This design comes from an exercise in tuning for small area on the open sky130 flow, not from production work.
The RTL was checked by simulation tests, not by an equivalence proof against the original design.
Not every run is shown, and edits may drop behaviour that the tests do not exercise.
In runs 5 and 6 the design's own scripts or RTL, not TritonCTS, make the clock network.
The clock input has no modelled driver; a real chip could not lean on it and would need a root buffer or a full tree.

==> design.v <==
module clutchcamassy(clk, rst, clch_latch, power, cont_angle, clch_angle, rc1, rc2, rc3, rc4, rc5, rc6, rc7, rc8, rc9, rc12, rl1, rl2, rl3, rl10, sccb);
input wire clk;
input wire rst;
input wire clch_latch;
input wire power;
output wire signed [31:0] cont_angle;
output wire signed [31:0] clch_angle;
output wire rc1, rc2, rc3, rc4, rc5, rc6, rc7, rc8, rc9, rc12;
output wire rl1, rl2, rl3, rl10, sccb;
  wire _0189_;
  wire _0190_;
  wire _0191_;
  wire _0192_;
  wire _0193_;
  wire _0194_;
  wire _0195_;
  wire _0196_;
  wire _0197_;
  wire _0198_;
  wire _0199_;
  wire _0200_;
  wire _0201_;
  wire _0202_;
  wire _0203_;
  wire _0204_;
  wire _0205_;
  wire _0206_;
  wire _0207_;
  wire _0208_;
  wire _0209_;
  wire _0210_;
  wire _0211_;
  wire _0212_;
  wire _0213_;
  wire _0214_;
  wire _0215_;
  wire _0216_;
  wire _0217_;
  wire _0218_;
  wire _0219_;
  wire _0220_;
  wire _0221_;
  wire _0222_;
  wire _0223_;
  wire _0224_;
  wire _0225_;
  wire _0226_;
  wire _0227_;
  wire _0228_;
  wire _0229_;
  wire _0230_;
  wire _0231_;
  wire _0232_;
  wire _0233_;
  wire _0234_;
  wire _0235_;
  wire _0236_;
  wire _0237_;
  wire _0238_;
  wire _0239_;
  wire _0240_;
  wire _0241_;
  wire _0242_;
  wire _0243_;
  wire _0244_;
  wire _0245_;
  wire _0246_;
  wire _0247_;
  wire _0248_;
  wire _0249_;
  wire _0250_;
  wire _0251_;
  wire _0252_;
  wire _0253_;
  wire _0254_;
  wire _0255_;
  wire _0256_;
  wire _0257_;
  wire _0258_;
  wire _0259_;
  wire _0260_;
  wire _0261_;
  wire _0262_;
  wire _0263_;
  wire _0264_;
  wire _0265_;
  wire _0266_;
  wire _0267_;
  wire _0268_;
  wire _0269_;
  wire _0270_;
  wire _0271_;
  wire _0272_;
  wire _0273_;
  wire _0274_;
  wire _0275_;
  wire _0276_;
  wire _0277_;
  wire _0278_;
  wire _0279_;
  wire _0280_;
  wire _0281_;
  wire _0282_;
  wire _0283_;
  wire _0284_;
  wire _0285_;
  wire _0286_;
  wire _0287_;
  wire _0288_;
  wire _0289_;
  wire _0290_;
  wire _0291_;
  wire _0292_;
  wire _0293_;
  wire _0294_;
  wire _0295_;
  wire _0296_;
  wire _0297_;
  wire _0298_;
  wire _0299_;
  wire _0300_;
  wire _0301_;
  wire _0302_;
  wire _0303_;
  wire _0304_;
  wire _0305_;
  wire _0306_;
  wire _0307_;
  wire _0308_;
  wire _0309_;
  wire _0310_;
  wire _0311_;
  wire _0312_;
  wire _0313_;
  wire _0314_;
  wire _0315_;
  wire _0316_;
  wire _0317_;
  wire _0318_;
  wire _0319_;
  wire _0320_;
  wire _0321_;
  wire _0322_;
  wire _0323_;
  wire _0324_;
  wire _0325_;
  wire _0326_;
  wire _0327_;
  wire _0328_;
  wire _0329_;
  wire _0330_;
  wire _0331_;
  wire _0332_;
  wire _0333_;
  wire _0334_;
  wire _0335_;
  wire _0336_;
  wire _0337_;
  wire _0338_;
  wire _0339_;
  wire _0340_;
  wire _0341_;
  wire _0342_;
  wire _0343_;
  wire _0344_;
  wire _0345_;
  wire _0346_;
  wire _0347_;
  wire _0348_;
  wire _0349_;
  wire _0350_;
  wire _0351_;
  wire _0352_;
  wire _0353_;
  wire _0354_;
  wire _0355_;
  wire _0356_;
  wire _0357_;
  wire _0358_;
  wire _0359_;
  wire _0360_;
  wire _0361_;
  wire _0362_;
  wire _0363_;
  wire _0364_;
  wire _0365_;
  wire _0366_;
  wire _0367_;
  wire _0368_;
  wire _0369_;
  wire _0370_;
  wire _0371_;
  wire _0372_;
  wire _0373_;
  wire _0374_;
  wire _0375_;
  wire _0376_;
  wire _0377_;
  wire _0378_;
  wire _0379_;
  wire _0380_;
  wire _0381_;
  wire _0382_;
  wire _0383_;
  wire _0384_;
  wire _0385_;
  wire _0386_;
  wire _0387_;
  wire _0388_;
  wire _0389_;
  wire _0390_;
  wire _0391_;
  wire _0392_;
  wire _0393_;
  wire _0394_;
  wire _0395_;
  wire _0396_;
  wire _0397_;
  wire _0398_;
  wire _0399_;
  wire _0400_;
  wire _0401_;
  wire _0402_;
  wire _0403_;
  wire _0404_;
  wire _0405_;
  wire _0406_;
  wire _0407_;
  wire _0408_;
  wire _0409_;
  wire _0410_;
  wire _0411_;
  wire _0412_;
  wire _0413_;
  wire _0414_;
  wire _0415_;
  wire _0416_;
  wire _0417_;
  wire _0418_;
  wire _0419_;
  wire _0420_;
  wire _0421_;
  wire _0422_;
  wire _0423_;
  wire _0424_;
  wire _0425_;
  wire _0426_;
  wire _0427_;
  wire _0428_;
  wire _0429_;
  wire _0430_;
  wire _0431_;
  wire _0432_;
  wire _0433_;
  wire _0434_;
  wire _0435_;
  wire _0436_;
  wire _0437_;
  wire _0438_;
  wire _0439_;
  wire _0440_;
  wire _0441_;
  wire _0442_;
  wire _0443_;
  wire _0444_;
  wire _0445_;
  wire _0446_;
  wire _0447_;
  wire _0448_;
  wire _0449_;
  wire _0450_;
  wire _0451_;
  wire _0452_;
  wire _0453_;
  wire _0454_;
  wire _0455_;
  wire _0456_;
  wire _0457_;
  wire _0458_;
  wire _0459_;
  wire _0460_;
  wire _0461_;
  wire _0462_;
  wire _0463_;
  wire _0464_;
  wire _0465_;
  wire _0466_;
  wire _0467_;
  wire _0468_;
  wire _0469_;
  wire _0470_;
  wire _0471_;
  wire _0472_;
  wire _0473_;
  wire _0474_;
  wire _0475_;
  wire _0476_;
  wire _0477_;
  wire _0478_;
  wire _0479_;
  wire _0480_;
  wire _0481_;
  wire _0482_;
  wire _0483_;
  wire _0484_;
  wire _0485_;
  wire _0486_;
  wire _0487_;
  wire _0488_;
  wire _0489_;
  wire _0490_;
  wire _0491_;
  wire _0492_;
  wire _0493_;
  wire _0494_;
  wire _0495_;
  wire _0496_;
  wire _0497_;
  wire _0498_;
  wire _0499_;
  wire _0500_;
  wire _0501_;
  wire _0502_;
  wire _0503_;
  wire _0504_;
  wire _0505_;
  wire _0506_;
  wire _0507_;
  wire _0508_;
  wire _0509_;
  wire _0510_;
  wire _0511_;
  wire _0512_;
  wire _0513_;
  wire _0514_;
  wire _0515_;
  wire _0516_;
  wire _0517_;
  wire _0518_;
  wire _0519_;
  wire _0520_;
  wire _0521_;
  wire _0522_;
  wire _0523_;
  wire _0524_;
  wire _0525_;
  wire _0526_;
  wire _0527_;
  wire _0528_;
  wire _0529_;
  wire _0530_;
  wire _0531_;
  wire _0532_;
  wire _0533_;
  wire _0534_;
  wire _0535_;
  wire _0536_;
  wire _0537_;
  wire _0538_;
  wire _0539_;
  wire _0540_;
  wire _0541_;
  wire _0542_;
  wire _0543_;
  wire _0544_;
  wire _0545_;
  wire _0546_;
  wire _0547_;
  wire _0548_;
  wire _0549_;
  wire _0550_;
  wire _0551_;
  wire _0552_;
  wire _0553_;
  wire _0554_;
  wire _0555_;
  wire _0556_;
  wire _0557_;
  wire _0558_;
  wire _0559_;
  wire _0560_;
  wire _0561_;
  wire _0562_;
  wire _0563_;
  wire _0564_;
  wire _0565_;
  wire _0566_;
  wire _0567_;
  wire _0568_;
  wire _0569_;
  wire _0570_;
  wire _0571_;
  wire _0572_;
  wire _0573_;
  wire _0574_;
  wire _0575_;
  wire _0576_;
  wire _0577_;
  wire _0578_;
  wire _0579_;
  wire _0580_;
  wire _0581_;
  wire _0582_;
  wire _0583_;
  wire _0584_;
  wire _0585_;
  wire _0586_;
  wire _0587_;
  wire _0588_;
  wire _0589_;
  wire _0590_;
  wire _0591_;
  wire _0592_;
  wire _0593_;
  wire _0594_;
  wire _0595_;
  wire _0596_;
  wire _0597_;
  wire _0598_;
  wire _0599_;
  wire _0600_;
  wire _0601_;
  wire _0602_;
  wire _0603_;
  wire _0604_;
  wire _0605_;
  wire _0606_;
  wire _0607_;
  wire _0608_;
  wire _0609_;
  wire _0610_;
  wire _0611_;
  wire _0612_;
  wire _0613_;
  wire _0614_;
  wire _0615_;
  wire _0616_;
  wire _0617_;
  wire _0618_;
  wire _0619_;
  wire _0620_;
  wire _0621_;
  wire _0622_;
  wire _0623_;
  wire _0624_;
  wire _0625_;
  wire _0626_;
  wire _0627_;
  wire _0628_;
  wire _0629_;
  wire _0630_;
  wire _0631_;
  wire _0632_;
  wire _0633_;
  wire _0634_;
  wire _0635_;
  wire _0636_;
  wire _0637_;
  wire _0638_;
  wire _0639_;
  wire _0640_;
  wire _0641_;
  wire _0642_;
  wire _0643_;
  wire _0644_;
  wire _0645_;
  wire _0646_;
  wire _0647_;
  wire _0648_;
  wire _0649_;
  wire _0650_;
  wire _0651_;
  wire _0652_;
  wire _0653_;
  wire _0654_;
  wire _0655_;
  wire _0656_;
  wire _0657_;
  wire _0658_;
  wire _0659_;
  wire _0660_;
  wire _0661_;
  wire _0662_;
  wire _0663_;
  wire _0664_;
  wire _0665_;
  wire _0666_;
  wire _0667_;
  wire _0668_;
  wire _0669_;
  wire _0670_;
  wire _0671_;
  wire _0672_;
  wire _0673_;
  wire _0674_;
  wire _0675_;
  wire _0676_;
  wire _0677_;
  wire _0678_;
  wire _0679_;
  wire _0680_;
  wire _0681_;
  wire _0682_;
  wire _0683_;
  wire _0684_;
  wire _0685_;
  wire _0686_;
  wire _0687_;
  wire _0688_;
  wire _0689_;
  wire _0690_;
  wire _0691_;
  wire _0692_;
  wire _0693_;
  wire _0694_;
  wire _0695_;
  wire _0696_;
  wire _0697_;
  wire _0698_;
  wire _0699_;
  wire _0700_;
  wire _0701_;
  wire _0702_;
  wire _0703_;
  wire _0704_;
  wire _0705_;
  wire _0706_;
  wire _0707_;
  wire _0708_;
  wire _0709_;
  wire _0710_;
  wire _0711_;
  wire _0712_;
  wire _0713_;
  wire _0714_;
  wire _0715_;
  wire _0716_;
  wire _0717_;
  wire _0718_;
  wire _0719_;
  wire _0720_;
  wire _0721_;
  wire _0722_;
  wire _0723_;
  wire _0724_;
  wire _0725_;
  wire _0726_;
  wire _0727_;
  wire _0728_;
  wire _0729_;
  wire _0730_;
  wire _0731_;
  wire _0732_;
  wire _0733_;
  wire _0734_;
  wire _0735_;
  wire _0736_;
  wire _0737_;
  wire _0738_;
  wire _0739_;
  wire _0740_;
  wire _0741_;
  wire _0742_;
  wire _0743_;
  wire _0744_;
  wire _0745_;
  wire _0746_;
  wire _0747_;
  wire _0748_;
  wire _0749_;
  wire _0750_;
  wire _0751_;
  wire _0752_;
  wire _0753_;
  wire _0754_;
  wire _0755_;
  wire _0756_;
  wire _0757_;
  wire _0758_;
  wire _0759_;
  wire _0760_;
  wire _0761_;
  wire _0762_;
  wire _0763_;
  wire _0764_;
  wire _0765_;
  wire _0766_;
  wire _0767_;
  wire _0768_;
  wire _0769_;
  wire _0770_;
  wire _0771_;
  wire _0772_;
  wire _0773_;
  wire _0774_;
  wire _0145_;
  wire _0146_;
  wire _0164_;
  wire _0168_;
  wire _0170_;
  wire _0172_;
  wire _0175_;
  wire _0180_;
  wire _0184_;
  wire _0186_;
  wire _0188_;
  reg cont_angle_reg_0;
  reg cont_angle_reg_1;
  reg cont_angle_reg_2;
  reg cx_reg_3;
  reg cx_reg_4;
  reg cx_reg_5;
  reg cx_reg_6;
  reg cx_reg_7;
  reg cx_reg_8;
  reg [1:0] kq;
  always @(posedge clk)
    cont_angle_reg_0 <= _0146_;
  always @(posedge clk)
    cont_angle_reg_1 <= _0145_;
  always @(posedge clk)
    cont_angle_reg_2 <= _0170_;
  always @(posedge clk)
    cx_reg_3 <= _0186_;
  always @(posedge clk)
    cx_reg_4 <= _0184_;
  always @(posedge clk)
    cx_reg_5 <= _0175_;
  always @(posedge clk)
    cx_reg_6 <= _0172_;
  always @(posedge clk)
    cx_reg_7 <= _0168_;
  always @(posedge clk)
    cx_reg_8 <= _0188_;
  always @(posedge clk)
    kq[0] <= _0164_;
  always @(posedge clk)
    kq[1] <= _0180_;
  assign _0189_ = ~cont_angle_reg_1;
  assign _0190_ = ~cont_angle_reg_0;
  assign _0194_ = _0292_ & _0293_;
  assign _0292_ = ~_0189_;
  assign _0293_ = ~_0190_;
  assign _0191_ = ~cx_reg_3;
  assign _0192_ = ~cx_reg_6;
  assign _0193_ = ~cx_reg_4;
  assign _0297_ = _0294_ | _0295_;
  assign _0195_ = _0297_ | _0296_;
  assign _0294_ = ~_0191_;
  assign _0295_ = ~_0192_;
  assign _0296_ = ~_0193_;
  assign _0301_ = _0298_ & _0299_;
  assign _0196_ = _0301_ & _0300_;
  assign _0298_ = ~cont_angle_reg_2;
  assign _0299_ = ~_0194_;
  assign _0300_ = ~_0195_;
  assign _0197_ = _0302_ & _0303_;
  assign _0302_ = ~cx_reg_6;
  assign _0303_ = ~cx_reg_5;
  assign _0307_ = _0304_ & _0305_;
  assign _0205_ = _0307_ & _0306_;
  assign _0304_ = ~kq[1];
  assign _0305_ = ~_0196_;
  assign _0306_ = ~_0197_;
  assign _0201_ = ~cx_reg_5;
  assign _0202_ = _0308_ | _0309_;
  assign _0308_ = ~cx_reg_3;
  assign _0309_ = ~cx_reg_4;
  assign _0198_ = ~cont_angle_reg_2;
  assign _0199_ = _0310_ & _0311_;
  assign _0310_ = ~cont_angle_reg_1;
  assign _0311_ = ~cont_angle_reg_0;
  assign _0200_ = _0312_ & _0313_;
  assign _0312_ = ~_0198_;
  assign _0313_ = ~_0199_;
  assign _0203_ = _0314_ | _0315_;
  assign _0314_ = ~cx_reg_4;
  assign _0315_ = ~_0200_;
  assign _0316_ = _0201_ & _0202_;
  assign _0204_ = _0316_ & _0203_;
  assign _0320_ = _0317_ & _0318_;
  assign _0206_ = _0320_ | _0319_;
  assign _0317_ = ~_0192_;
  assign _0318_ = ~_0204_;
  assign _0319_ = ~kq[0];
  assign rl2 = _0321_ & _0206_;
  assign _0321_ = ~_0205_;
  assign _0207_ = ~power;
  assign _0208_ = _0322_ & _0323_;
  assign _0322_ = ~_0190_;
  assign _0323_ = ~_0207_;
  assign _0330_ = _0324_ & _0325_;
  assign _0331_ = _0330_ & _0326_;
  assign _0332_ = _0327_ & _0328_;
  assign _0333_ = _0332_ & _0329_;
  assign _0146_ = _0331_ | _0333_;
  assign _0324_ = ~_0190_;
  assign _0325_ = ~rst;
  assign _0326_ = ~_0208_;
  assign _0327_ = ~_0207_;
  assign _0328_ = ~rst;
  assign _0329_ = ~_0208_;
  assign _0212_ = ~_0197_;
  assign _0338_ = _0334_ & _0335_;
  assign _0339_ = _0336_ & _0337_;
  assign _0209_ = _0338_ | _0339_;
  assign _0334_ = ~cont_angle_reg_2;
  assign _0335_ = ~cx_reg_3;
  assign _0336_ = ~cont_angle_reg_1;
  assign _0337_ = ~cx_reg_3;
  assign _0210_ = ~_0209_;
  assign _0211_ = _0340_ & _0341_;
  assign _0340_ = ~_0192_;
  assign _0341_ = ~_0201_;
  assign _0345_ = _0342_ & _0343_;
  assign _0213_ = _0345_ | _0344_;
  assign _0342_ = ~cx_reg_4;
  assign _0343_ = ~_0210_;
  assign _0344_ = ~_0211_;
  assign _0214_ = _0346_ | _0347_;
  assign _0346_ = ~_0212_;
  assign _0347_ = ~_0213_;
  assign rc6 = ~_0214_;
  assign _0215_ = ~_0194_;
  assign _0352_ = _0348_ & _0349_;
  assign _0353_ = _0350_ & _0351_;
  assign _0216_ = _0352_ | _0353_;
  assign _0348_ = ~_0198_;
  assign _0349_ = ~_0191_;
  assign _0350_ = ~_0215_;
  assign _0351_ = ~_0191_;
  assign _0360_ = _0354_ & _0355_;
  assign _0361_ = _0356_ & _0357_;
  assign _0362_ = _0358_ & _0359_;
  assign _0363_ = _0360_ | _0361_;
  assign rc3 = _0363_ | _0362_;
  assign _0354_ = ~cx_reg_4;
  assign _0355_ = ~rc6;
  assign _0356_ = ~_0216_;
  assign _0357_ = ~rc6;
  assign _0358_ = ~_0213_;
  assign _0359_ = ~rc6;
  assign _0367_ = _0364_ & _0365_;
  assign _0217_ = _0367_ & _0366_;
  assign _0364_ = ~cont_angle_reg_2;
  assign _0365_ = ~cx_reg_3;
  assign _0366_ = ~cx_reg_4;
  assign _0218_ = _0368_ | _0369_;
  assign _0368_ = ~_0201_;
  assign _0369_ = ~_0217_;
  assign _0374_ = _0370_ & _0371_;
  assign _0375_ = _0374_ & _0372_;
  assign _0223_ = _0375_ | _0373_;
  assign _0370_ = ~cont_angle_reg_1;
  assign _0371_ = ~cont_angle_reg_0;
  assign _0372_ = ~_0218_;
  assign _0373_ = ~cx_reg_6;
  assign _0376_ = _0191_ | _0193_;
  assign _0221_ = _0376_ | _0199_;
  assign _0219_ = _0377_ | _0378_;
  assign _0377_ = ~cont_angle_reg_2;
  assign _0378_ = ~cx_reg_3;
  assign _0220_ = _0379_ & _0380_;
  assign _0379_ = ~_0215_;
  assign _0380_ = ~_0219_;
  assign _0384_ = _0381_ & _0382_;
  assign _0222_ = _0384_ | _0383_;
  assign _0381_ = ~cx_reg_4;
  assign _0382_ = ~_0220_;
  assign _0383_ = ~cx_reg_8;
  assign _0388_ = _0385_ | _0386_;
  assign _0224_ = _0388_ | _0387_;
  assign _0385_ = ~_0221_;
  assign _0386_ = ~_0222_;
  assign _0387_ = ~rc3;
  assign rc9 = _0389_ | _0390_;
  assign _0389_ = ~_0223_;
  assign _0390_ = ~_0224_;
  assign _0225_ = _0391_ & _0392_;
  assign _0391_ = ~cx_reg_3;
  assign _0392_ = ~kq[1];
  assign _0226_ = _0393_ & _0394_;
  assign _0393_ = ~kq[0];
  assign _0394_ = ~_0225_;
  assign _0227_ = _0395_ & _0396_;
  assign _0395_ = ~cx_reg_4;
  assign _0396_ = ~_0226_;
  assign _0230_ = _0397_ | _0398_;
  assign _0397_ = ~_0201_;
  assign _0398_ = ~_0227_;
  assign _0228_ = ~kq[0];
  assign _0229_ = _0399_ & _0400_;
  assign _0399_ = ~kq[1];
  assign _0400_ = ~_0228_;
  assign _0231_ = ~_0229_;
  assign _0404_ = _0401_ & _0402_;
  assign _0232_ = _0404_ | _0403_;
  assign _0401_ = ~_0192_;
  assign _0402_ = ~_0230_;
  assign _0403_ = ~_0231_;
  assign _0409_ = _0405_ & _0406_;
  assign _0410_ = _0407_ & _0408_;
  assign clch_angle[6] = _0409_ | _0410_;
  assign _0405_ = ~_0192_;
  assign _0406_ = ~_0232_;
  assign _0407_ = ~_0230_;
  assign _0408_ = ~_0232_;
  assign _0233_ = _0411_ | _0412_;
  assign _0411_ = ~cont_angle_reg_1;
  assign _0412_ = ~_0208_;
  assign _0235_ = ~_0233_;
  assign _0234_ = ~_0211_;
  assign _0236_ = _0413_ & _0414_;
  assign _0413_ = ~_0203_;
  assign _0414_ = ~_0234_;
  assign _0237_ = _0415_ | _0416_;
  assign _0415_ = ~_0235_;
  assign _0416_ = ~_0236_;
  assign _0240_ = _0417_ & _0418_;
  assign _0417_ = ~cx_reg_3;
  assign _0418_ = ~_0237_;
  assign _0238_ = ~rst;
  assign _0239_ = _0419_ | _0420_;
  assign _0419_ = ~_0238_;
  assign _0420_ = ~_0237_;
  assign _0424_ = _0421_ & _0422_;
  assign _0241_ = _0424_ | _0423_;
  assign _0421_ = ~rst;
  assign _0422_ = ~_0225_;
  assign _0423_ = ~_0239_;
  assign _0428_ = _0425_ & _0426_;
  assign _0164_ = _0428_ | _0427_;
  assign _0425_ = ~_0228_;
  assign _0426_ = ~_0240_;
  assign _0427_ = ~_0241_;
  assign _0242_ = ~cx_reg_7;
  assign _0432_ = _0429_ & _0430_;
  assign _0243_ = _0432_ | _0431_;
  assign _0429_ = ~cx_reg_3;
  assign _0430_ = ~_0242_;
  assign _0431_ = ~cx_reg_8;
  assign _0244_ = _0433_ | _0434_;
  assign _0433_ = ~_0193_;
  assign _0434_ = ~_0243_;
  assign _0245_ = _0435_ & _0436_;
  assign _0435_ = ~cx_reg_5;
  assign _0436_ = ~_0244_;
  assign _0246_ = ~_0245_;
  assign _0441_ = _0437_ & _0438_;
  assign _0442_ = _0439_ & _0440_;
  assign cont_angle[6] = _0441_ | _0442_;
  assign _0437_ = ~cx_reg_6;
  assign _0438_ = ~_0246_;
  assign _0439_ = ~_0192_;
  assign _0440_ = ~_0245_;
  assign _0247_ = _0443_ & _0444_;
  assign _0443_ = ~cx_reg_4;
  assign _0444_ = ~_0212_;
  assign _0248_ = ~_0247_;
  assign _0249_ = _0445_ & _0446_;
  assign _0445_ = ~cx_reg_3;
  assign _0446_ = ~_0248_;
  assign _0451_ = _0447_ & _0448_;
  assign _0452_ = _0449_ & _0450_;
  assign cont_angle[7] = _0451_ | _0452_;
  assign _0447_ = ~_0242_;
  assign _0448_ = ~_0249_;
  assign _0449_ = ~cx_reg_8;
  assign _0450_ = ~_0248_;
  assign _0250_ = _0453_ & _0454_;
  assign _0453_ = ~_0198_;
  assign _0454_ = ~_0233_;
  assign _0251_ = _0455_ & _0456_;
  assign _0455_ = ~cx_reg_3;
  assign _0456_ = ~_0250_;
  assign _0252_ = _0457_ & _0458_;
  assign _0457_ = ~_0219_;
  assign _0458_ = ~_0233_;
  assign _0462_ = _0459_ & _0460_;
  assign _0186_ = _0462_ & _0461_;
  assign _0459_ = ~_0239_;
  assign _0460_ = ~_0251_;
  assign _0461_ = ~_0252_;
  assign _0253_ = _0463_ & _0464_;
  assign _0463_ = ~cx_reg_4;
  assign _0464_ = ~_0216_;
  assign _0468_ = _0465_ & _0466_;
  assign _0254_ = _0468_ | _0467_;
  assign _0465_ = ~_0193_;
  assign _0466_ = ~_0209_;
  assign _0467_ = ~_0197_;
  assign _0472_ = _0469_ & _0470_;
  assign rc7 = _0472_ | _0471_;
  assign _0469_ = ~_0234_;
  assign _0470_ = ~_0253_;
  assign _0471_ = ~_0254_;
  assign rc4 = _0473_ | _0474_;
  assign _0473_ = ~_0202_;
  assign _0474_ = ~rc7;
  assign _0255_ = _0475_ | _0476_;
  assign _0475_ = ~cx_reg_4;
  assign _0476_ = ~_0252_;
  assign _0480_ = _0477_ & _0478_;
  assign _0256_ = _0480_ | _0479_;
  assign _0477_ = ~cx_reg_4;
  assign _0478_ = ~_0252_;
  assign _0479_ = ~_0255_;
  assign _0184_ = _0481_ & _0482_;
  assign _0481_ = ~_0239_;
  assign _0482_ = ~_0256_;
  assign _0486_ = _0483_ & _0484_;
  assign cont_angle[4] = _0486_ | _0485_;
  assign _0483_ = ~_0193_;
  assign _0484_ = ~_0243_;
  assign _0485_ = ~_0244_;
  assign _0490_ = _0487_ | _0488_;
  assign _0257_ = _0490_ | _0489_;
  assign _0487_ = ~_0201_;
  assign _0488_ = ~_0217_;
  assign _0489_ = ~_0189_;
  assign _0497_ = _0491_ & _0492_;
  assign _0498_ = _0493_ & _0494_;
  assign _0499_ = _0495_ & _0496_;
  assign _0500_ = _0497_ | _0498_;
  assign _0258_ = _0500_ | _0499_;
  assign _0491_ = ~_0201_;
  assign _0492_ = ~_0223_;
  assign _0493_ = ~cx_reg_7;
  assign _0494_ = ~_0223_;
  assign _0495_ = ~_0253_;
  assign _0496_ = ~_0223_;
  assign _0506_ = _0501_ & _0502_;
  assign _0507_ = _0503_ & _0504_;
  assign _0508_ = _0506_ | _0507_;
  assign rc2 = _0508_ | _0505_;
  assign _0501_ = ~cx_reg_8;
  assign _0502_ = ~_0257_;
  assign _0503_ = ~_0201_;
  assign _0504_ = ~_0217_;
  assign _0505_ = ~_0258_;
  assign _0513_ = _0509_ & _0510_;
  assign _0514_ = _0511_ & _0512_;
  assign _0259_ = _0513_ | _0514_;
  assign _0509_ = ~cx_reg_4;
  assign _0510_ = ~_0227_;
  assign _0511_ = ~_0226_;
  assign _0512_ = ~_0227_;
  assign clch_angle[4] = _0515_ | _0516_;
  assign _0515_ = ~_0231_;
  assign _0516_ = ~_0259_;
  assign _0523_ = _0517_ & _0518_;
  assign _0524_ = _0523_ & _0519_;
  assign _0525_ = _0520_ & _0521_;
  assign _0526_ = _0525_ & _0522_;
  assign _0170_ = _0524_ | _0526_;
  assign _0517_ = ~_0198_;
  assign _0518_ = ~rst;
  assign _0519_ = ~_0250_;
  assign _0520_ = ~_0233_;
  assign _0521_ = ~rst;
  assign _0522_ = ~_0250_;
  assign _0531_ = _0527_ & _0528_;
  assign _0532_ = _0529_ & _0530_;
  assign _0260_ = _0531_ | _0532_;
  assign _0527_ = ~cont_angle_reg_2;
  assign _0528_ = ~_0201_;
  assign _0529_ = ~_0198_;
  assign _0530_ = ~cx_reg_5;
  assign _0261_ = ~kq[1];
  assign _0536_ = _0533_ | _0534_;
  assign _0262_ = _0536_ | _0535_;
  assign _0533_ = ~cx_reg_3;
  assign _0534_ = ~cx_reg_6;
  assign _0535_ = ~_0198_;
  assign _0537_ = cx_reg_3 & _0261_;
  assign _0538_ = _0537_ & _0262_;
  assign _0539_ = cx_reg_6 & _0261_;
  assign _0540_ = _0539_ & _0262_;
  assign _0541_ = _0260_ & _0261_;
  assign _0542_ = _0541_ & _0262_;
  assign _0543_ = _0538_ | _0540_;
  assign _0268_ = _0543_ | _0542_;
  assign _0547_ = _0544_ & _0545_;
  assign _0264_ = _0547_ | _0546_;
  assign _0544_ = ~_0212_;
  assign _0545_ = ~_0219_;
  assign _0546_ = ~kq[1];
  assign _0263_ = _0548_ | _0549_;
  assign _0548_ = ~_0212_;
  assign _0549_ = ~_0260_;
  assign _0554_ = _0550_ & _0551_;
  assign _0555_ = _0554_ & _0552_;
  assign _0265_ = _0555_ & _0553_;
  assign _0550_ = ~cont_angle_reg_1;
  assign _0551_ = ~cx_reg_3;
  assign _0552_ = ~_0211_;
  assign _0553_ = ~_0263_;
  assign _0562_ = _0556_ & _0557_;
  assign _0563_ = _0562_ & _0558_;
  assign _0564_ = _0559_ & _0560_;
  assign _0565_ = _0564_ & _0561_;
  assign _0269_ = _0563_ | _0565_;
  assign _0556_ = ~cont_angle_reg_1;
  assign _0557_ = ~_0193_;
  assign _0558_ = ~_0265_;
  assign _0559_ = ~_0264_;
  assign _0560_ = ~_0193_;
  assign _0561_ = ~_0265_;
  assign _0266_ = _0264_ | _0566_;
  assign _0566_ = ~_0189_;
  assign _0570_ = _0567_ & _0568_;
  assign _0267_ = _0570_ | _0569_;
  assign _0567_ = ~cx_reg_3;
  assign _0568_ = ~_0192_;
  assign _0569_ = ~cont_angle_reg_1;
  assign _0577_ = _0571_ & _0572_;
  assign _0578_ = _0573_ & _0574_;
  assign _0579_ = _0575_ & _0576_;
  assign _0580_ = _0577_ | _0578_;
  assign _0270_ = _0580_ | _0579_;
  assign _0571_ = ~_0266_;
  assign _0572_ = ~cx_reg_4;
  assign _0573_ = ~_0267_;
  assign _0574_ = ~cx_reg_4;
  assign _0575_ = ~_0263_;
  assign _0576_ = ~cx_reg_4;
  assign _0585_ = _0581_ & _0582_;
  assign _0586_ = _0585_ & _0583_;
  assign sccb = _0586_ & _0584_;
  assign _0581_ = ~kq[0];
  assign _0582_ = ~_0268_;
  assign _0583_ = ~_0269_;
  assign _0584_ = ~_0270_;
  assign clch_angle[1] = _0587_ | _0588_;
  assign _0587_ = ~_0189_;
  assign _0588_ = ~_0231_;
  assign _0592_ = _0589_ & _0590_;
  assign _0271_ = _0592_ | _0591_;
  assign _0589_ = ~cx_reg_8;
  assign _0590_ = ~_0242_;
  assign _0591_ = ~_0194_;
  assign _0597_ = _0593_ & _0594_;
  assign _0598_ = _0597_ & _0595_;
  assign _0273_ = _0598_ & _0596_;
  assign _0593_ = ~_0262_;
  assign _0594_ = ~_0271_;
  assign _0595_ = ~_0206_;
  assign _0596_ = ~clch_latch;
  assign _0602_ = _0599_ & _0600_;
  assign _0272_ = _0602_ & _0601_;
  assign _0599_ = ~_0262_;
  assign _0600_ = ~_0271_;
  assign _0601_ = ~_0206_;
  assign _0606_ = _0603_ & _0604_;
  assign _0274_ = _0606_ & _0605_;
  assign _0603_ = ~kq[1];
  assign _0604_ = ~_0240_;
  assign _0605_ = ~_0272_;
  assign _0615_ = _0607_ & _0608_;
  assign _0616_ = _0615_ & _0609_;
  assign _0617_ = _0616_ & _0610_;
  assign _0618_ = _0611_ & _0612_;
  assign _0619_ = _0618_ & _0613_;
  assign _0620_ = _0619_ & _0614_;
  assign _0180_ = _0617_ | _0620_;
  assign _0607_ = ~_0240_;
  assign _0608_ = ~rst;
  assign _0609_ = ~_0273_;
  assign _0610_ = ~_0274_;
  assign _0611_ = ~clch_angle[4];
  assign _0612_ = ~rst;
  assign _0613_ = ~_0273_;
  assign _0614_ = ~_0274_;
  assign clch_angle[2] = _0621_ & _0622_;
  assign _0621_ = ~_0198_;
  assign _0622_ = ~_0229_;
  assign _0627_ = _0623_ & _0624_;
  assign _0628_ = _0625_ & _0626_;
  assign rl10 = _0627_ | _0628_;
  assign _0623_ = ~kq[1];
  assign _0624_ = ~_0228_;
  assign _0625_ = ~_0214_;
  assign _0626_ = ~_0228_;
  assign _0632_ = _0629_ & _0630_;
  assign _0276_ = _0632_ | _0631_;
  assign _0629_ = ~kq[0];
  assign _0630_ = ~_0205_;
  assign _0631_ = ~_0231_;
  assign _0277_ = _0633_ & _0634_;
  assign _0633_ = ~cx_reg_6;
  assign _0634_ = ~_0257_;
  assign _0275_ = _0635_ & _0636_;
  assign _0635_ = ~_0194_;
  assign _0636_ = ~_0218_;
  assign _0641_ = _0637_ & _0638_;
  assign _0642_ = _0639_ & _0640_;
  assign _0278_ = _0641_ | _0642_;
  assign _0637_ = ~kq[0];
  assign _0638_ = ~_0223_;
  assign _0639_ = ~_0275_;
  assign _0640_ = ~_0223_;
  assign _0646_ = _0643_ & _0644_;
  assign rl1 = _0646_ & _0645_;
  assign _0643_ = ~_0276_;
  assign _0644_ = ~_0277_;
  assign _0645_ = ~_0278_;
  assign _0279_ = _0647_ & _0648_;
  assign _0647_ = ~_0201_;
  assign _0648_ = ~_0255_;
  assign _0280_ = _0649_ | _0650_;
  assign _0649_ = ~_0238_;
  assign _0650_ = ~_0279_;
  assign _0654_ = _0651_ & _0652_;
  assign _0172_ = _0654_ | _0653_;
  assign _0651_ = ~_0192_;
  assign _0652_ = ~_0239_;
  assign _0653_ = ~_0280_;
  assign clch_angle[0] = _0655_ | _0656_;
  assign _0655_ = ~_0190_;
  assign _0656_ = ~_0231_;
  assign _0281_ = _0657_ & _0658_;
  assign _0657_ = ~cont_angle_reg_1;
  assign _0658_ = ~_0208_;
  assign _0662_ = _0659_ & _0660_;
  assign _0145_ = _0662_ & _0661_;
  assign _0659_ = ~rst;
  assign _0660_ = ~_0281_;
  assign _0661_ = ~_0235_;
  assign _0667_ = _0663_ & _0664_;
  assign _0668_ = _0667_ | _0665_;
  assign clch_angle[5] = _0668_ | _0666_;
  assign _0663_ = ~_0201_;
  assign _0664_ = ~_0227_;
  assign _0665_ = ~_0230_;
  assign _0666_ = ~_0231_;
  assign _0282_ = _0669_ & _0670_;
  assign _0669_ = ~kq[1];
  assign _0670_ = ~_0249_;
  assign _0283_ = _0671_ & _0672_;
  assign _0671_ = ~kq[0];
  assign _0672_ = ~_0282_;
  assign _0677_ = _0673_ & _0674_;
  assign _0678_ = _0675_ & _0676_;
  assign clch_angle[8] = _0677_ | _0678_;
  assign _0673_ = ~kq[1];
  assign _0674_ = ~_0228_;
  assign _0675_ = ~_0247_;
  assign _0676_ = ~_0228_;
  assign clch_angle[7] = _0679_ & _0680_;
  assign _0679_ = ~_0283_;
  assign _0680_ = ~clch_angle[8];
  assign _0685_ = _0681_ & _0682_;
  assign _0686_ = _0683_ & _0684_;
  assign cont_angle[3] = _0685_ | _0686_;
  assign _0681_ = ~_0191_;
  assign _0682_ = ~cx_reg_7;
  assign _0683_ = ~cx_reg_3;
  assign _0684_ = ~_0242_;
  assign _0691_ = _0687_ & _0688_;
  assign _0692_ = _0689_ & _0690_;
  assign _0284_ = _0691_ | _0692_;
  assign _0687_ = ~_0201_;
  assign _0688_ = ~_0192_;
  assign _0689_ = ~_0221_;
  assign _0690_ = ~_0192_;
  assign _0697_ = _0693_ & _0694_;
  assign _0698_ = _0695_ & _0696_;
  assign rc1 = _0697_ | _0698_;
  assign _0693_ = ~cont_angle_reg_2;
  assign _0694_ = ~_0202_;
  assign _0695_ = ~_0249_;
  assign _0696_ = ~_0284_;
  assign cont_angle[8] = _0699_ & _0700_;
  assign _0699_ = ~cx_reg_8;
  assign _0700_ = ~_0247_;
  assign _0705_ = _0701_ & _0702_;
  assign _0706_ = _0703_ & _0704_;
  assign _0285_ = _0705_ | _0706_;
  assign _0701_ = ~cx_reg_3;
  assign _0702_ = ~_0244_;
  assign _0703_ = ~cx_reg_7;
  assign _0704_ = ~_0244_;
  assign _0710_ = _0707_ & _0708_;
  assign cont_angle[5] = _0710_ | _0709_;
  assign _0707_ = ~_0201_;
  assign _0708_ = ~_0285_;
  assign _0709_ = ~_0246_;
  assign _0286_ = _0711_ & _0712_;
  assign _0711_ = ~_0242_;
  assign _0712_ = ~_0237_;
  assign _0287_ = _0713_ & _0714_;
  assign _0713_ = ~cx_reg_8;
  assign _0714_ = ~_0239_;
  assign _0719_ = _0715_ & _0716_;
  assign _0720_ = _0717_ & _0718_;
  assign _0188_ = _0719_ | _0720_;
  assign _0715_ = ~_0238_;
  assign _0716_ = ~_0287_;
  assign _0717_ = ~_0286_;
  assign _0718_ = ~_0287_;
  assign _0288_ = _0721_ | _0722_;
  assign _0721_ = ~cx_reg_4;
  assign _0722_ = ~_0216_;
  assign _0728_ = _0723_ & _0724_;
  assign _0729_ = _0725_ & _0726_;
  assign _0730_ = _0728_ | _0729_;
  assign rc12 = _0730_ | _0727_;
  assign _0723_ = ~_0210_;
  assign _0724_ = ~_0248_;
  assign _0725_ = ~_0192_;
  assign _0726_ = ~_0288_;
  assign _0727_ = ~_0234_;
  assign _0737_ = _0731_ & _0732_;
  assign _0738_ = _0733_ & _0734_;
  assign _0739_ = _0735_ & _0736_;
  assign _0740_ = _0737_ | _0738_;
  assign _0289_ = _0740_ | _0739_;
  assign _0731_ = ~_0235_;
  assign _0732_ = ~cx_reg_7;
  assign _0733_ = ~_0236_;
  assign _0734_ = ~cx_reg_7;
  assign _0735_ = ~cx_reg_8;
  assign _0736_ = ~cx_reg_7;
  assign _0744_ = _0741_ & _0742_;
  assign _0168_ = _0744_ & _0743_;
  assign _0741_ = ~rst;
  assign _0742_ = ~_0289_;
  assign _0743_ = ~_0286_;
  assign rc8 = _0745_ & _0746_;
  assign _0745_ = ~_0197_;
  assign _0746_ = ~_0236_;
  assign _0753_ = _0747_ & _0748_;
  assign _0754_ = _0753_ & _0749_;
  assign _0755_ = _0750_ & _0751_;
  assign _0756_ = _0755_ & _0752_;
  assign _0175_ = _0754_ | _0756_;
  assign _0747_ = ~_0201_;
  assign _0748_ = ~_0239_;
  assign _0749_ = ~_0279_;
  assign _0750_ = ~_0255_;
  assign _0751_ = ~_0239_;
  assign _0752_ = ~_0279_;
  assign _0290_ = _0757_ & _0758_;
  assign _0757_ = ~_0225_;
  assign _0758_ = ~_0229_;
  assign _0762_ = _0759_ & _0760_;
  assign clch_angle[3] = _0762_ | _0761_;
  assign _0759_ = ~_0191_;
  assign _0760_ = ~_0261_;
  assign _0761_ = ~_0290_;
  assign _0291_ = _0195_ | _0200_;
  assign _0769_ = _0763_ & _0764_;
  assign _0770_ = _0765_ & _0766_;
  assign _0771_ = _0767_ & _0768_;
  assign _0772_ = _0769_ | _0770_;
  assign rl3 = _0772_ | _0771_;
  assign _0763_ = ~kq[1];
  assign _0764_ = ~_0276_;
  assign _0765_ = ~_0212_;
  assign _0766_ = ~_0276_;
  assign _0767_ = ~_0291_;
  assign _0768_ = ~_0276_;
  assign rc5 = _0773_ & _0774_;
  assign _0773_ = ~cx_reg_8;
  assign _0774_ = ~_0214_;
  assign clch_angle[31:9] = 23'h000000;
  assign { cont_angle[31:9], cont_angle[2:0] } = { 23'h000000, cont_angle_reg_2, cont_angle_reg_1, cont_angle_reg_0 };
endmodule
==> flow/run.sh <==
#!/bin/bash
# Own layout flow: the standard flow, with four changes that cut cell area.
#  1. After the standard synthesis, the combinational cells between the flip-flops are re-mapped
#     by Yosys/ABC for area (flow/reopt.tcl tries flow/remap_*.abc and keeps the smallest).
#     Every flip-flop keeps its cell and its name.
#  2. Port buffers are buf_1 (BUFFER_PORTS_ARGS), not the larger cell buffer_ports picks itself.
#  3. The constant-0 outputs share one tie cell (SKIP_REPAIR_TIE_FANOUT) instead of one each.
#  4. Clock tree: clkbuf_2 buffers only, without sink clustering or dummy loads (CTS_ARGS).
# Each tool's full output goes to a log file in this folder.
set -euo pipefail
here=$(pwd)
res=$here/orfs/results/$FLOW_PLATFORM/clutchcamassy/base
YOSYS=${YOSYS_EXE:-$FLOW_HOME/../tools/install/yosys/bin/yosys}
[[ -x $YOSYS ]] || YOSYS=yosys

bash standard.sh synth > log_1_synth.txt 2>&1

cp $res/1_2_yosys.v $here/standard_synth.v
REOPT_IN=$here/standard_synth.v REOPT_OUT=$here/reopt.v REOPT_DIR=$here/flow \
  $YOSYS -c $here/flow/reopt.tcl > log_2_reopt.txt 2>&1
cp $here/reopt.v $res/1_2_yosys.v
touch $res/1_2_yosys.v
rm -f $res/1_synth.odb $res/1_synth.sdc

export SKIP_REPAIR_TIE_FANOUT=1
export BUFFER_PORTS_ARGS="-buffer_cell sky130_fd_sc_hd__buf_1"
export CTS_ARGS="-repair_clock_nets -root_buf sky130_fd_sc_hd__clkbuf_2 -buf_list sky130_fd_sc_hd__clkbuf_4 -dont_use_dummy_load"
bash standard.sh > log_3_layout.txt 2>&1
==> flow/remap_1.abc <==
strash
dch -f
amap
topo
==> flow/remap_2.abc <==
strash
dch -f
amap
strash
dch -f
amap
topo
==> flow/remap_3.abc <==
strash
dch -f
amap
strash
dch -f
amap
strash
dch -f
amap
topo
==> flow/remap_4.abc <==
strash
dch -f
amap
strash
dch -f
amap
strash
dch -f
amap
strash
dch -f
amap
topo
==> flow/remap_5.abc <==
strash
dch -f
amap
strash
dch -f
amap
strash
dch -f
amap
strash
dch -f
amap
strash
dch -f
amap
topo
==> flow/remap_6.abc <==
strash
dch -f
amap
strash
dch -f
amap
strash
dch -f
amap
strash
dch -f
amap
strash
dch -f
amap
strash
dch -f
amap
topo
==> flow/reopt.tcl <==
# Re-map the combinational cells of the standard synthesis netlist for area. Every flip-flop
# instance is kept as it is (same cell, same name); only the logic between them is re-mapped.
# Several ABC scripts (flow/remap_*.abc) are tried and the smallest result is kept.
yosys -import
set lib $::env(FLOW_HOME)/platforms/sky130hd/lib/sky130_fd_sc_hd__tt_025C_1v80.lib
set in $::env(REOPT_IN)
set out $::env(REOPT_OUT)
set top $::env(FLOW_TOP)
read_liberty -ignore_miss_func $lib
read_verilog $in
hierarchy -top $top
setattr -mod -set keep_hierarchy 1 sky130_fd_sc_hd__df* sky130_fd_sc_hd__edf* sky130_fd_sc_hd__sdf*
flatten
opt_clean -purge
# keep the nets into the flip-flops' pins, so ABC treats them as outputs of the logic
yosys cd $top
setattr -set keep 1 t:sky130_fd_sc_hd__df* %x:+\[D\] t:sky130_fd_sc_hd__df* %d
yosys cd
design -save base

# the platform's don't-use cells (DONT_USE_CELLS in its config.mk) must not be mapped to
set dont_use {}
set f [open $::env(FLOW_HOME)/platforms/sky130hd/config.mk r]
set cfg [read $f]
close $f
if {[regexp {DONT_USE_CELLS \+= \\(.*?)\n\s*\n} $cfg -> block]} {
  foreach c [regexp -all -inline {sky130_fd_sc_hd__\w+} $block] { lappend dont_use -dont_use $c }
}
if {[llength $dont_use] < 20} { error "could not read the platform's don't-use cells" }
puts "REOPT dont_use: [expr {[llength $dont_use] / 2}] cells"

proc area_of {lib top} {
  set s [tee -q -s result.string stat -liberty $lib $top]
  if {[regexp {Chip area for module '\\[^']+': ([0-9.]+)} $s -> a]} { return $a }
  return 1e9
}

set best 1e9
set best_script ""
foreach script [lsort [glob $::env(REOPT_DIR)/remap_*.abc]] {
  design -load base
  abc -liberty $lib {*}$dont_use -script $script $top
  opt_clean -purge
  set a [area_of $lib $top]
  puts "REOPT [file tail $script]: $a"
  if {$a < $best} {
    set best $a
    set best_script $script
    design -save best
  }
}
puts "REOPT best: [file tail $best_script] $best"
design -load best
hilomap -singleton -hicell sky130_fd_sc_hd__conb_1 HI -locell sky130_fd_sc_hd__conb_1 LO
splitnets
opt_clean -purge
insbuf -buf sky130_fd_sc_hd__buf_4 A X
yosys rename -hide w:*.*
opt_clean -purge
tee -o reopt_stat.txt stat -liberty $lib
read_liberty -lib -overwrite $lib
check -assert
select $top
write_verilog -noattr -nohex -nodec -selected $out
==> standard.sh <==
#!/bin/bash
# synth_recipe.tcl (not shown) runs the flow's synth.tcl, then flattens the netlist and writes it again
# the make line also repeats each setting of config.mk as NAME=value (left out here)
make -C /OpenROAD-flow-scripts/flow DESIGN_CONFIG=/design/flow/config.mk WORK_HOME=/design/flow/orfs CLKGATE_MAP_FILE= SYNTH_SCRIPT=/design/flow/synth_recipe.tcl "${@:-finish}"
==> config.mk <==
export PLATFORM = sky130hd
export DESIGN_NAME = clutchcamassy
export DESIGN_NICKNAME = clutchcamassy
export VERILOG_FILES = /design/flow/design.v
export SDC_FILE = /design/flow/constraint.sdc
export NUM_CORES = 4
export LEC_CHECK = 0
export ABC_AREA = 1
export CAP_MARGIN = 20
export CORE_MARGIN = 2
export CORE_UTILIZATION = 40
export SLEW_MARGIN = 20
==> constraint.sdc <==
create_clock -name core_clock -period 35.0 [get_ports {clk}]
set_input_delay 7.0000 -clock core_clock [delete_from_list [all_inputs] [get_ports {clk}]]
set_output_delay 7.0000 -clock core_clock [all_outputs]
set_load 0.01 [all_outputs]
### Metal layers overlaid, run 1

Scale: 10 px per µm.
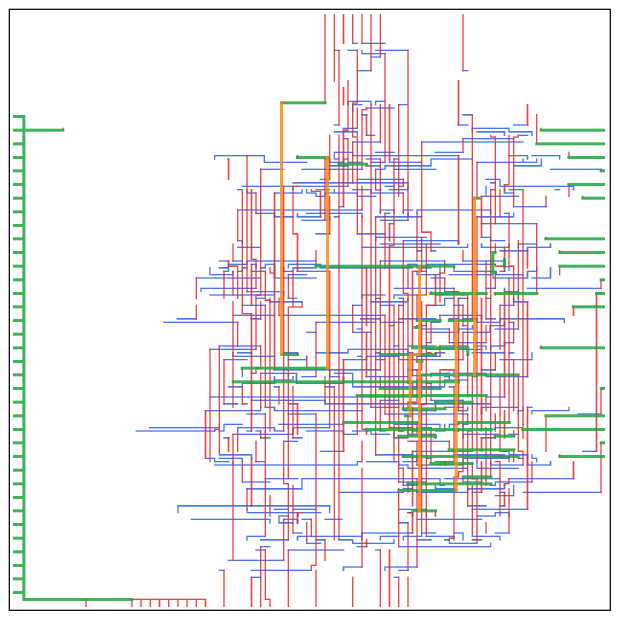
- orange: metal 4 (wire length 112 µm)
- blue: metal 1 (wire length 1240 µm)
- green: metal 3 (wire length 356 µm)
- red: metal 2 (wire length 1500 µm)

### Supply network, run 1

Scale: 8 px per µm. Pins as bars on the die edge.
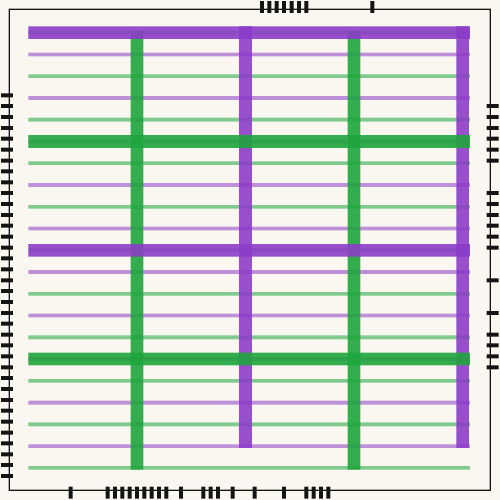
- green: VSS
- purple: VDD
- met5 straps: 4
- met4 straps: 4
- rows: 20

==> flow_summary.ini, run 1 <==
[floorplan]
dieWidth_um = 59.96
start_util = 0.4171
ios = 83
die_h_um = 59.96
num_rows = 20
dieArea_um2 = 3595

[route]
routed_via_density = 5.563
routed_wl_um = 3209
vias = 1246
firstDrtPassIters = 5
drc = 0
wl_per_cell_um = 14.33
postRouteAntennaNets = 0
drt_first_iter_violations = 190

[sta]
drv_slew = 0
rsz0062_at_grt = no
setup_viol = 0
min_period_ns = 9.249
timing.final.crit_share = 0.2643
worst_slack_ns = 25.75
finClkSkew_ns = 0.01849
fmax_ghz = 0.1081
setup_tns_ns = 0
finalHoldViolations = 0

[placement]
pre_cts_ws_ns = 26.13
post_dp_cell_area_um2 = 1069
dpl.hpwl_um = 2426
gp_congestion = 0.9675
placedCellCount = 221
portBuffers = 36

[critical_path]
cp_max_fo = 10
regToRegStartpoint = cont_angle_reg_2
ff2ff_setup_slack_ns = 32.83
cp-start-kind = flip-flop
arrival_ns = 2.25
path_class = reg2out
reg2reg_to = kq[1]
critical_path_required_ns = 28.00
end_kind = primary output
r2r_cells = 9
crit_start = cx_reg_6
setup.worst_path.end = sccb

[finish]
antenna_cells = 0
areaGrowthSynthToFinish_pct = -13.49
layout_commonest_cell = nor2_1
nets = 197
drive_gt1_frac = 0.01571
final_cell_mix = nor2_1 (37), buf_1 (36), nand2_1 (19), clkinv_1 (18), o21ai_0 (15)
fin_area_um2 = 1084

[global_route]
grt_max_degree = 47
gr-total-overflow = 0
grt_pass1_vias = 1073
grt_usage = 0.1839
grt_pass1_wl_um = 4995
antenna_found_initial = 0

[clocking]
cts_max_level = 1
cts.path.max_buffers = 2
cts_tree = built
clock_latency_ns = 0.28
cts_resized = 0
cts_inserted_buffers = 3
hold_buffers = 0
clock_sinks = 11
clk_pin_slew_ns = 0.12
cts-root-buf = clkbuf_2
post_cts_buffers = 0

[logic_synthesis]
netlist_area_um2 = 1252
postSynthCellCount = 200
yosysWarnings = 1
avgSynthCellArea_um2 = 6.262
syn_nets = 204

[job]
drv_cap = 0

[min_path]
hold_class = reg2reg

[run_status]
status = timing/DRC/antenna clean
### Placement view, run 1

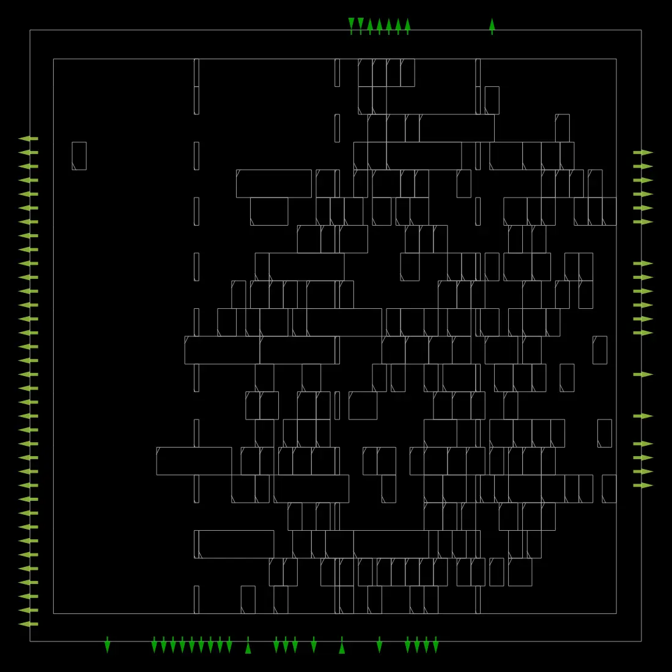
core area: 3003 µm²
tap cell count: 33
Finished Layout Cells: 224

==> run 1: cell type report <==
type | count | area (µm²)
flip-flops and latches | 11 | 220.2
fillers | 338 | 1919
clock buffers | 3 | 15.01
well taps | 33 | 41.29
repair buffers | 36 | 135.1
inverters | 18 | 67.56
multi-input cells | 123 | 604.3
==> run 1: critical path, cell delays in order, from the launching register on <==
cell       delay (ns)
dfxtp_1          0.56
clkinv_1         0.34
o32ai_1          0.34
a21oi_1          0.10
a2111oi_0        0.43
buf_1            0.20
==> run 1: sequential cells by signal, indices dropped and copies added, names as in the netlist <==
signal            count
cx_reg_5              1
cont_angle_reg_0      1
cx_reg_8              1
cont_angle_reg_2      1
cx_reg_6              1
cont_angle_reg_1      1
kq                    2
cx_reg_3              1
cx_reg_7              1
cx_reg_4              1
==> run 1: worst min-delay path by stage <==
stage | start | endpoint | slack (ns) | depth (start not counted)
final | cont_angle_reg_0 | cont_angle_reg_0 | 0.53 | 2
after global routing | cont_angle_reg_0 | cont_angle_reg_0 | 0.57 | 2
after CTS | cont_angle_reg_0 | cont_angle_reg_0 | 0.53 | 2
after detailed placement | cont_angle_reg_0 | cont_angle_reg_0 | 0.51 | 2
after global placement | cont_angle_reg_0 | cont_angle_reg_0 | 0.51 | 2
after floorplan | cont_angle_reg_0 | cont_angle_reg_0 | 0.48 | 2
==> run 1: layer usage <==
layer | GRT usage | wire [µm]
met3 | 0.01948 | 355
met5 | 0 | 0
met1 | 0.2256 | 1243
met4 | 0.08571 | 111
met2 | 0.3183 | 1498
==> run 1: per-stage QoR <==
stage,utilization,hold slack (ns)
floorplan,-,0.4788
CTS,0.3608,0.5297
global route,0.3608,0.5694
global placement,0.3558,0.5123
finish,0.3608,0.5317
detailed placement,0.3558,0.5141
==> inputs of run 2 (changes only) <==
--- a/flow/run.sh
+++ b/flow/run.sh
@@ -25,4 +25,4 @@
 export SKIP_REPAIR_TIE_FANOUT=1
 export BUFFER_PORTS_ARGS="-buffer_cell sky130_fd_sc_hd__buf_1"
-export CTS_ARGS="-repair_clock_nets -root_buf sky130_fd_sc_hd__clkbuf_2 -buf_list sky130_fd_sc_hd__clkbuf_4 -dont_use_dummy_load"
+export CTS_ARGS="-repair_clock_nets -buf_list sky130_fd_sc_hd__clkbuf_2 -dont_use_dummy_load"
 bash standard.sh > log_3_layout.txt 2>&1
### Wiring heat map, run 2

Scale: 6 px per µm. 12 x 12 tiles, from white (low) to dark blue (high), scaled to the fullest tile. Values are wire area over tile area, all layers added.
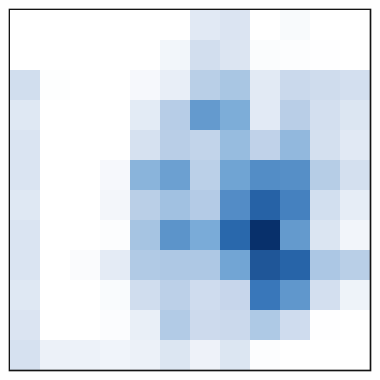
- tiles over half the peak: 12%
- mean over tiles: 0.16
- fullest tile: 0.80
- nearly empty tiles: 31%

### A small window of the routed layout, run 2

Region (20, 8) to (40, 28) µm. Cells in gray, sequential cells in the stronger gray; small squares are vias.
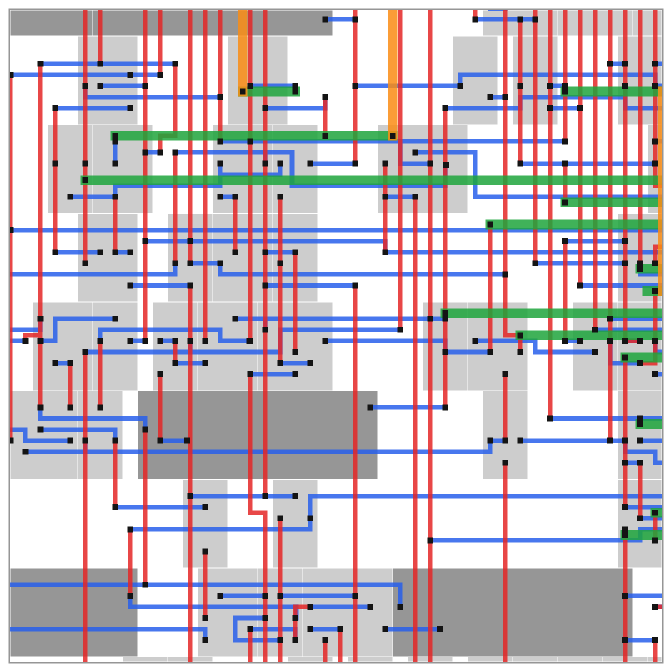
- orange: metal 4
- green: metal 3
- blue: metal 1
- red: metal 2
- sequential cells in the window: 3
- most frequent: nor2_1 (6), clkinv_1 (5), nand2_1 (5)
- cells with their middle in the window: 36

==> run 2 against run 1 <==
Compared with the run above:
- count of clock-buffer cells in the layout unchanged
- still clean on timing, DRC and antenna
- largest cell class unchanged
- sequential cell count unchanged
- first-iteration DRC count unchanged
- clock skew unchanged
- critical path depth unchanged
- sequential share of layout area unchanged
- core utilization unchanged
- highest routed layer unchanged
- die area unchanged
==> flow_summary.ini, run 2 <==
[run_status]
status = timing/DRC/antenna clean

[placement]
dpl.hpwl_um = 2426
portBuffers = 36
gp_congestion = 0.9675

[finish]
top_register = kq
final_cell_mix = nor2_1 (37), buf_1 (36), nand2_1 (19), clkinv_1 (18), o21ai_0 (15)
drive_gt1_frac = 0.01571
finalCoreUtilization = 0.3608
antenna_cells = 0
nets = 197
areaGrowthSynthToFinish_pct = -13.49
layout_commonest_cell = nor2_1
largest_register_ffs = 2

[global_route]
grt_pass1_vias = 1073
antenna_found_initial = 0
gr-total-overflow = 0
grt_pass1_wl_um = 4995
grt_max_degree = 47
grt_usage = 0.1839

[sta]
setup_viol = 0
finClkSkew_ns = 0.01849
rsz0062_at_grt = no
finalHoldViolations = 0
whs_ns = 0.5317
fmax_ghz = 0.1081
drv_slew = 0
timing.final.crit_share = 0.2643
setup_tns_ns = 0
min_period_ns = 9.249

[critical_path]
crit_slowest_cell = dfxtp_1
end_kind = primary output
cp-start-kind = flip-flop
critical_path_required_ns = 28.00
arrival_ns = 2.25
cp_top_family = compound AO/OA/AOI/OAI gates
path_class = reg2out
crit_buf_inv = 2
worst_path_largest_cell_delay_ns = 0.56
cp_cell_sequence = clkinv_1 > o32ai_1 > a21oi_1 > a2111oi_0 > buf_1
cp_max_fo = 10

[clocking]
cts-root-buf = clkbuf_2
hold_buffers = 0
cts_tree = built
post_cts_buffers = 0
clock_sinks = 11
clock_latency_ns = 0.28
clk_pin_slew_ns = 0.12
cts.path.max_buffers = 2
cts_max_level = 1
cts_resized = 0
cts_inserted_buffers = 3

[floorplan]
core_area_um2 = 3003
num_rows = 20
ios = 83
start_util = 0.4171
die_h_um = 59.96
dieArea_um2 = 3595
dieWidth_um = 59.96

[route]
top_layer = met4
routed_via_density = 5.563
firstDrtPassIters = 5
drc = 0
drt_first_iter_violations = 190
wl_met1_um = 1243
vias = 1246
wl_per_cell_um = 14.33
dr_wl_met3_um = 355
routed_wl_um = 3209
postRouteAntennaNets = 0
wl_met2_um = 1498

[logic_synthesis]
avgSynthCellArea_um2 = 6.262
netlist_area_um2 = 1252
postSynthCellCount = 200
yosysWarnings = 1
syn_nets = 204

[job]
drv_cap = 0

[min_path]
hold_class = reg2reg
## run 2: cell counts in the layout (fill, tap and decap cells not counted)
Identical to the previous run, type by type.
## run 2: area by class of cell
| type | count | area (µm²) |
|---|---|---|
| inverters | 18 | 67.56 |
| multi-input cells | 123 | 604.3 |
| clock buffers | 3 | 15.01 |
| repair buffers | 36 | 135.1 |
| flip-flops and latches | 11 | 220.2 |
| well taps | 33 | 41.29 |
| fillers | 338 | 1919 |
## run 2: per-stage QoR
stage          cells  setup WS [ns]  area, µm²
4_1_cts          224          25.80       1084
3_3_place_gp     221          26.04       1069
3_5_place_dp     221          26.13       1069
2_1_floorplan    200          26.28       1252
5_1_grt          224          25.53       1084
6_report         224          25.75       1084
## run 2: layer usage
metal	GRT usage	vias to the layer above
li1	-	623
met3	0.01948	13
met5	0	-
met1	0.2256	521
met2	0.3183	89
met4	0.08571	0
## run 2: path summary, 6_finish.rpt
| path | endpoint | from | slack, ns | depth (start not counted) |
|---|---|---|---|---|
| min | cont_angle_reg_0 | cont_angle_reg_0 | 0.53 | 2 |
| max reg2reg | kq[1] | cont_angle_reg_2 | 32.83 | 9 |
| min reg2reg | cont_angle_reg_0 | cont_angle_reg_0 | 0.53 | 2 |
| max | sccb | cx_reg_6 | 25.75 | 5 |
## run 2: worst min-delay path: stages, from the launching register on
cell and delay (ns):
dfxtp_1 0.34, clkinv_1 0.08, a211oi_1 0.07
==> inputs of run 3 (changes only) <==
--- a/flow/run.sh
+++ b/flow/run.sh
@@ -25,4 +25,4 @@
 export SKIP_REPAIR_TIE_FANOUT=1
 export BUFFER_PORTS_ARGS="-buffer_cell sky130_fd_sc_hd__buf_1"
-export CTS_ARGS="-repair_clock_nets -buf_list sky130_fd_sc_hd__clkbuf_2 -dont_use_dummy_load"
+export CTS_ARGS="-sink_clustering_enable -sink_clustering_size 12 -sink_clustering_max_diameter 1000 -sink_clustering_levels 1 -repair_clock_nets -buf_list sky130_fd_sc_hd__clkbuf_4 -dont_use_dummy_load"
 bash standard.sh > log_3_layout.txt 2>&1
### Placement view, run 3

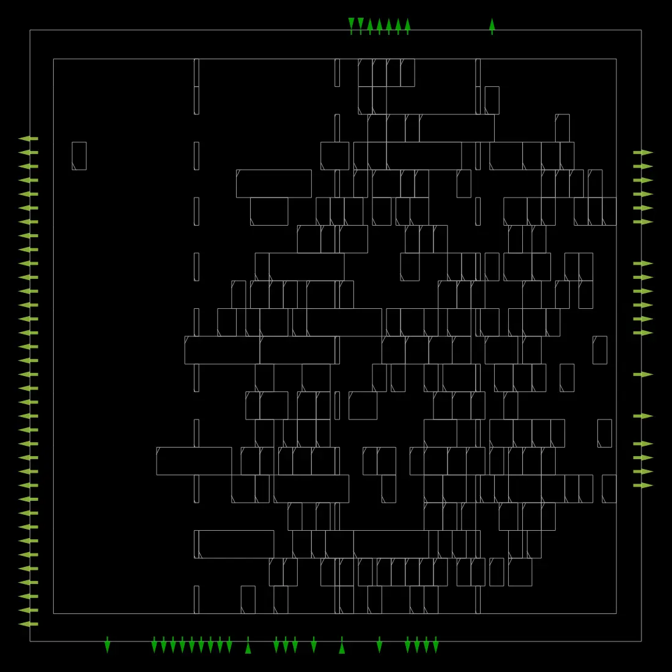
FFs & Latches: 11
Seq/total area: 0.2018

### Metal layers overlaid, run 3

Scale: 10 px per µm.
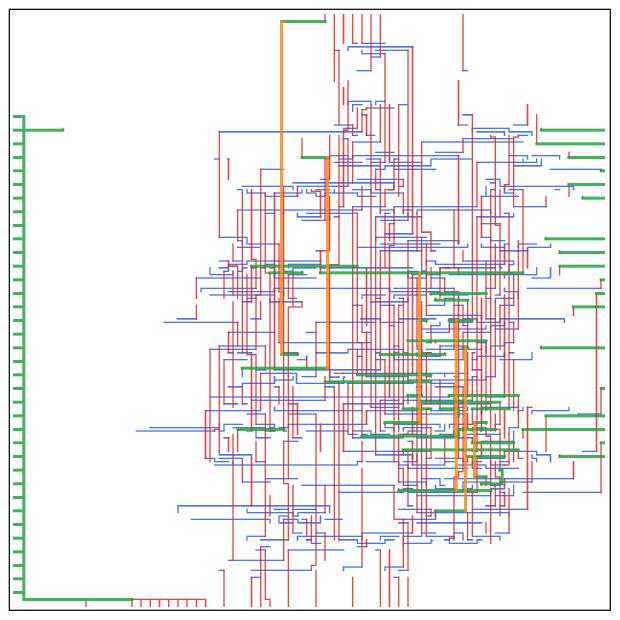
- red: metal 2 (wire length 1480 µm)
- blue: metal 1 (wire length 1270 µm)
- orange: metal 4 (wire length 108 µm)
- green: metal 3 (wire length 342 µm)

### A small window of the routed layout, run 3

Region (20, 8) to (40, 28) µm. Cells in gray, sequential cells in the stronger gray; small squares are vias.
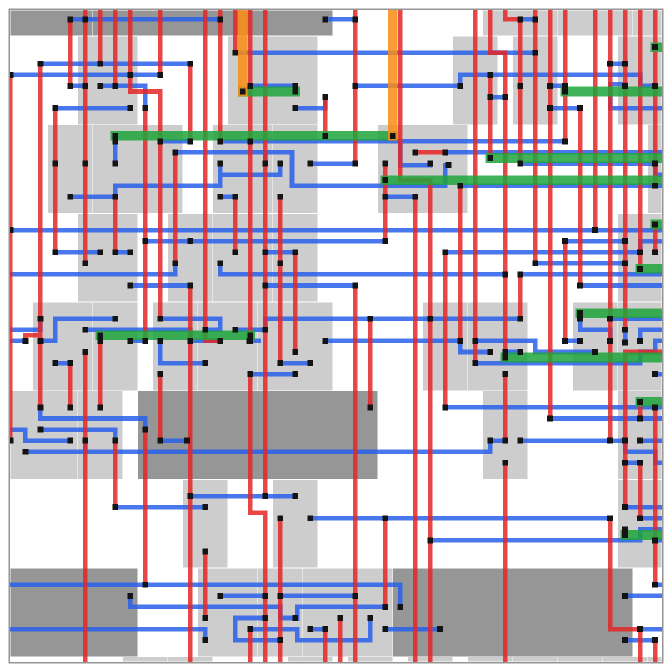
- green: metal 3
- red: metal 2
- blue: metal 1
- orange: metal 4
- sequential cells in the window: 3
- most frequent: nor2_1 (6), clkinv_1 (5), nand2_1 (5)
- cells with their middle in the window: 36

### Wiring heat map, run 3

Scale: 6 px per µm. 12 x 12 tiles, from white (low) to dark blue (high), scaled to the fullest tile. Values are wire area over tile area, all layers added.
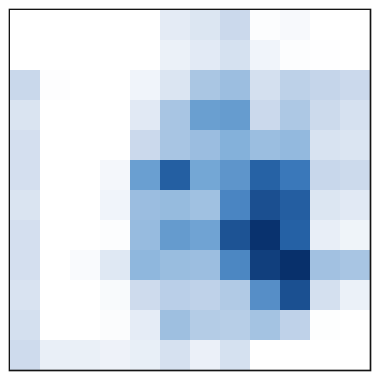
- mean over tiles: 0.16
- fullest tile: 0.67
- emptiest ninth of the die: north-west

==> run 3 against run 2 <==
Compared with the run above:
- core utilization is 0.25 points higher
- critical path depth stayed put
- sequential share of layout area is 0.14 points lower
- count of clock-buffer cells in the layout stayed put
- register-to-register slack better by 0.03 ns
- via count is 0.56% lower
- non-clock buffer count stayed put
- die area stayed put
- clock skew is 0.0045 ns lower
- area after synthesis stayed put
- critical path type unchanged
- largest cell class unchanged
==> flow_summary.ini, run 3 <==
[min_path]
hold_path_depth = 2
hold_class = reg2reg
hp-start = cont_angle_reg_0
hold_end = cont_angle_reg_0

[placement]
portBuffers = 36
dpl.hpwl_um = 2426
gp_congestion = 0.9675
pre_cts_ws_ns = 26.13

[floorplan]
die_h_um = 59.96
num_rows = 20
dieWidth_um = 59.96
ios = 83
dieArea_um2 = 3595
start_util = 0.4171
core_area_um2 = 3003

[finish]
seqCellArea_um2 = 220.2
areaGrowthSynthToFinish_pct = -12.89
finalCoreUtilization = 0.3633
layout_commonest_cell = nor2_1
top_register = kq
largest_register_ffs = 2
nets = 197
drive_gt1_frac = 0.01571
multi_input_area_um2 = 604.3
fillerInstances = 338
antenna_cells = 0
final_cell_mix = nor2_1 (37), buf_1 (36), nand2_1 (19), clkinv_1 (18), o21ai_0 (15)

[clocking]
cts-root-buf = clkbuf_4
cts.path.max_buffers = 2
clock_sinks = 11
clock_latency_ns = 0.28
clk_pin_slew_ns = 0.08
post_cts_buffers = 0
cts_tree = built
cts_resized = 0
cts_inserted_buffers = 3
hold_buffers = 0
cts_max_level = 1

[sta]
timing.final.crit_share = 0.2636
setup_tns_ns = 0
fmax_ghz = 0.1084
min_period_ns = 9.226
rsz0062_at_grt = no
drv_slew = 0
worst_slack_ns = 25.77
setup_viol = 0
finClkSkew_ns = 0.01397
finalHoldViolations = 0

[global_route]
gr-total-overflow = 0
grt_pass1_wl_um = 4995
antenna_found_initial = 0
grt_pass1_vias = 1073
grt_usage = 0.1839
grt_max_degree = 47

[run_status]
status = timing/DRC/antenna clean

[critical_path]
regToRegStartpoint = cont_angle_reg_2
arrival_ns = 2.23
cp-start-kind = flip-flop
reg2reg_to = kq[1]
r2r_cells = 9
path_class = reg2out
end_kind = primary output
cp_max_fo = 10
ff2ff_setup_slack_ns = 32.86
critical_path_required_ns = 28.00

[route]
vias = 1239
routed_via_density = 5.531
firstDrtPassIters = 5
wl_per_cell_um = 14.30
drt_first_iter_violations = 200
postRouteAntennaNets = 0
drc = 0
routed_wl_um = 3204

[logic_synthesis]
avgSynthCellArea_um2 = 6.262
netlist_area_um2 = 1252
yosysWarnings = 1
postSynthCellCount = 200
syn_nets = 204

[job]
drv_cap = 0
-- run 3: cell types whose count changed in the layout (fill, tap and decap cells not counted) --
cell      change
clkbuf_2      -3
clkbuf_4      +3
-- run 3: routing by layer --
| metal | up-vias | routed length, µm | global-route usage |
|---|---|---|---|
| met2 | 80 | 1482 | 0.3183 |
| met4 | 0 | 108 | 0.08571 |
| met5 | - | 0 | 0 |
| met1 | 522 | 1271 | 0.2256 |
| li1 | 623 | - | - |
| met3 | 14 | 341 | 0.01948 |
-- run 3: worst max-delay path, cell delays in order (launching register included) --
cell	delay [ns]
dfxtp_1	0.54
clkinv_1	0.34
o32ai_1	0.34
a21oi_1	0.10
a2111oi_0	0.43
buf_1	0.20
-- run 3: worst max path at each step --
stage	start	endpoint	slack (ns)	cells past startpoint
3_5_place_dp	cx_reg_6	sccb	26.13	5
4_1_cts	cx_reg_6	sccb	25.81	5
5_1_grt	cx_reg_3	sccb	25.55	5
6_report	cx_reg_6	sccb	25.77	5
2_1_floorplan	cx_reg_6	sccb	26.28	4
3_3_place_gp	cx_reg_6	sccb	26.04	5
-- run 3: stage by stage --
stage | cells | cell area [µm²] | hold WS, ns
finish | 224 | 1091 | 0.5260
global route | 224 | 1091 | 0.5629
CTS | 224 | 1091 | 0.5235
detailed placement | 221 | 1069 | 0.5141
global placement | 221 | 1069 | 0.5123
floorplan | 200 | 1252 | 0.4788
-- run 3: area by class of cell --
type / instances / area share
inverter: 18 / 0.06193
tap: 33 / 0.03784
sequential: 11 / 0.2018
multi-input combinational: 123 / 0.5539
timing repair buffer: 36 / 0.1239
clock buffer: 3 / 0.02064
--- run 4: outline of the changes from run 3 ---
design.v: 1268 -> 1316 lines; modules unchanged: 0
  clutchcamassy: edited, 1268 -> 1316 lines
--- a/flow/run.sh
+++ b/flow/run.sh
@@ -25,4 +25,4 @@
 export SKIP_REPAIR_TIE_FANOUT=1
 export BUFFER_PORTS_ARGS="-buffer_cell sky130_fd_sc_hd__buf_1"
-export CTS_ARGS="-sink_clustering_enable -sink_clustering_size 12 -sink_clustering_max_diameter 1000 -sink_clustering_levels 1 -repair_clock_nets -buf_list sky130_fd_sc_hd__clkbuf_4 -dont_use_dummy_load"
+export CTS_ARGS="-repair_clock_nets -buf_list sky130_fd_sc_hd__clkbuf_2 -dont_use_dummy_load"
 bash standard.sh > log_3_layout.txt 2>&1
==> run 4 against run 3 <==
Compared with the run above:
- critical endpoint is now rl3
- clock skew down 0.0097 ns
- sequential cell count unchanged
- design area down 1.8%
- register-to-register slack better by 0.14 ns
- still clean
- fmax down 2.3%
- area after synthesis down 1.0%
- core utilization down 0.67 points
- non-clock buffer count unchanged
- die area down 0.93%
- synthesized cell count down 1.5%
==> flow_summary.ini, run 4 <==
[clocking]
cts_max_level = 1
clk_pin_slew_ns = 0.10
cts.path.max_buffers = 2
cts_tree = built
clock_latency_ns = 0.25
cts_resized = 0
post_cts_buffers = 0
cts-root-buf = clkbuf_2
hold_buffers = 0
cts_inserted_buffers = 3
clock_sinks = 11

[sta]
timing.final.crit_share = 0.2699
whs_ns = 0.5687
drv_slew = 0
relSlewSlack = 0.6501
setup_viol = 0
min_period_ns = 9.445
finalHoldViolations = 0
setup_tns_ns = 0
worst_pin_slew_ns = 0.5241
finClkSkew_ns = 0.004242
rsz0062_at_grt = no
fmax_ghz = 0.1059
worst_slack_ns = 25.56

[critical_path]
regToRegStartpoint = cx_reg_4
cp_cell_sequence = clkinv_1 > nor2_1 > nor2_1 > a311oi_1 > o21ai_0 > a31oi_1 > buf_1
cp_top_family = compound AO/OA/AOI/OAI gates
reg2reg_to = kq[1]
crit_buf_inv = 2
arrival_ns = 2.44
crit_slowest_cell = dfxtp_1
cp_max_fo = 10
critical_path_required_ns = 28.00
path_class = reg2out
r2r_cells = 7
worst_path_largest_cell_delay_ns = 0.55
cp-start-kind = flip-flop
crit_top_cell = nor2_1
end_kind = primary output
ff2ff_setup_slack_ns = 33.00

[global_route]
grt_max_degree = 47
met2_usage = 0.2702
antenna_found_initial = 0
grt_pass1_wl_um = 5016
busiest_layer = met2
grt_use_met1 = 0.2688
grtUsageMet3 = 0.01948
gr-total-overflow = 0
grt_pass1_vias = 1053

[logic_synthesis]
netlist_area_um2 = 1240
avgSynthCellArea_um2 = 6.294
syn_nets = 201
postSynthCellCount = 197
yosysWarnings = 1

[finish]
top_register = kq
fin_area_um2 = 1071
nets = 194
antenna_cells = 0
final_cell_mix = buf_1 (36), nor2_1 (34), o21ai_0 (19), clkinv_1 (18), nand2_1 (17)
layout_commonest_cell = buf_1
areaGrowthSynthToFinish_pct = -13.62
drive_gt1_frac = 0.01596
largest_register_ffs = 2

[placement]
pre_cts_ws_ns = 25.94
post_dp_cell_area_um2 = 1056
gp_congestion = 0.9991
portBuffers = 36
dpl.hpwl_um = 2417

[min_path]
hold_path_depth = 2
hold_end = cont_angle_reg_0
hp-start = cont_angle_reg_0
hold_class = reg2reg

[run_status]
status = timing/DRC/antenna clean

[floorplan]
die_h_um = 59.68
start_util = 0.4129
core_area_um2 = 3003
dieWidth_um = 59.68
ios = 83
dieArea_um2 = 3561

[route]
drc = 0
routed_via_density = 5.593
postRouteAntennaNets = 0
firstDrtPassIters = 4
drt_first_iter_violations = 79
routed_wl_um = 3136

[job]
drv_cap = 0
==> run 4: cell count changes in the layout (fill, tap and decap cells not counted), moves of 2 or more <==
cell	previous run	this run
clkbuf_4	3	0
a31oi_1	5	3
nand2_1	19	17
o22ai_1	4	6
or3_1	2	0
o21ai_0	15	19
nor2_1	37	34
clkbuf_2	0	3
==> run 4: worst min-delay path, delay by kind of cell (launching register included) <==
kind | cells | cell delay (ns)
buffers and inverters | 1 | 0.10
DFF | 1 | 0.37
AOI/OAI and AO/OA | 1 | 0.07
==> run 4: through the flow <==
stage / std cells
detailed placement: 218
CTS: 221
floorplan: 197
global route: 221
global placement: 218
finish: 221
==> run 4: worst max path at each step <==
| stage | start | to | depth (start not counted) |
|---|---|---|---|
| floorplan | cont_angle_reg_2 | sccb | 6 |
| global placement | cont_angle_reg_1 | rl3 | 7 |
| detailed placement | cont_angle_reg_1 | rl3 | 7 |
| CTS | cont_angle_reg_1 | rl3 | 7 |
| global route | cont_angle_reg_1 | rl3 | 7 |
| finish | cont_angle_reg_1 | rl3 | 7 |
==> run 4: layout make-up <==
cell class / count / area [µm²] / area share
Sequential cell: 11 / 220.2 / 0.2056
Multi-Input combinational cell: 120 / 591.8 / 0.5526
Clock buffer: 3 / 15.01 / 0.01402
Tap cell: 33 / 41.29 / 0.03855
Timing Repair Buffer: 36 / 135.1 / 0.1262
Inverter: 18 / 67.56 / 0.06308
==> run 4: metal layers <==
layer	share of wire	vias to the layer above
met5	0	-
met4	0.010	0
met3	0.078	4
met2	0.45	54
met1	0.46	561
li1	-	617
### Metal layers overlaid, run 4

Scale: 10 px per µm.
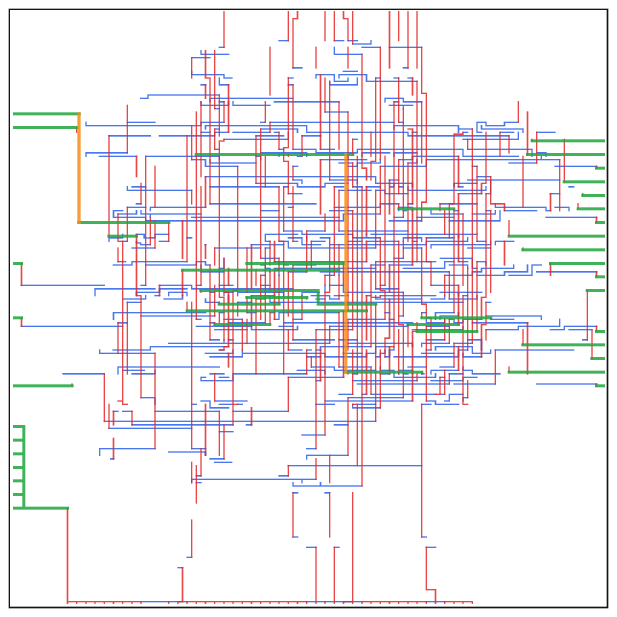
Tot GR Track Use: 0.1828
Vias: 1236
Routed wire per std cell: 14.19 µm

### Wiring heat map, run 4

Scale: 6 px per µm. 12 x 12 tiles, from white (low) to dark blue (high), scaled to the fullest tile. Values are wire area over tile area, all layers added.
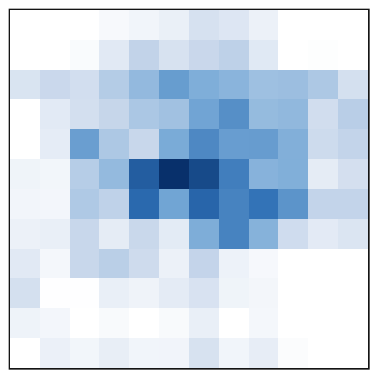
- fullest tile: 0.66
- tiles over half the peak: 13%
- nearly empty tiles: 22%

### A small window of the routed layout, run 4

Region (20, 8) to (40, 28) µm. Cells in gray, sequential cells in the stronger gray; small squares are vias.
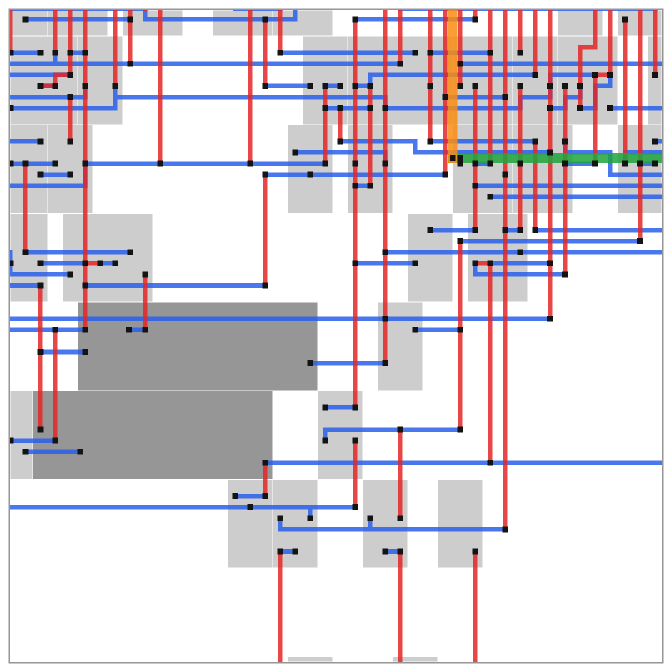
- green: metal 3
- orange: metal 4
- blue: metal 1
- red: metal 2
- cells with their middle in the window: 26
- sequential cells in the window: 2
- most frequent: nor2_1 (6)
- netlist names of flops here include: cont_angle_reg_0 (1), cont_angle_reg_2 (1)

### Placement view, run 4

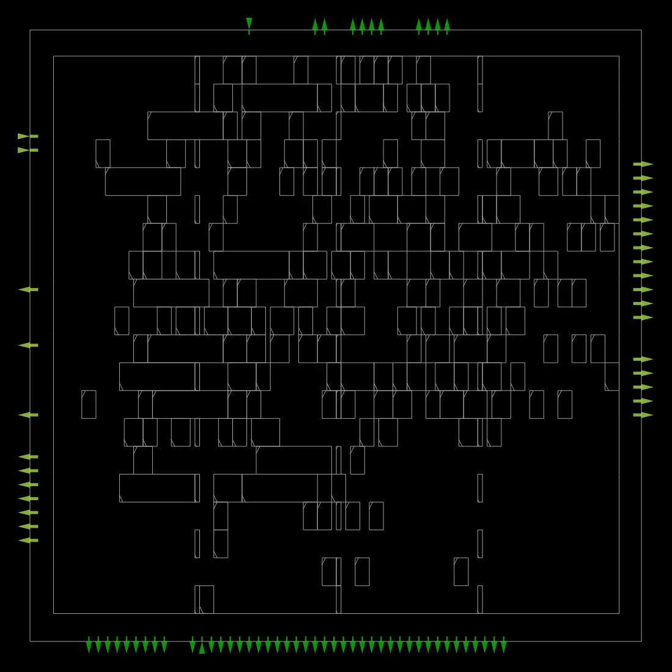
fin util: 0.3567
Rows: 20
Finished Layout Cells: 221
# fillers: 368

==> inputs of run 5 (changes only) <==
--- a/flow/run.sh
+++ b/flow/run.sh
@@ -26,3 +26,5 @@
 export BUFFER_PORTS_ARGS="-buffer_cell sky130_fd_sc_hd__buf_1"
 export CTS_ARGS="-repair_clock_nets -buf_list sky130_fd_sc_hd__clkbuf_2 -dont_use_dummy_load"
+export POST_CTS_TCL=$here/flow/post_cts.tcl
+export POST_CTS_ROOT_BUF=sky130_fd_sc_hd__clkbuf_4
 bash standard.sh > log_3_layout.txt 2>&1
==> flow/post_cts.tcl (new file) <==
# After CTS: the tree for this small design is a root buffer feeding two leaf buffers. Replace it
# with one buffer that drives every flip-flop clock pin directly (all sinks see the same single
# buffer stage, so no register's clock is moved relative to another).
set block [ord::get_db_block]
set clk_port_net [[$block findBTerm clk] getNet]
set root ""
foreach it [$clk_port_net getITerms] {
  if {[$it isInputSignal]} { set root [$it getInst] }
}
if {$root eq ""} { error "no clock root buffer" }
set root_net [[$root findITerm X] getNet]
set leaves {}
foreach it [$root_net getITerms] {
  set inst [$it getInst]
  if {$inst == $root} { continue }
  if {[string match "sky130_fd_sc_hd__clkbuf*" [[$inst getMaster] getName]]} { lappend leaves $inst }
}
puts "POST_CTS: root [$root getName], [llength $leaves] leaf buffers"
foreach leaf $leaves {
  set leaf_net [[$leaf findITerm X] getNet]
  set sinks {}
  foreach it [$leaf_net getITerms] {
    if {[$it getInst] != $leaf} { lappend sinks $it }
  }
  foreach it $sinks {
    $it disconnect
    $it connect $root_net
  }
  [$leaf findITerm A] disconnect
  [$leaf findITerm X] disconnect
  odb::dbInst_destroy $leaf
  odb::dbNet_destroy $leaf_net
}
set m [[ord::get_db] findMaster $::env(POST_CTS_ROOT_BUF)]
$root swapMaster $m
puts "POST_CTS: root is now [[$root getMaster] getName], driving [llength [$root_net getITerms]] pins"
detailed_placement
check_placement -verbose
estimate_parasitics -placement
report_clock_skew
### Metal layers overlaid, run 5

Scale: 10 px per µm.
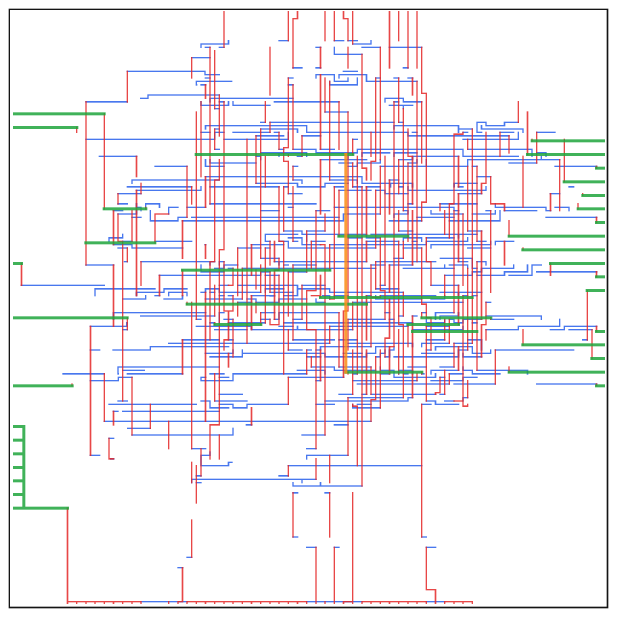
- orange: metal 4 (wire length 21.8 µm)
- blue: metal 1 (wire length 1430 µm)
- green: metal 3 (wire length 234 µm)
- red: metal 2 (wire length 1400 µm)

### Placement view, run 5

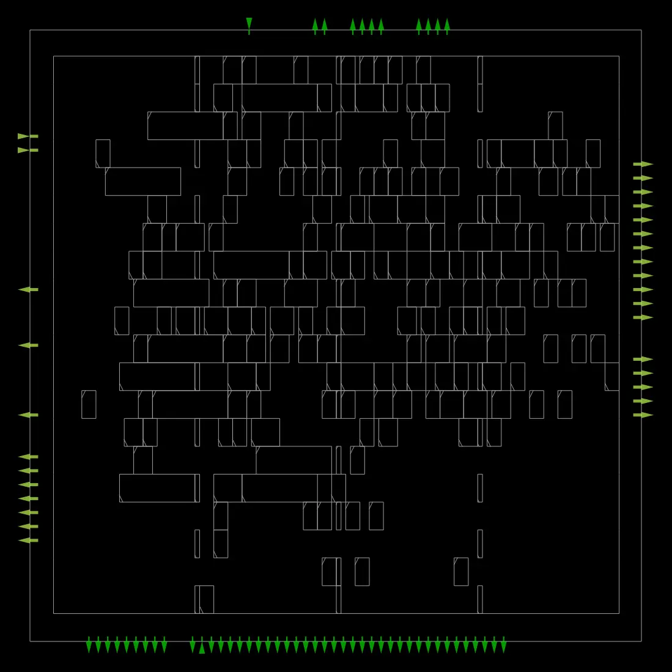
Finished Layout Cells: 219
fin util: 0.3542
Seq/total area: 0.2071
# fillers: 365

==> run 5 against run 4 <==
Compared with the run above:
- setup slack improved by 0.16 ns
- sequential share of layout area increased by 0.15 points
- clock skew is 0.0031 ns lower
- critical path type unchanged
- critical endpoint unchanged
- largest cell class unchanged
- highest routed layer unchanged
==> flow_summary.ini, run 5 <==
[sta]
setup_tns_ns = 0
fmax_ghz = 0.1077
worst_slack_ns = 25.72
finClkSkew_ns = 0.001158
setup_viol = 0
relSlewSlack = 0.6543
rsz0062_at_grt = no
timing.final.crit_share = 0.2652
finalHoldViolations = 0
whs_ns = 0.5732
min_period_ns = 9.281
drv_slew = 0
worst_pin_slew_ns = 0.5179

[global_route]
antenna_found_initial = 0
grt_pass1_vias = 1027
gr-total-overflow = 0
grt_max_degree = 47
grt_pass1_wl_um = 4947
grt_usage = 0.1859

[placement]
portBuffers = 36
dpl.hpwl_um = 2417
gp_congestion = 0.9991
pre_cts_ws_ns = 25.94
placedCellCount = 218

[finish]
layout_commonest_cell = buf_1
drive_gt1_frac = 0.005376
top_register = kq
nets = 192
final_cell_mix = buf_1 (36), nor2_1 (34), o21ai_0 (19), clkinv_1 (18), nand2_1 (17)
largest_register_ffs = 2
antenna_cells = 0
areaGrowthSynthToFinish_pct = -14.23

[floorplan]
core_area_um2 = 3003
dieArea_um2 = 3561
ios = 83
die_h_um = 59.68
start_util = 0.4129
num_rows = 20
dieWidth_um = 59.68

[run_status]
status = timing/DRC/antenna clean

[logic_synthesis]
netlist_area_um2 = 1240
avgSynthCellArea_um2 = 6.294
postSynthCellCount = 197
syn_nets = 201
yosysWarnings = 1

[route]
routed_via_density = 5.521
firstDrtPassIters = 4
drc = 0
wl_per_cell_um = 14.05
routed_wl_um = 3077
postRouteAntennaNets = 0
drt_first_iter_violations = 100
vias = 1209

[critical_path]
end_kind = primary output
critical_path_required_ns = 28.00
cp-start-kind = flip-flop
cp_max_fo = 10
arrival_ns = 2.28
path_class = reg2out

[clocking]
clock_latency_ns = 0.17
clock_sinks = 11
clk_pin_slew_ns = 0.11

[job]
drv_cap = 0

[min_path]
hold_class = reg2reg
### A small window of the routed layout, run 5

Region (20, 8) to (40, 28) µm. Cells in gray, sequential cells in the stronger gray; small squares are vias.
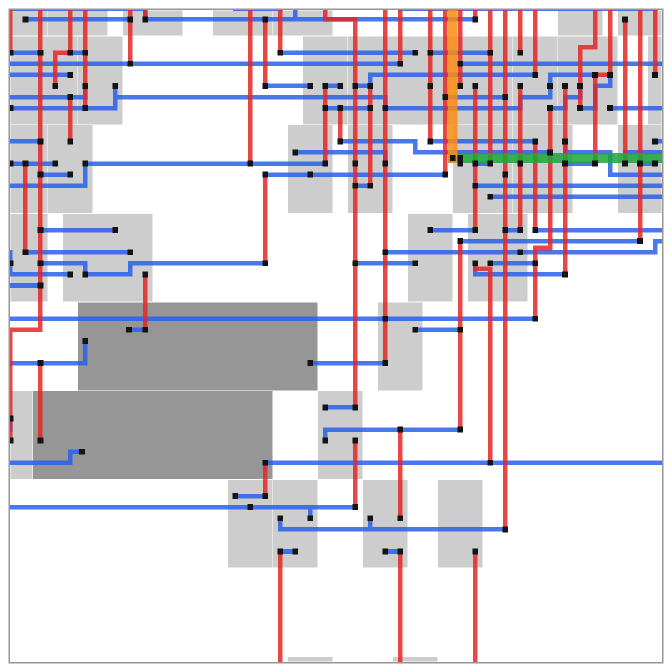
- blue: metal 1
- red: metal 2
- green: metal 3
- orange: metal 4
- most frequent: nor2_1 (6)
- netlist names of flops here include: cont_angle_reg_0 (1), cont_angle_reg_2 (1)
- sequential cells in the window: 2
- cells with their middle in the window: 26

### Wiring heat map, run 5

Scale: 6 px per µm. 12 x 12 tiles, from white (low) to dark blue (high), scaled to the fullest tile. Values are wire area over tile area, all layers added.
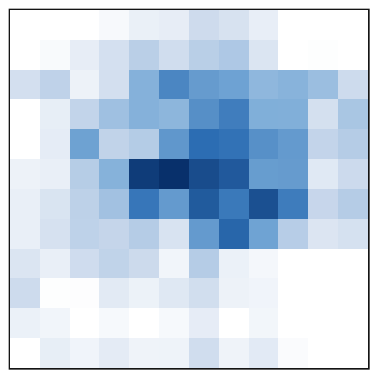
- mean over tiles: 0.14
- nearly empty tiles: 20%
- densest ninth of the die: center
- fullest tile: 0.56

-- run 5: worst max-delay path, stage by stage (launching register included) --
cell and delay [ns]:
dfxtp_1 0.53, clkinv_1 0.26, nor2_1 0.26, nor2_1 0.12
a311oi_1 0.41, o21ai_0 0.18, a31oi_1 0.18, buf_1 0.17
-- run 5: worst paths after layout --
kind                          from          endpoint  slack [ns]  cells past startpoint
hold reg to reg   cont_angle_reg_0  cont_angle_reg_0        0.57                      2
hold / removal    cont_angle_reg_0  cont_angle_reg_0        0.57                      2
setup reg to reg          cx_reg_4             kq[1]       33.04                      7
setup / recovery  cont_angle_reg_1               rl3       25.72                      7
-- run 5: cell type report --
class / count / area (µm²) / share of cell area
timing repair buffer: 36 / 135.1 / 0.1271
tap: 33 / 41.29 / 0.03882
sequential: 11 / 220.2 / 0.2071
inverter: 18 / 67.56 / 0.06353
multi-input combinational: 120 / 591.8 / 0.5565
clock buffer: 1 / 7.507 / 0.007059
-- run 5: per-layer routing --
layer  track usage  wire length, µm
met5             0                0
met4       0.03492               21
met3       0.01948              233
met2        0.2857             1395
met1        0.2806             1426
-- run 5: metrics by stage --
stage / area [µm²]
floorplan: 1240
global placement: 1056
detailed placement: 1056
global route: 1064
finish: 1064
==> inputs of run 6 (changes only) <==
--- a/flow/run.sh
+++ b/flow/run.sh
@@ -6,5 +6,6 @@
 #  2. Port buffers are buf_1 (BUFFER_PORTS_ARGS), not the larger cell buffer_ports picks itself.
 #  3. The constant-0 outputs share one tie cell (SKIP_REPAIR_TIE_FANOUT) instead of one each.
-#  4. Clock tree: clkbuf_2 buffers only, without sink clustering or dummy loads (CTS_ARGS).
+#  4. Clock tree: CTS builds a root and two leaf buffers (CTS_ARGS); flow/post_cts.tcl
+#     (POST_CTS_TCL) then makes it one clkbuf_4 that drives all eleven flip-flops directly.
 # Each tool's full output goes to a log file in this folder.
 set -euo pipefail
### Supply network, run 6

Scale: 8 px per µm. Pins as bars on the die edge.
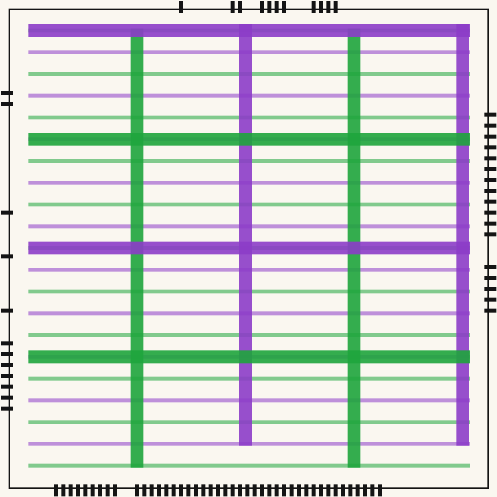
- purple: VDD
- green: VSS
- rows: 20
- met1 rails: 21
- met5 straps: 4
- signal pins: 83

==> run 6 against run 5 <==
Compared with the run above:
- first-iteration DRC count stayed put
- critical path depth is the same
- final cell count did not move
- sequential cell count unchanged
==> flow_summary.ini, run 6 <==
[sta]
setup_tns_ns = 0
whs_ns = 0.5732
drv_slew = 0
worst_pin_slew_ns = 0.5179
rsz0062_at_grt = no
finalHoldViolations = 0
timing.final.crit_share = 0.2652
fmax_ghz = 0.1077
relSlewSlack = 0.6543
setup_viol = 0
min_period_ns = 9.281
finClkSkew_ns = 0.001158

[critical_path]
cp_cell_sequence = clkinv_1 > nor2_1 > nor2_1 > a311oi_1 > o21ai_0 > a31oi_1 > buf_1
path_class = reg2out
arrival_ns = 2.28
cp_max_fo = 10
regToRegStartpoint = cx_reg_4
cp-start-kind = flip-flop
reg2reg_to = kq[1]
crit_slowest_cell = dfxtp_1
r2r_cells = 7
critical_path_required_ns = 28.00
setup.worst_path.end = rl3
end_kind = primary output
worst_path_largest_cell_delay_ns = 0.53
crit_top_cell = nor2_1
crit_start = cont_angle_reg_1
ff2ff_setup_slack_ns = 33.04

[floorplan]
dieWidth_um = 59.68
dieArea_um2 = 3561
start_util = 0.4129
core_area_um2 = 3003
num_rows = 20
ios = 83
die_h_um = 59.68

[route]
routed_wl_um = 3077
postRouteAntennaNets = 0
firstDrtPassIters = 4
drt_first_iter_violations = 100
routed_via_density = 5.521
wl_per_cell_um = 14.05
drc = 0
vias = 1209

[global_route]
met2_usage = 0.2857
busiest_layer = met2
grt_max_degree = 47
grt_pass1_vias = 1027
antenna_found_initial = 0
gr-total-overflow = 0
grt_usage = 0.1859
grtUsageMet3 = 0.01948
grt_use_met1 = 0.2806
grt_pass1_wl_um = 4947

[min_path]
hold_class = reg2reg
hold_path_depth = 2

[finish]
antenna_cells = 0
nets = 192
fin_area_um2 = 1064
largest_register_ffs = 2
drive_gt1_frac = 0.005376
layout_commonest_cell = buf_1
final_cell_mix = buf_1 (36), nor2_1 (34), o21ai_0 (19), clkinv_1 (18), nand2_1 (17)
top_register = kq
areaGrowthSynthToFinish_pct = -14.23

[placement]
gp_congestion = 0.9991
portBuffers = 36
dpl.hpwl_um = 2417
post_dp_cell_area_um2 = 1056

[logic_synthesis]
yosysWarnings = 1
netlist_area_um2 = 1240
postSynthCellCount = 197
avgSynthCellArea_um2 = 6.294
syn_nets = 201

[job]
drv_cap = 0

[clocking]
clock_latency_ns = 0.17
clk_pin_slew_ns = 0.11
clock_sinks = 11

[run_status]
status = timing/DRC/antenna clean
[run 6: cell counts in the layout (fill, tap and decap cells not counted)]
No cell type changed its count.
[run 6: final cells by class]
class | instances | area (µm²)
Clock buffer | 1 | 7.507
Fill cell | 365 | 1939
Inverter | 18 | 67.56
Multi-Input combinational cell | 120 | 591.8
Sequential cell | 11 | 220.2
Tap cell | 33 | 41.29
Timing Repair Buffer | 36 | 135.1
[run 6: worst min path at each step]
| stage | endpoint | slack [ns] | startpoint |
|---|---|---|---|
| after floorplan | cont_angle_reg_0 | 0.49 | cont_angle_reg_0 |
| after global placement | cont_angle_reg_0 | 0.57 | cont_angle_reg_0 |
| after detailed placement | cont_angle_reg_0 | 0.56 | cont_angle_reg_0 |
| after global routing | cont_angle_reg_1 | 0.64 | cont_angle_reg_1 |
| final | cont_angle_reg_0 | 0.57 | cont_angle_reg_0 |
[run 6: metrics by stage]
step           utilization  instances  setup slack (ns)
6_report            0.3542        219             25.72
2_1_floorplan            -        197             26.38
3_3_place_gp        0.3517        218             25.86
5_1_grt             0.3542        219             25.53
3_5_place_dp        0.3517        218             25.94
[run 6: layer usage]
layer	vias up	wire length (µm)
met4	0	21
met2	49	1395
met1	550	1426
met5	-	0
li1	608	-
met3	2	233
[run 6: critical path: cells and delay by family, from the launching register on]
| family | cells | cell delay, ns |
|---|---|---|
| AO/OA/AOI/OAI | 3 | 0.77 |
| flip-flops | 1 | 0.53 |
| AND/OR/NAND/NOR | 2 | 0.38 |
| buffers and inverters | 2 | 0.43 |

==> what the ideal ports hide <==
In the flow no input, the clock included, has a driving cell. The finished layouts below were timed again as built, in two steps.
Step 1 (the two cells are an assumption about what drives the block):
set clk [get_ports {clk}]
set_driving_cell -lib_cell sky130_fd_sc_hd__clkbuf_16 $clk
set_driving_cell -lib_cell sky130_fd_sc_hd__buf_2 [delete_from_list [all_inputs] $clk]
Step 2, shift: input delay + t, output delay - t, t = (earliest + latest rising clock arrival at the registers) / 2. This alone moves slack from input paths to output paths.
Three values: ideal, step 1, step 2; two values: the first two.
| run | t, ns | slack for setup (ns) | clock arrival spread, ns |
|---|---|---|---|
| run 1 | 0.290 | 25.751 / 25.730 / 26.020 | 0.018 / 0.019 |
| run 2 | 0.290 | 25.751 / 25.730 / 26.020 | 0.018 / 0.019 |
| run 3 | 0.294 | 25.774 / 25.752 / 26.046 | 0.014 / 0.014 |
| run 4 | 0.271 | 25.555 / 25.537 / 25.808 | 0.004 / 0.004 |
| run 5 | 0.182 | 25.719 / 25.702 / 25.885 | 0.001 / 0.001 |
| run 6 | 0.182 | 25.719 / 25.702 / 25.885 | 0.001 / 0.001 |
After both steps every run listed still meets setup and hold.
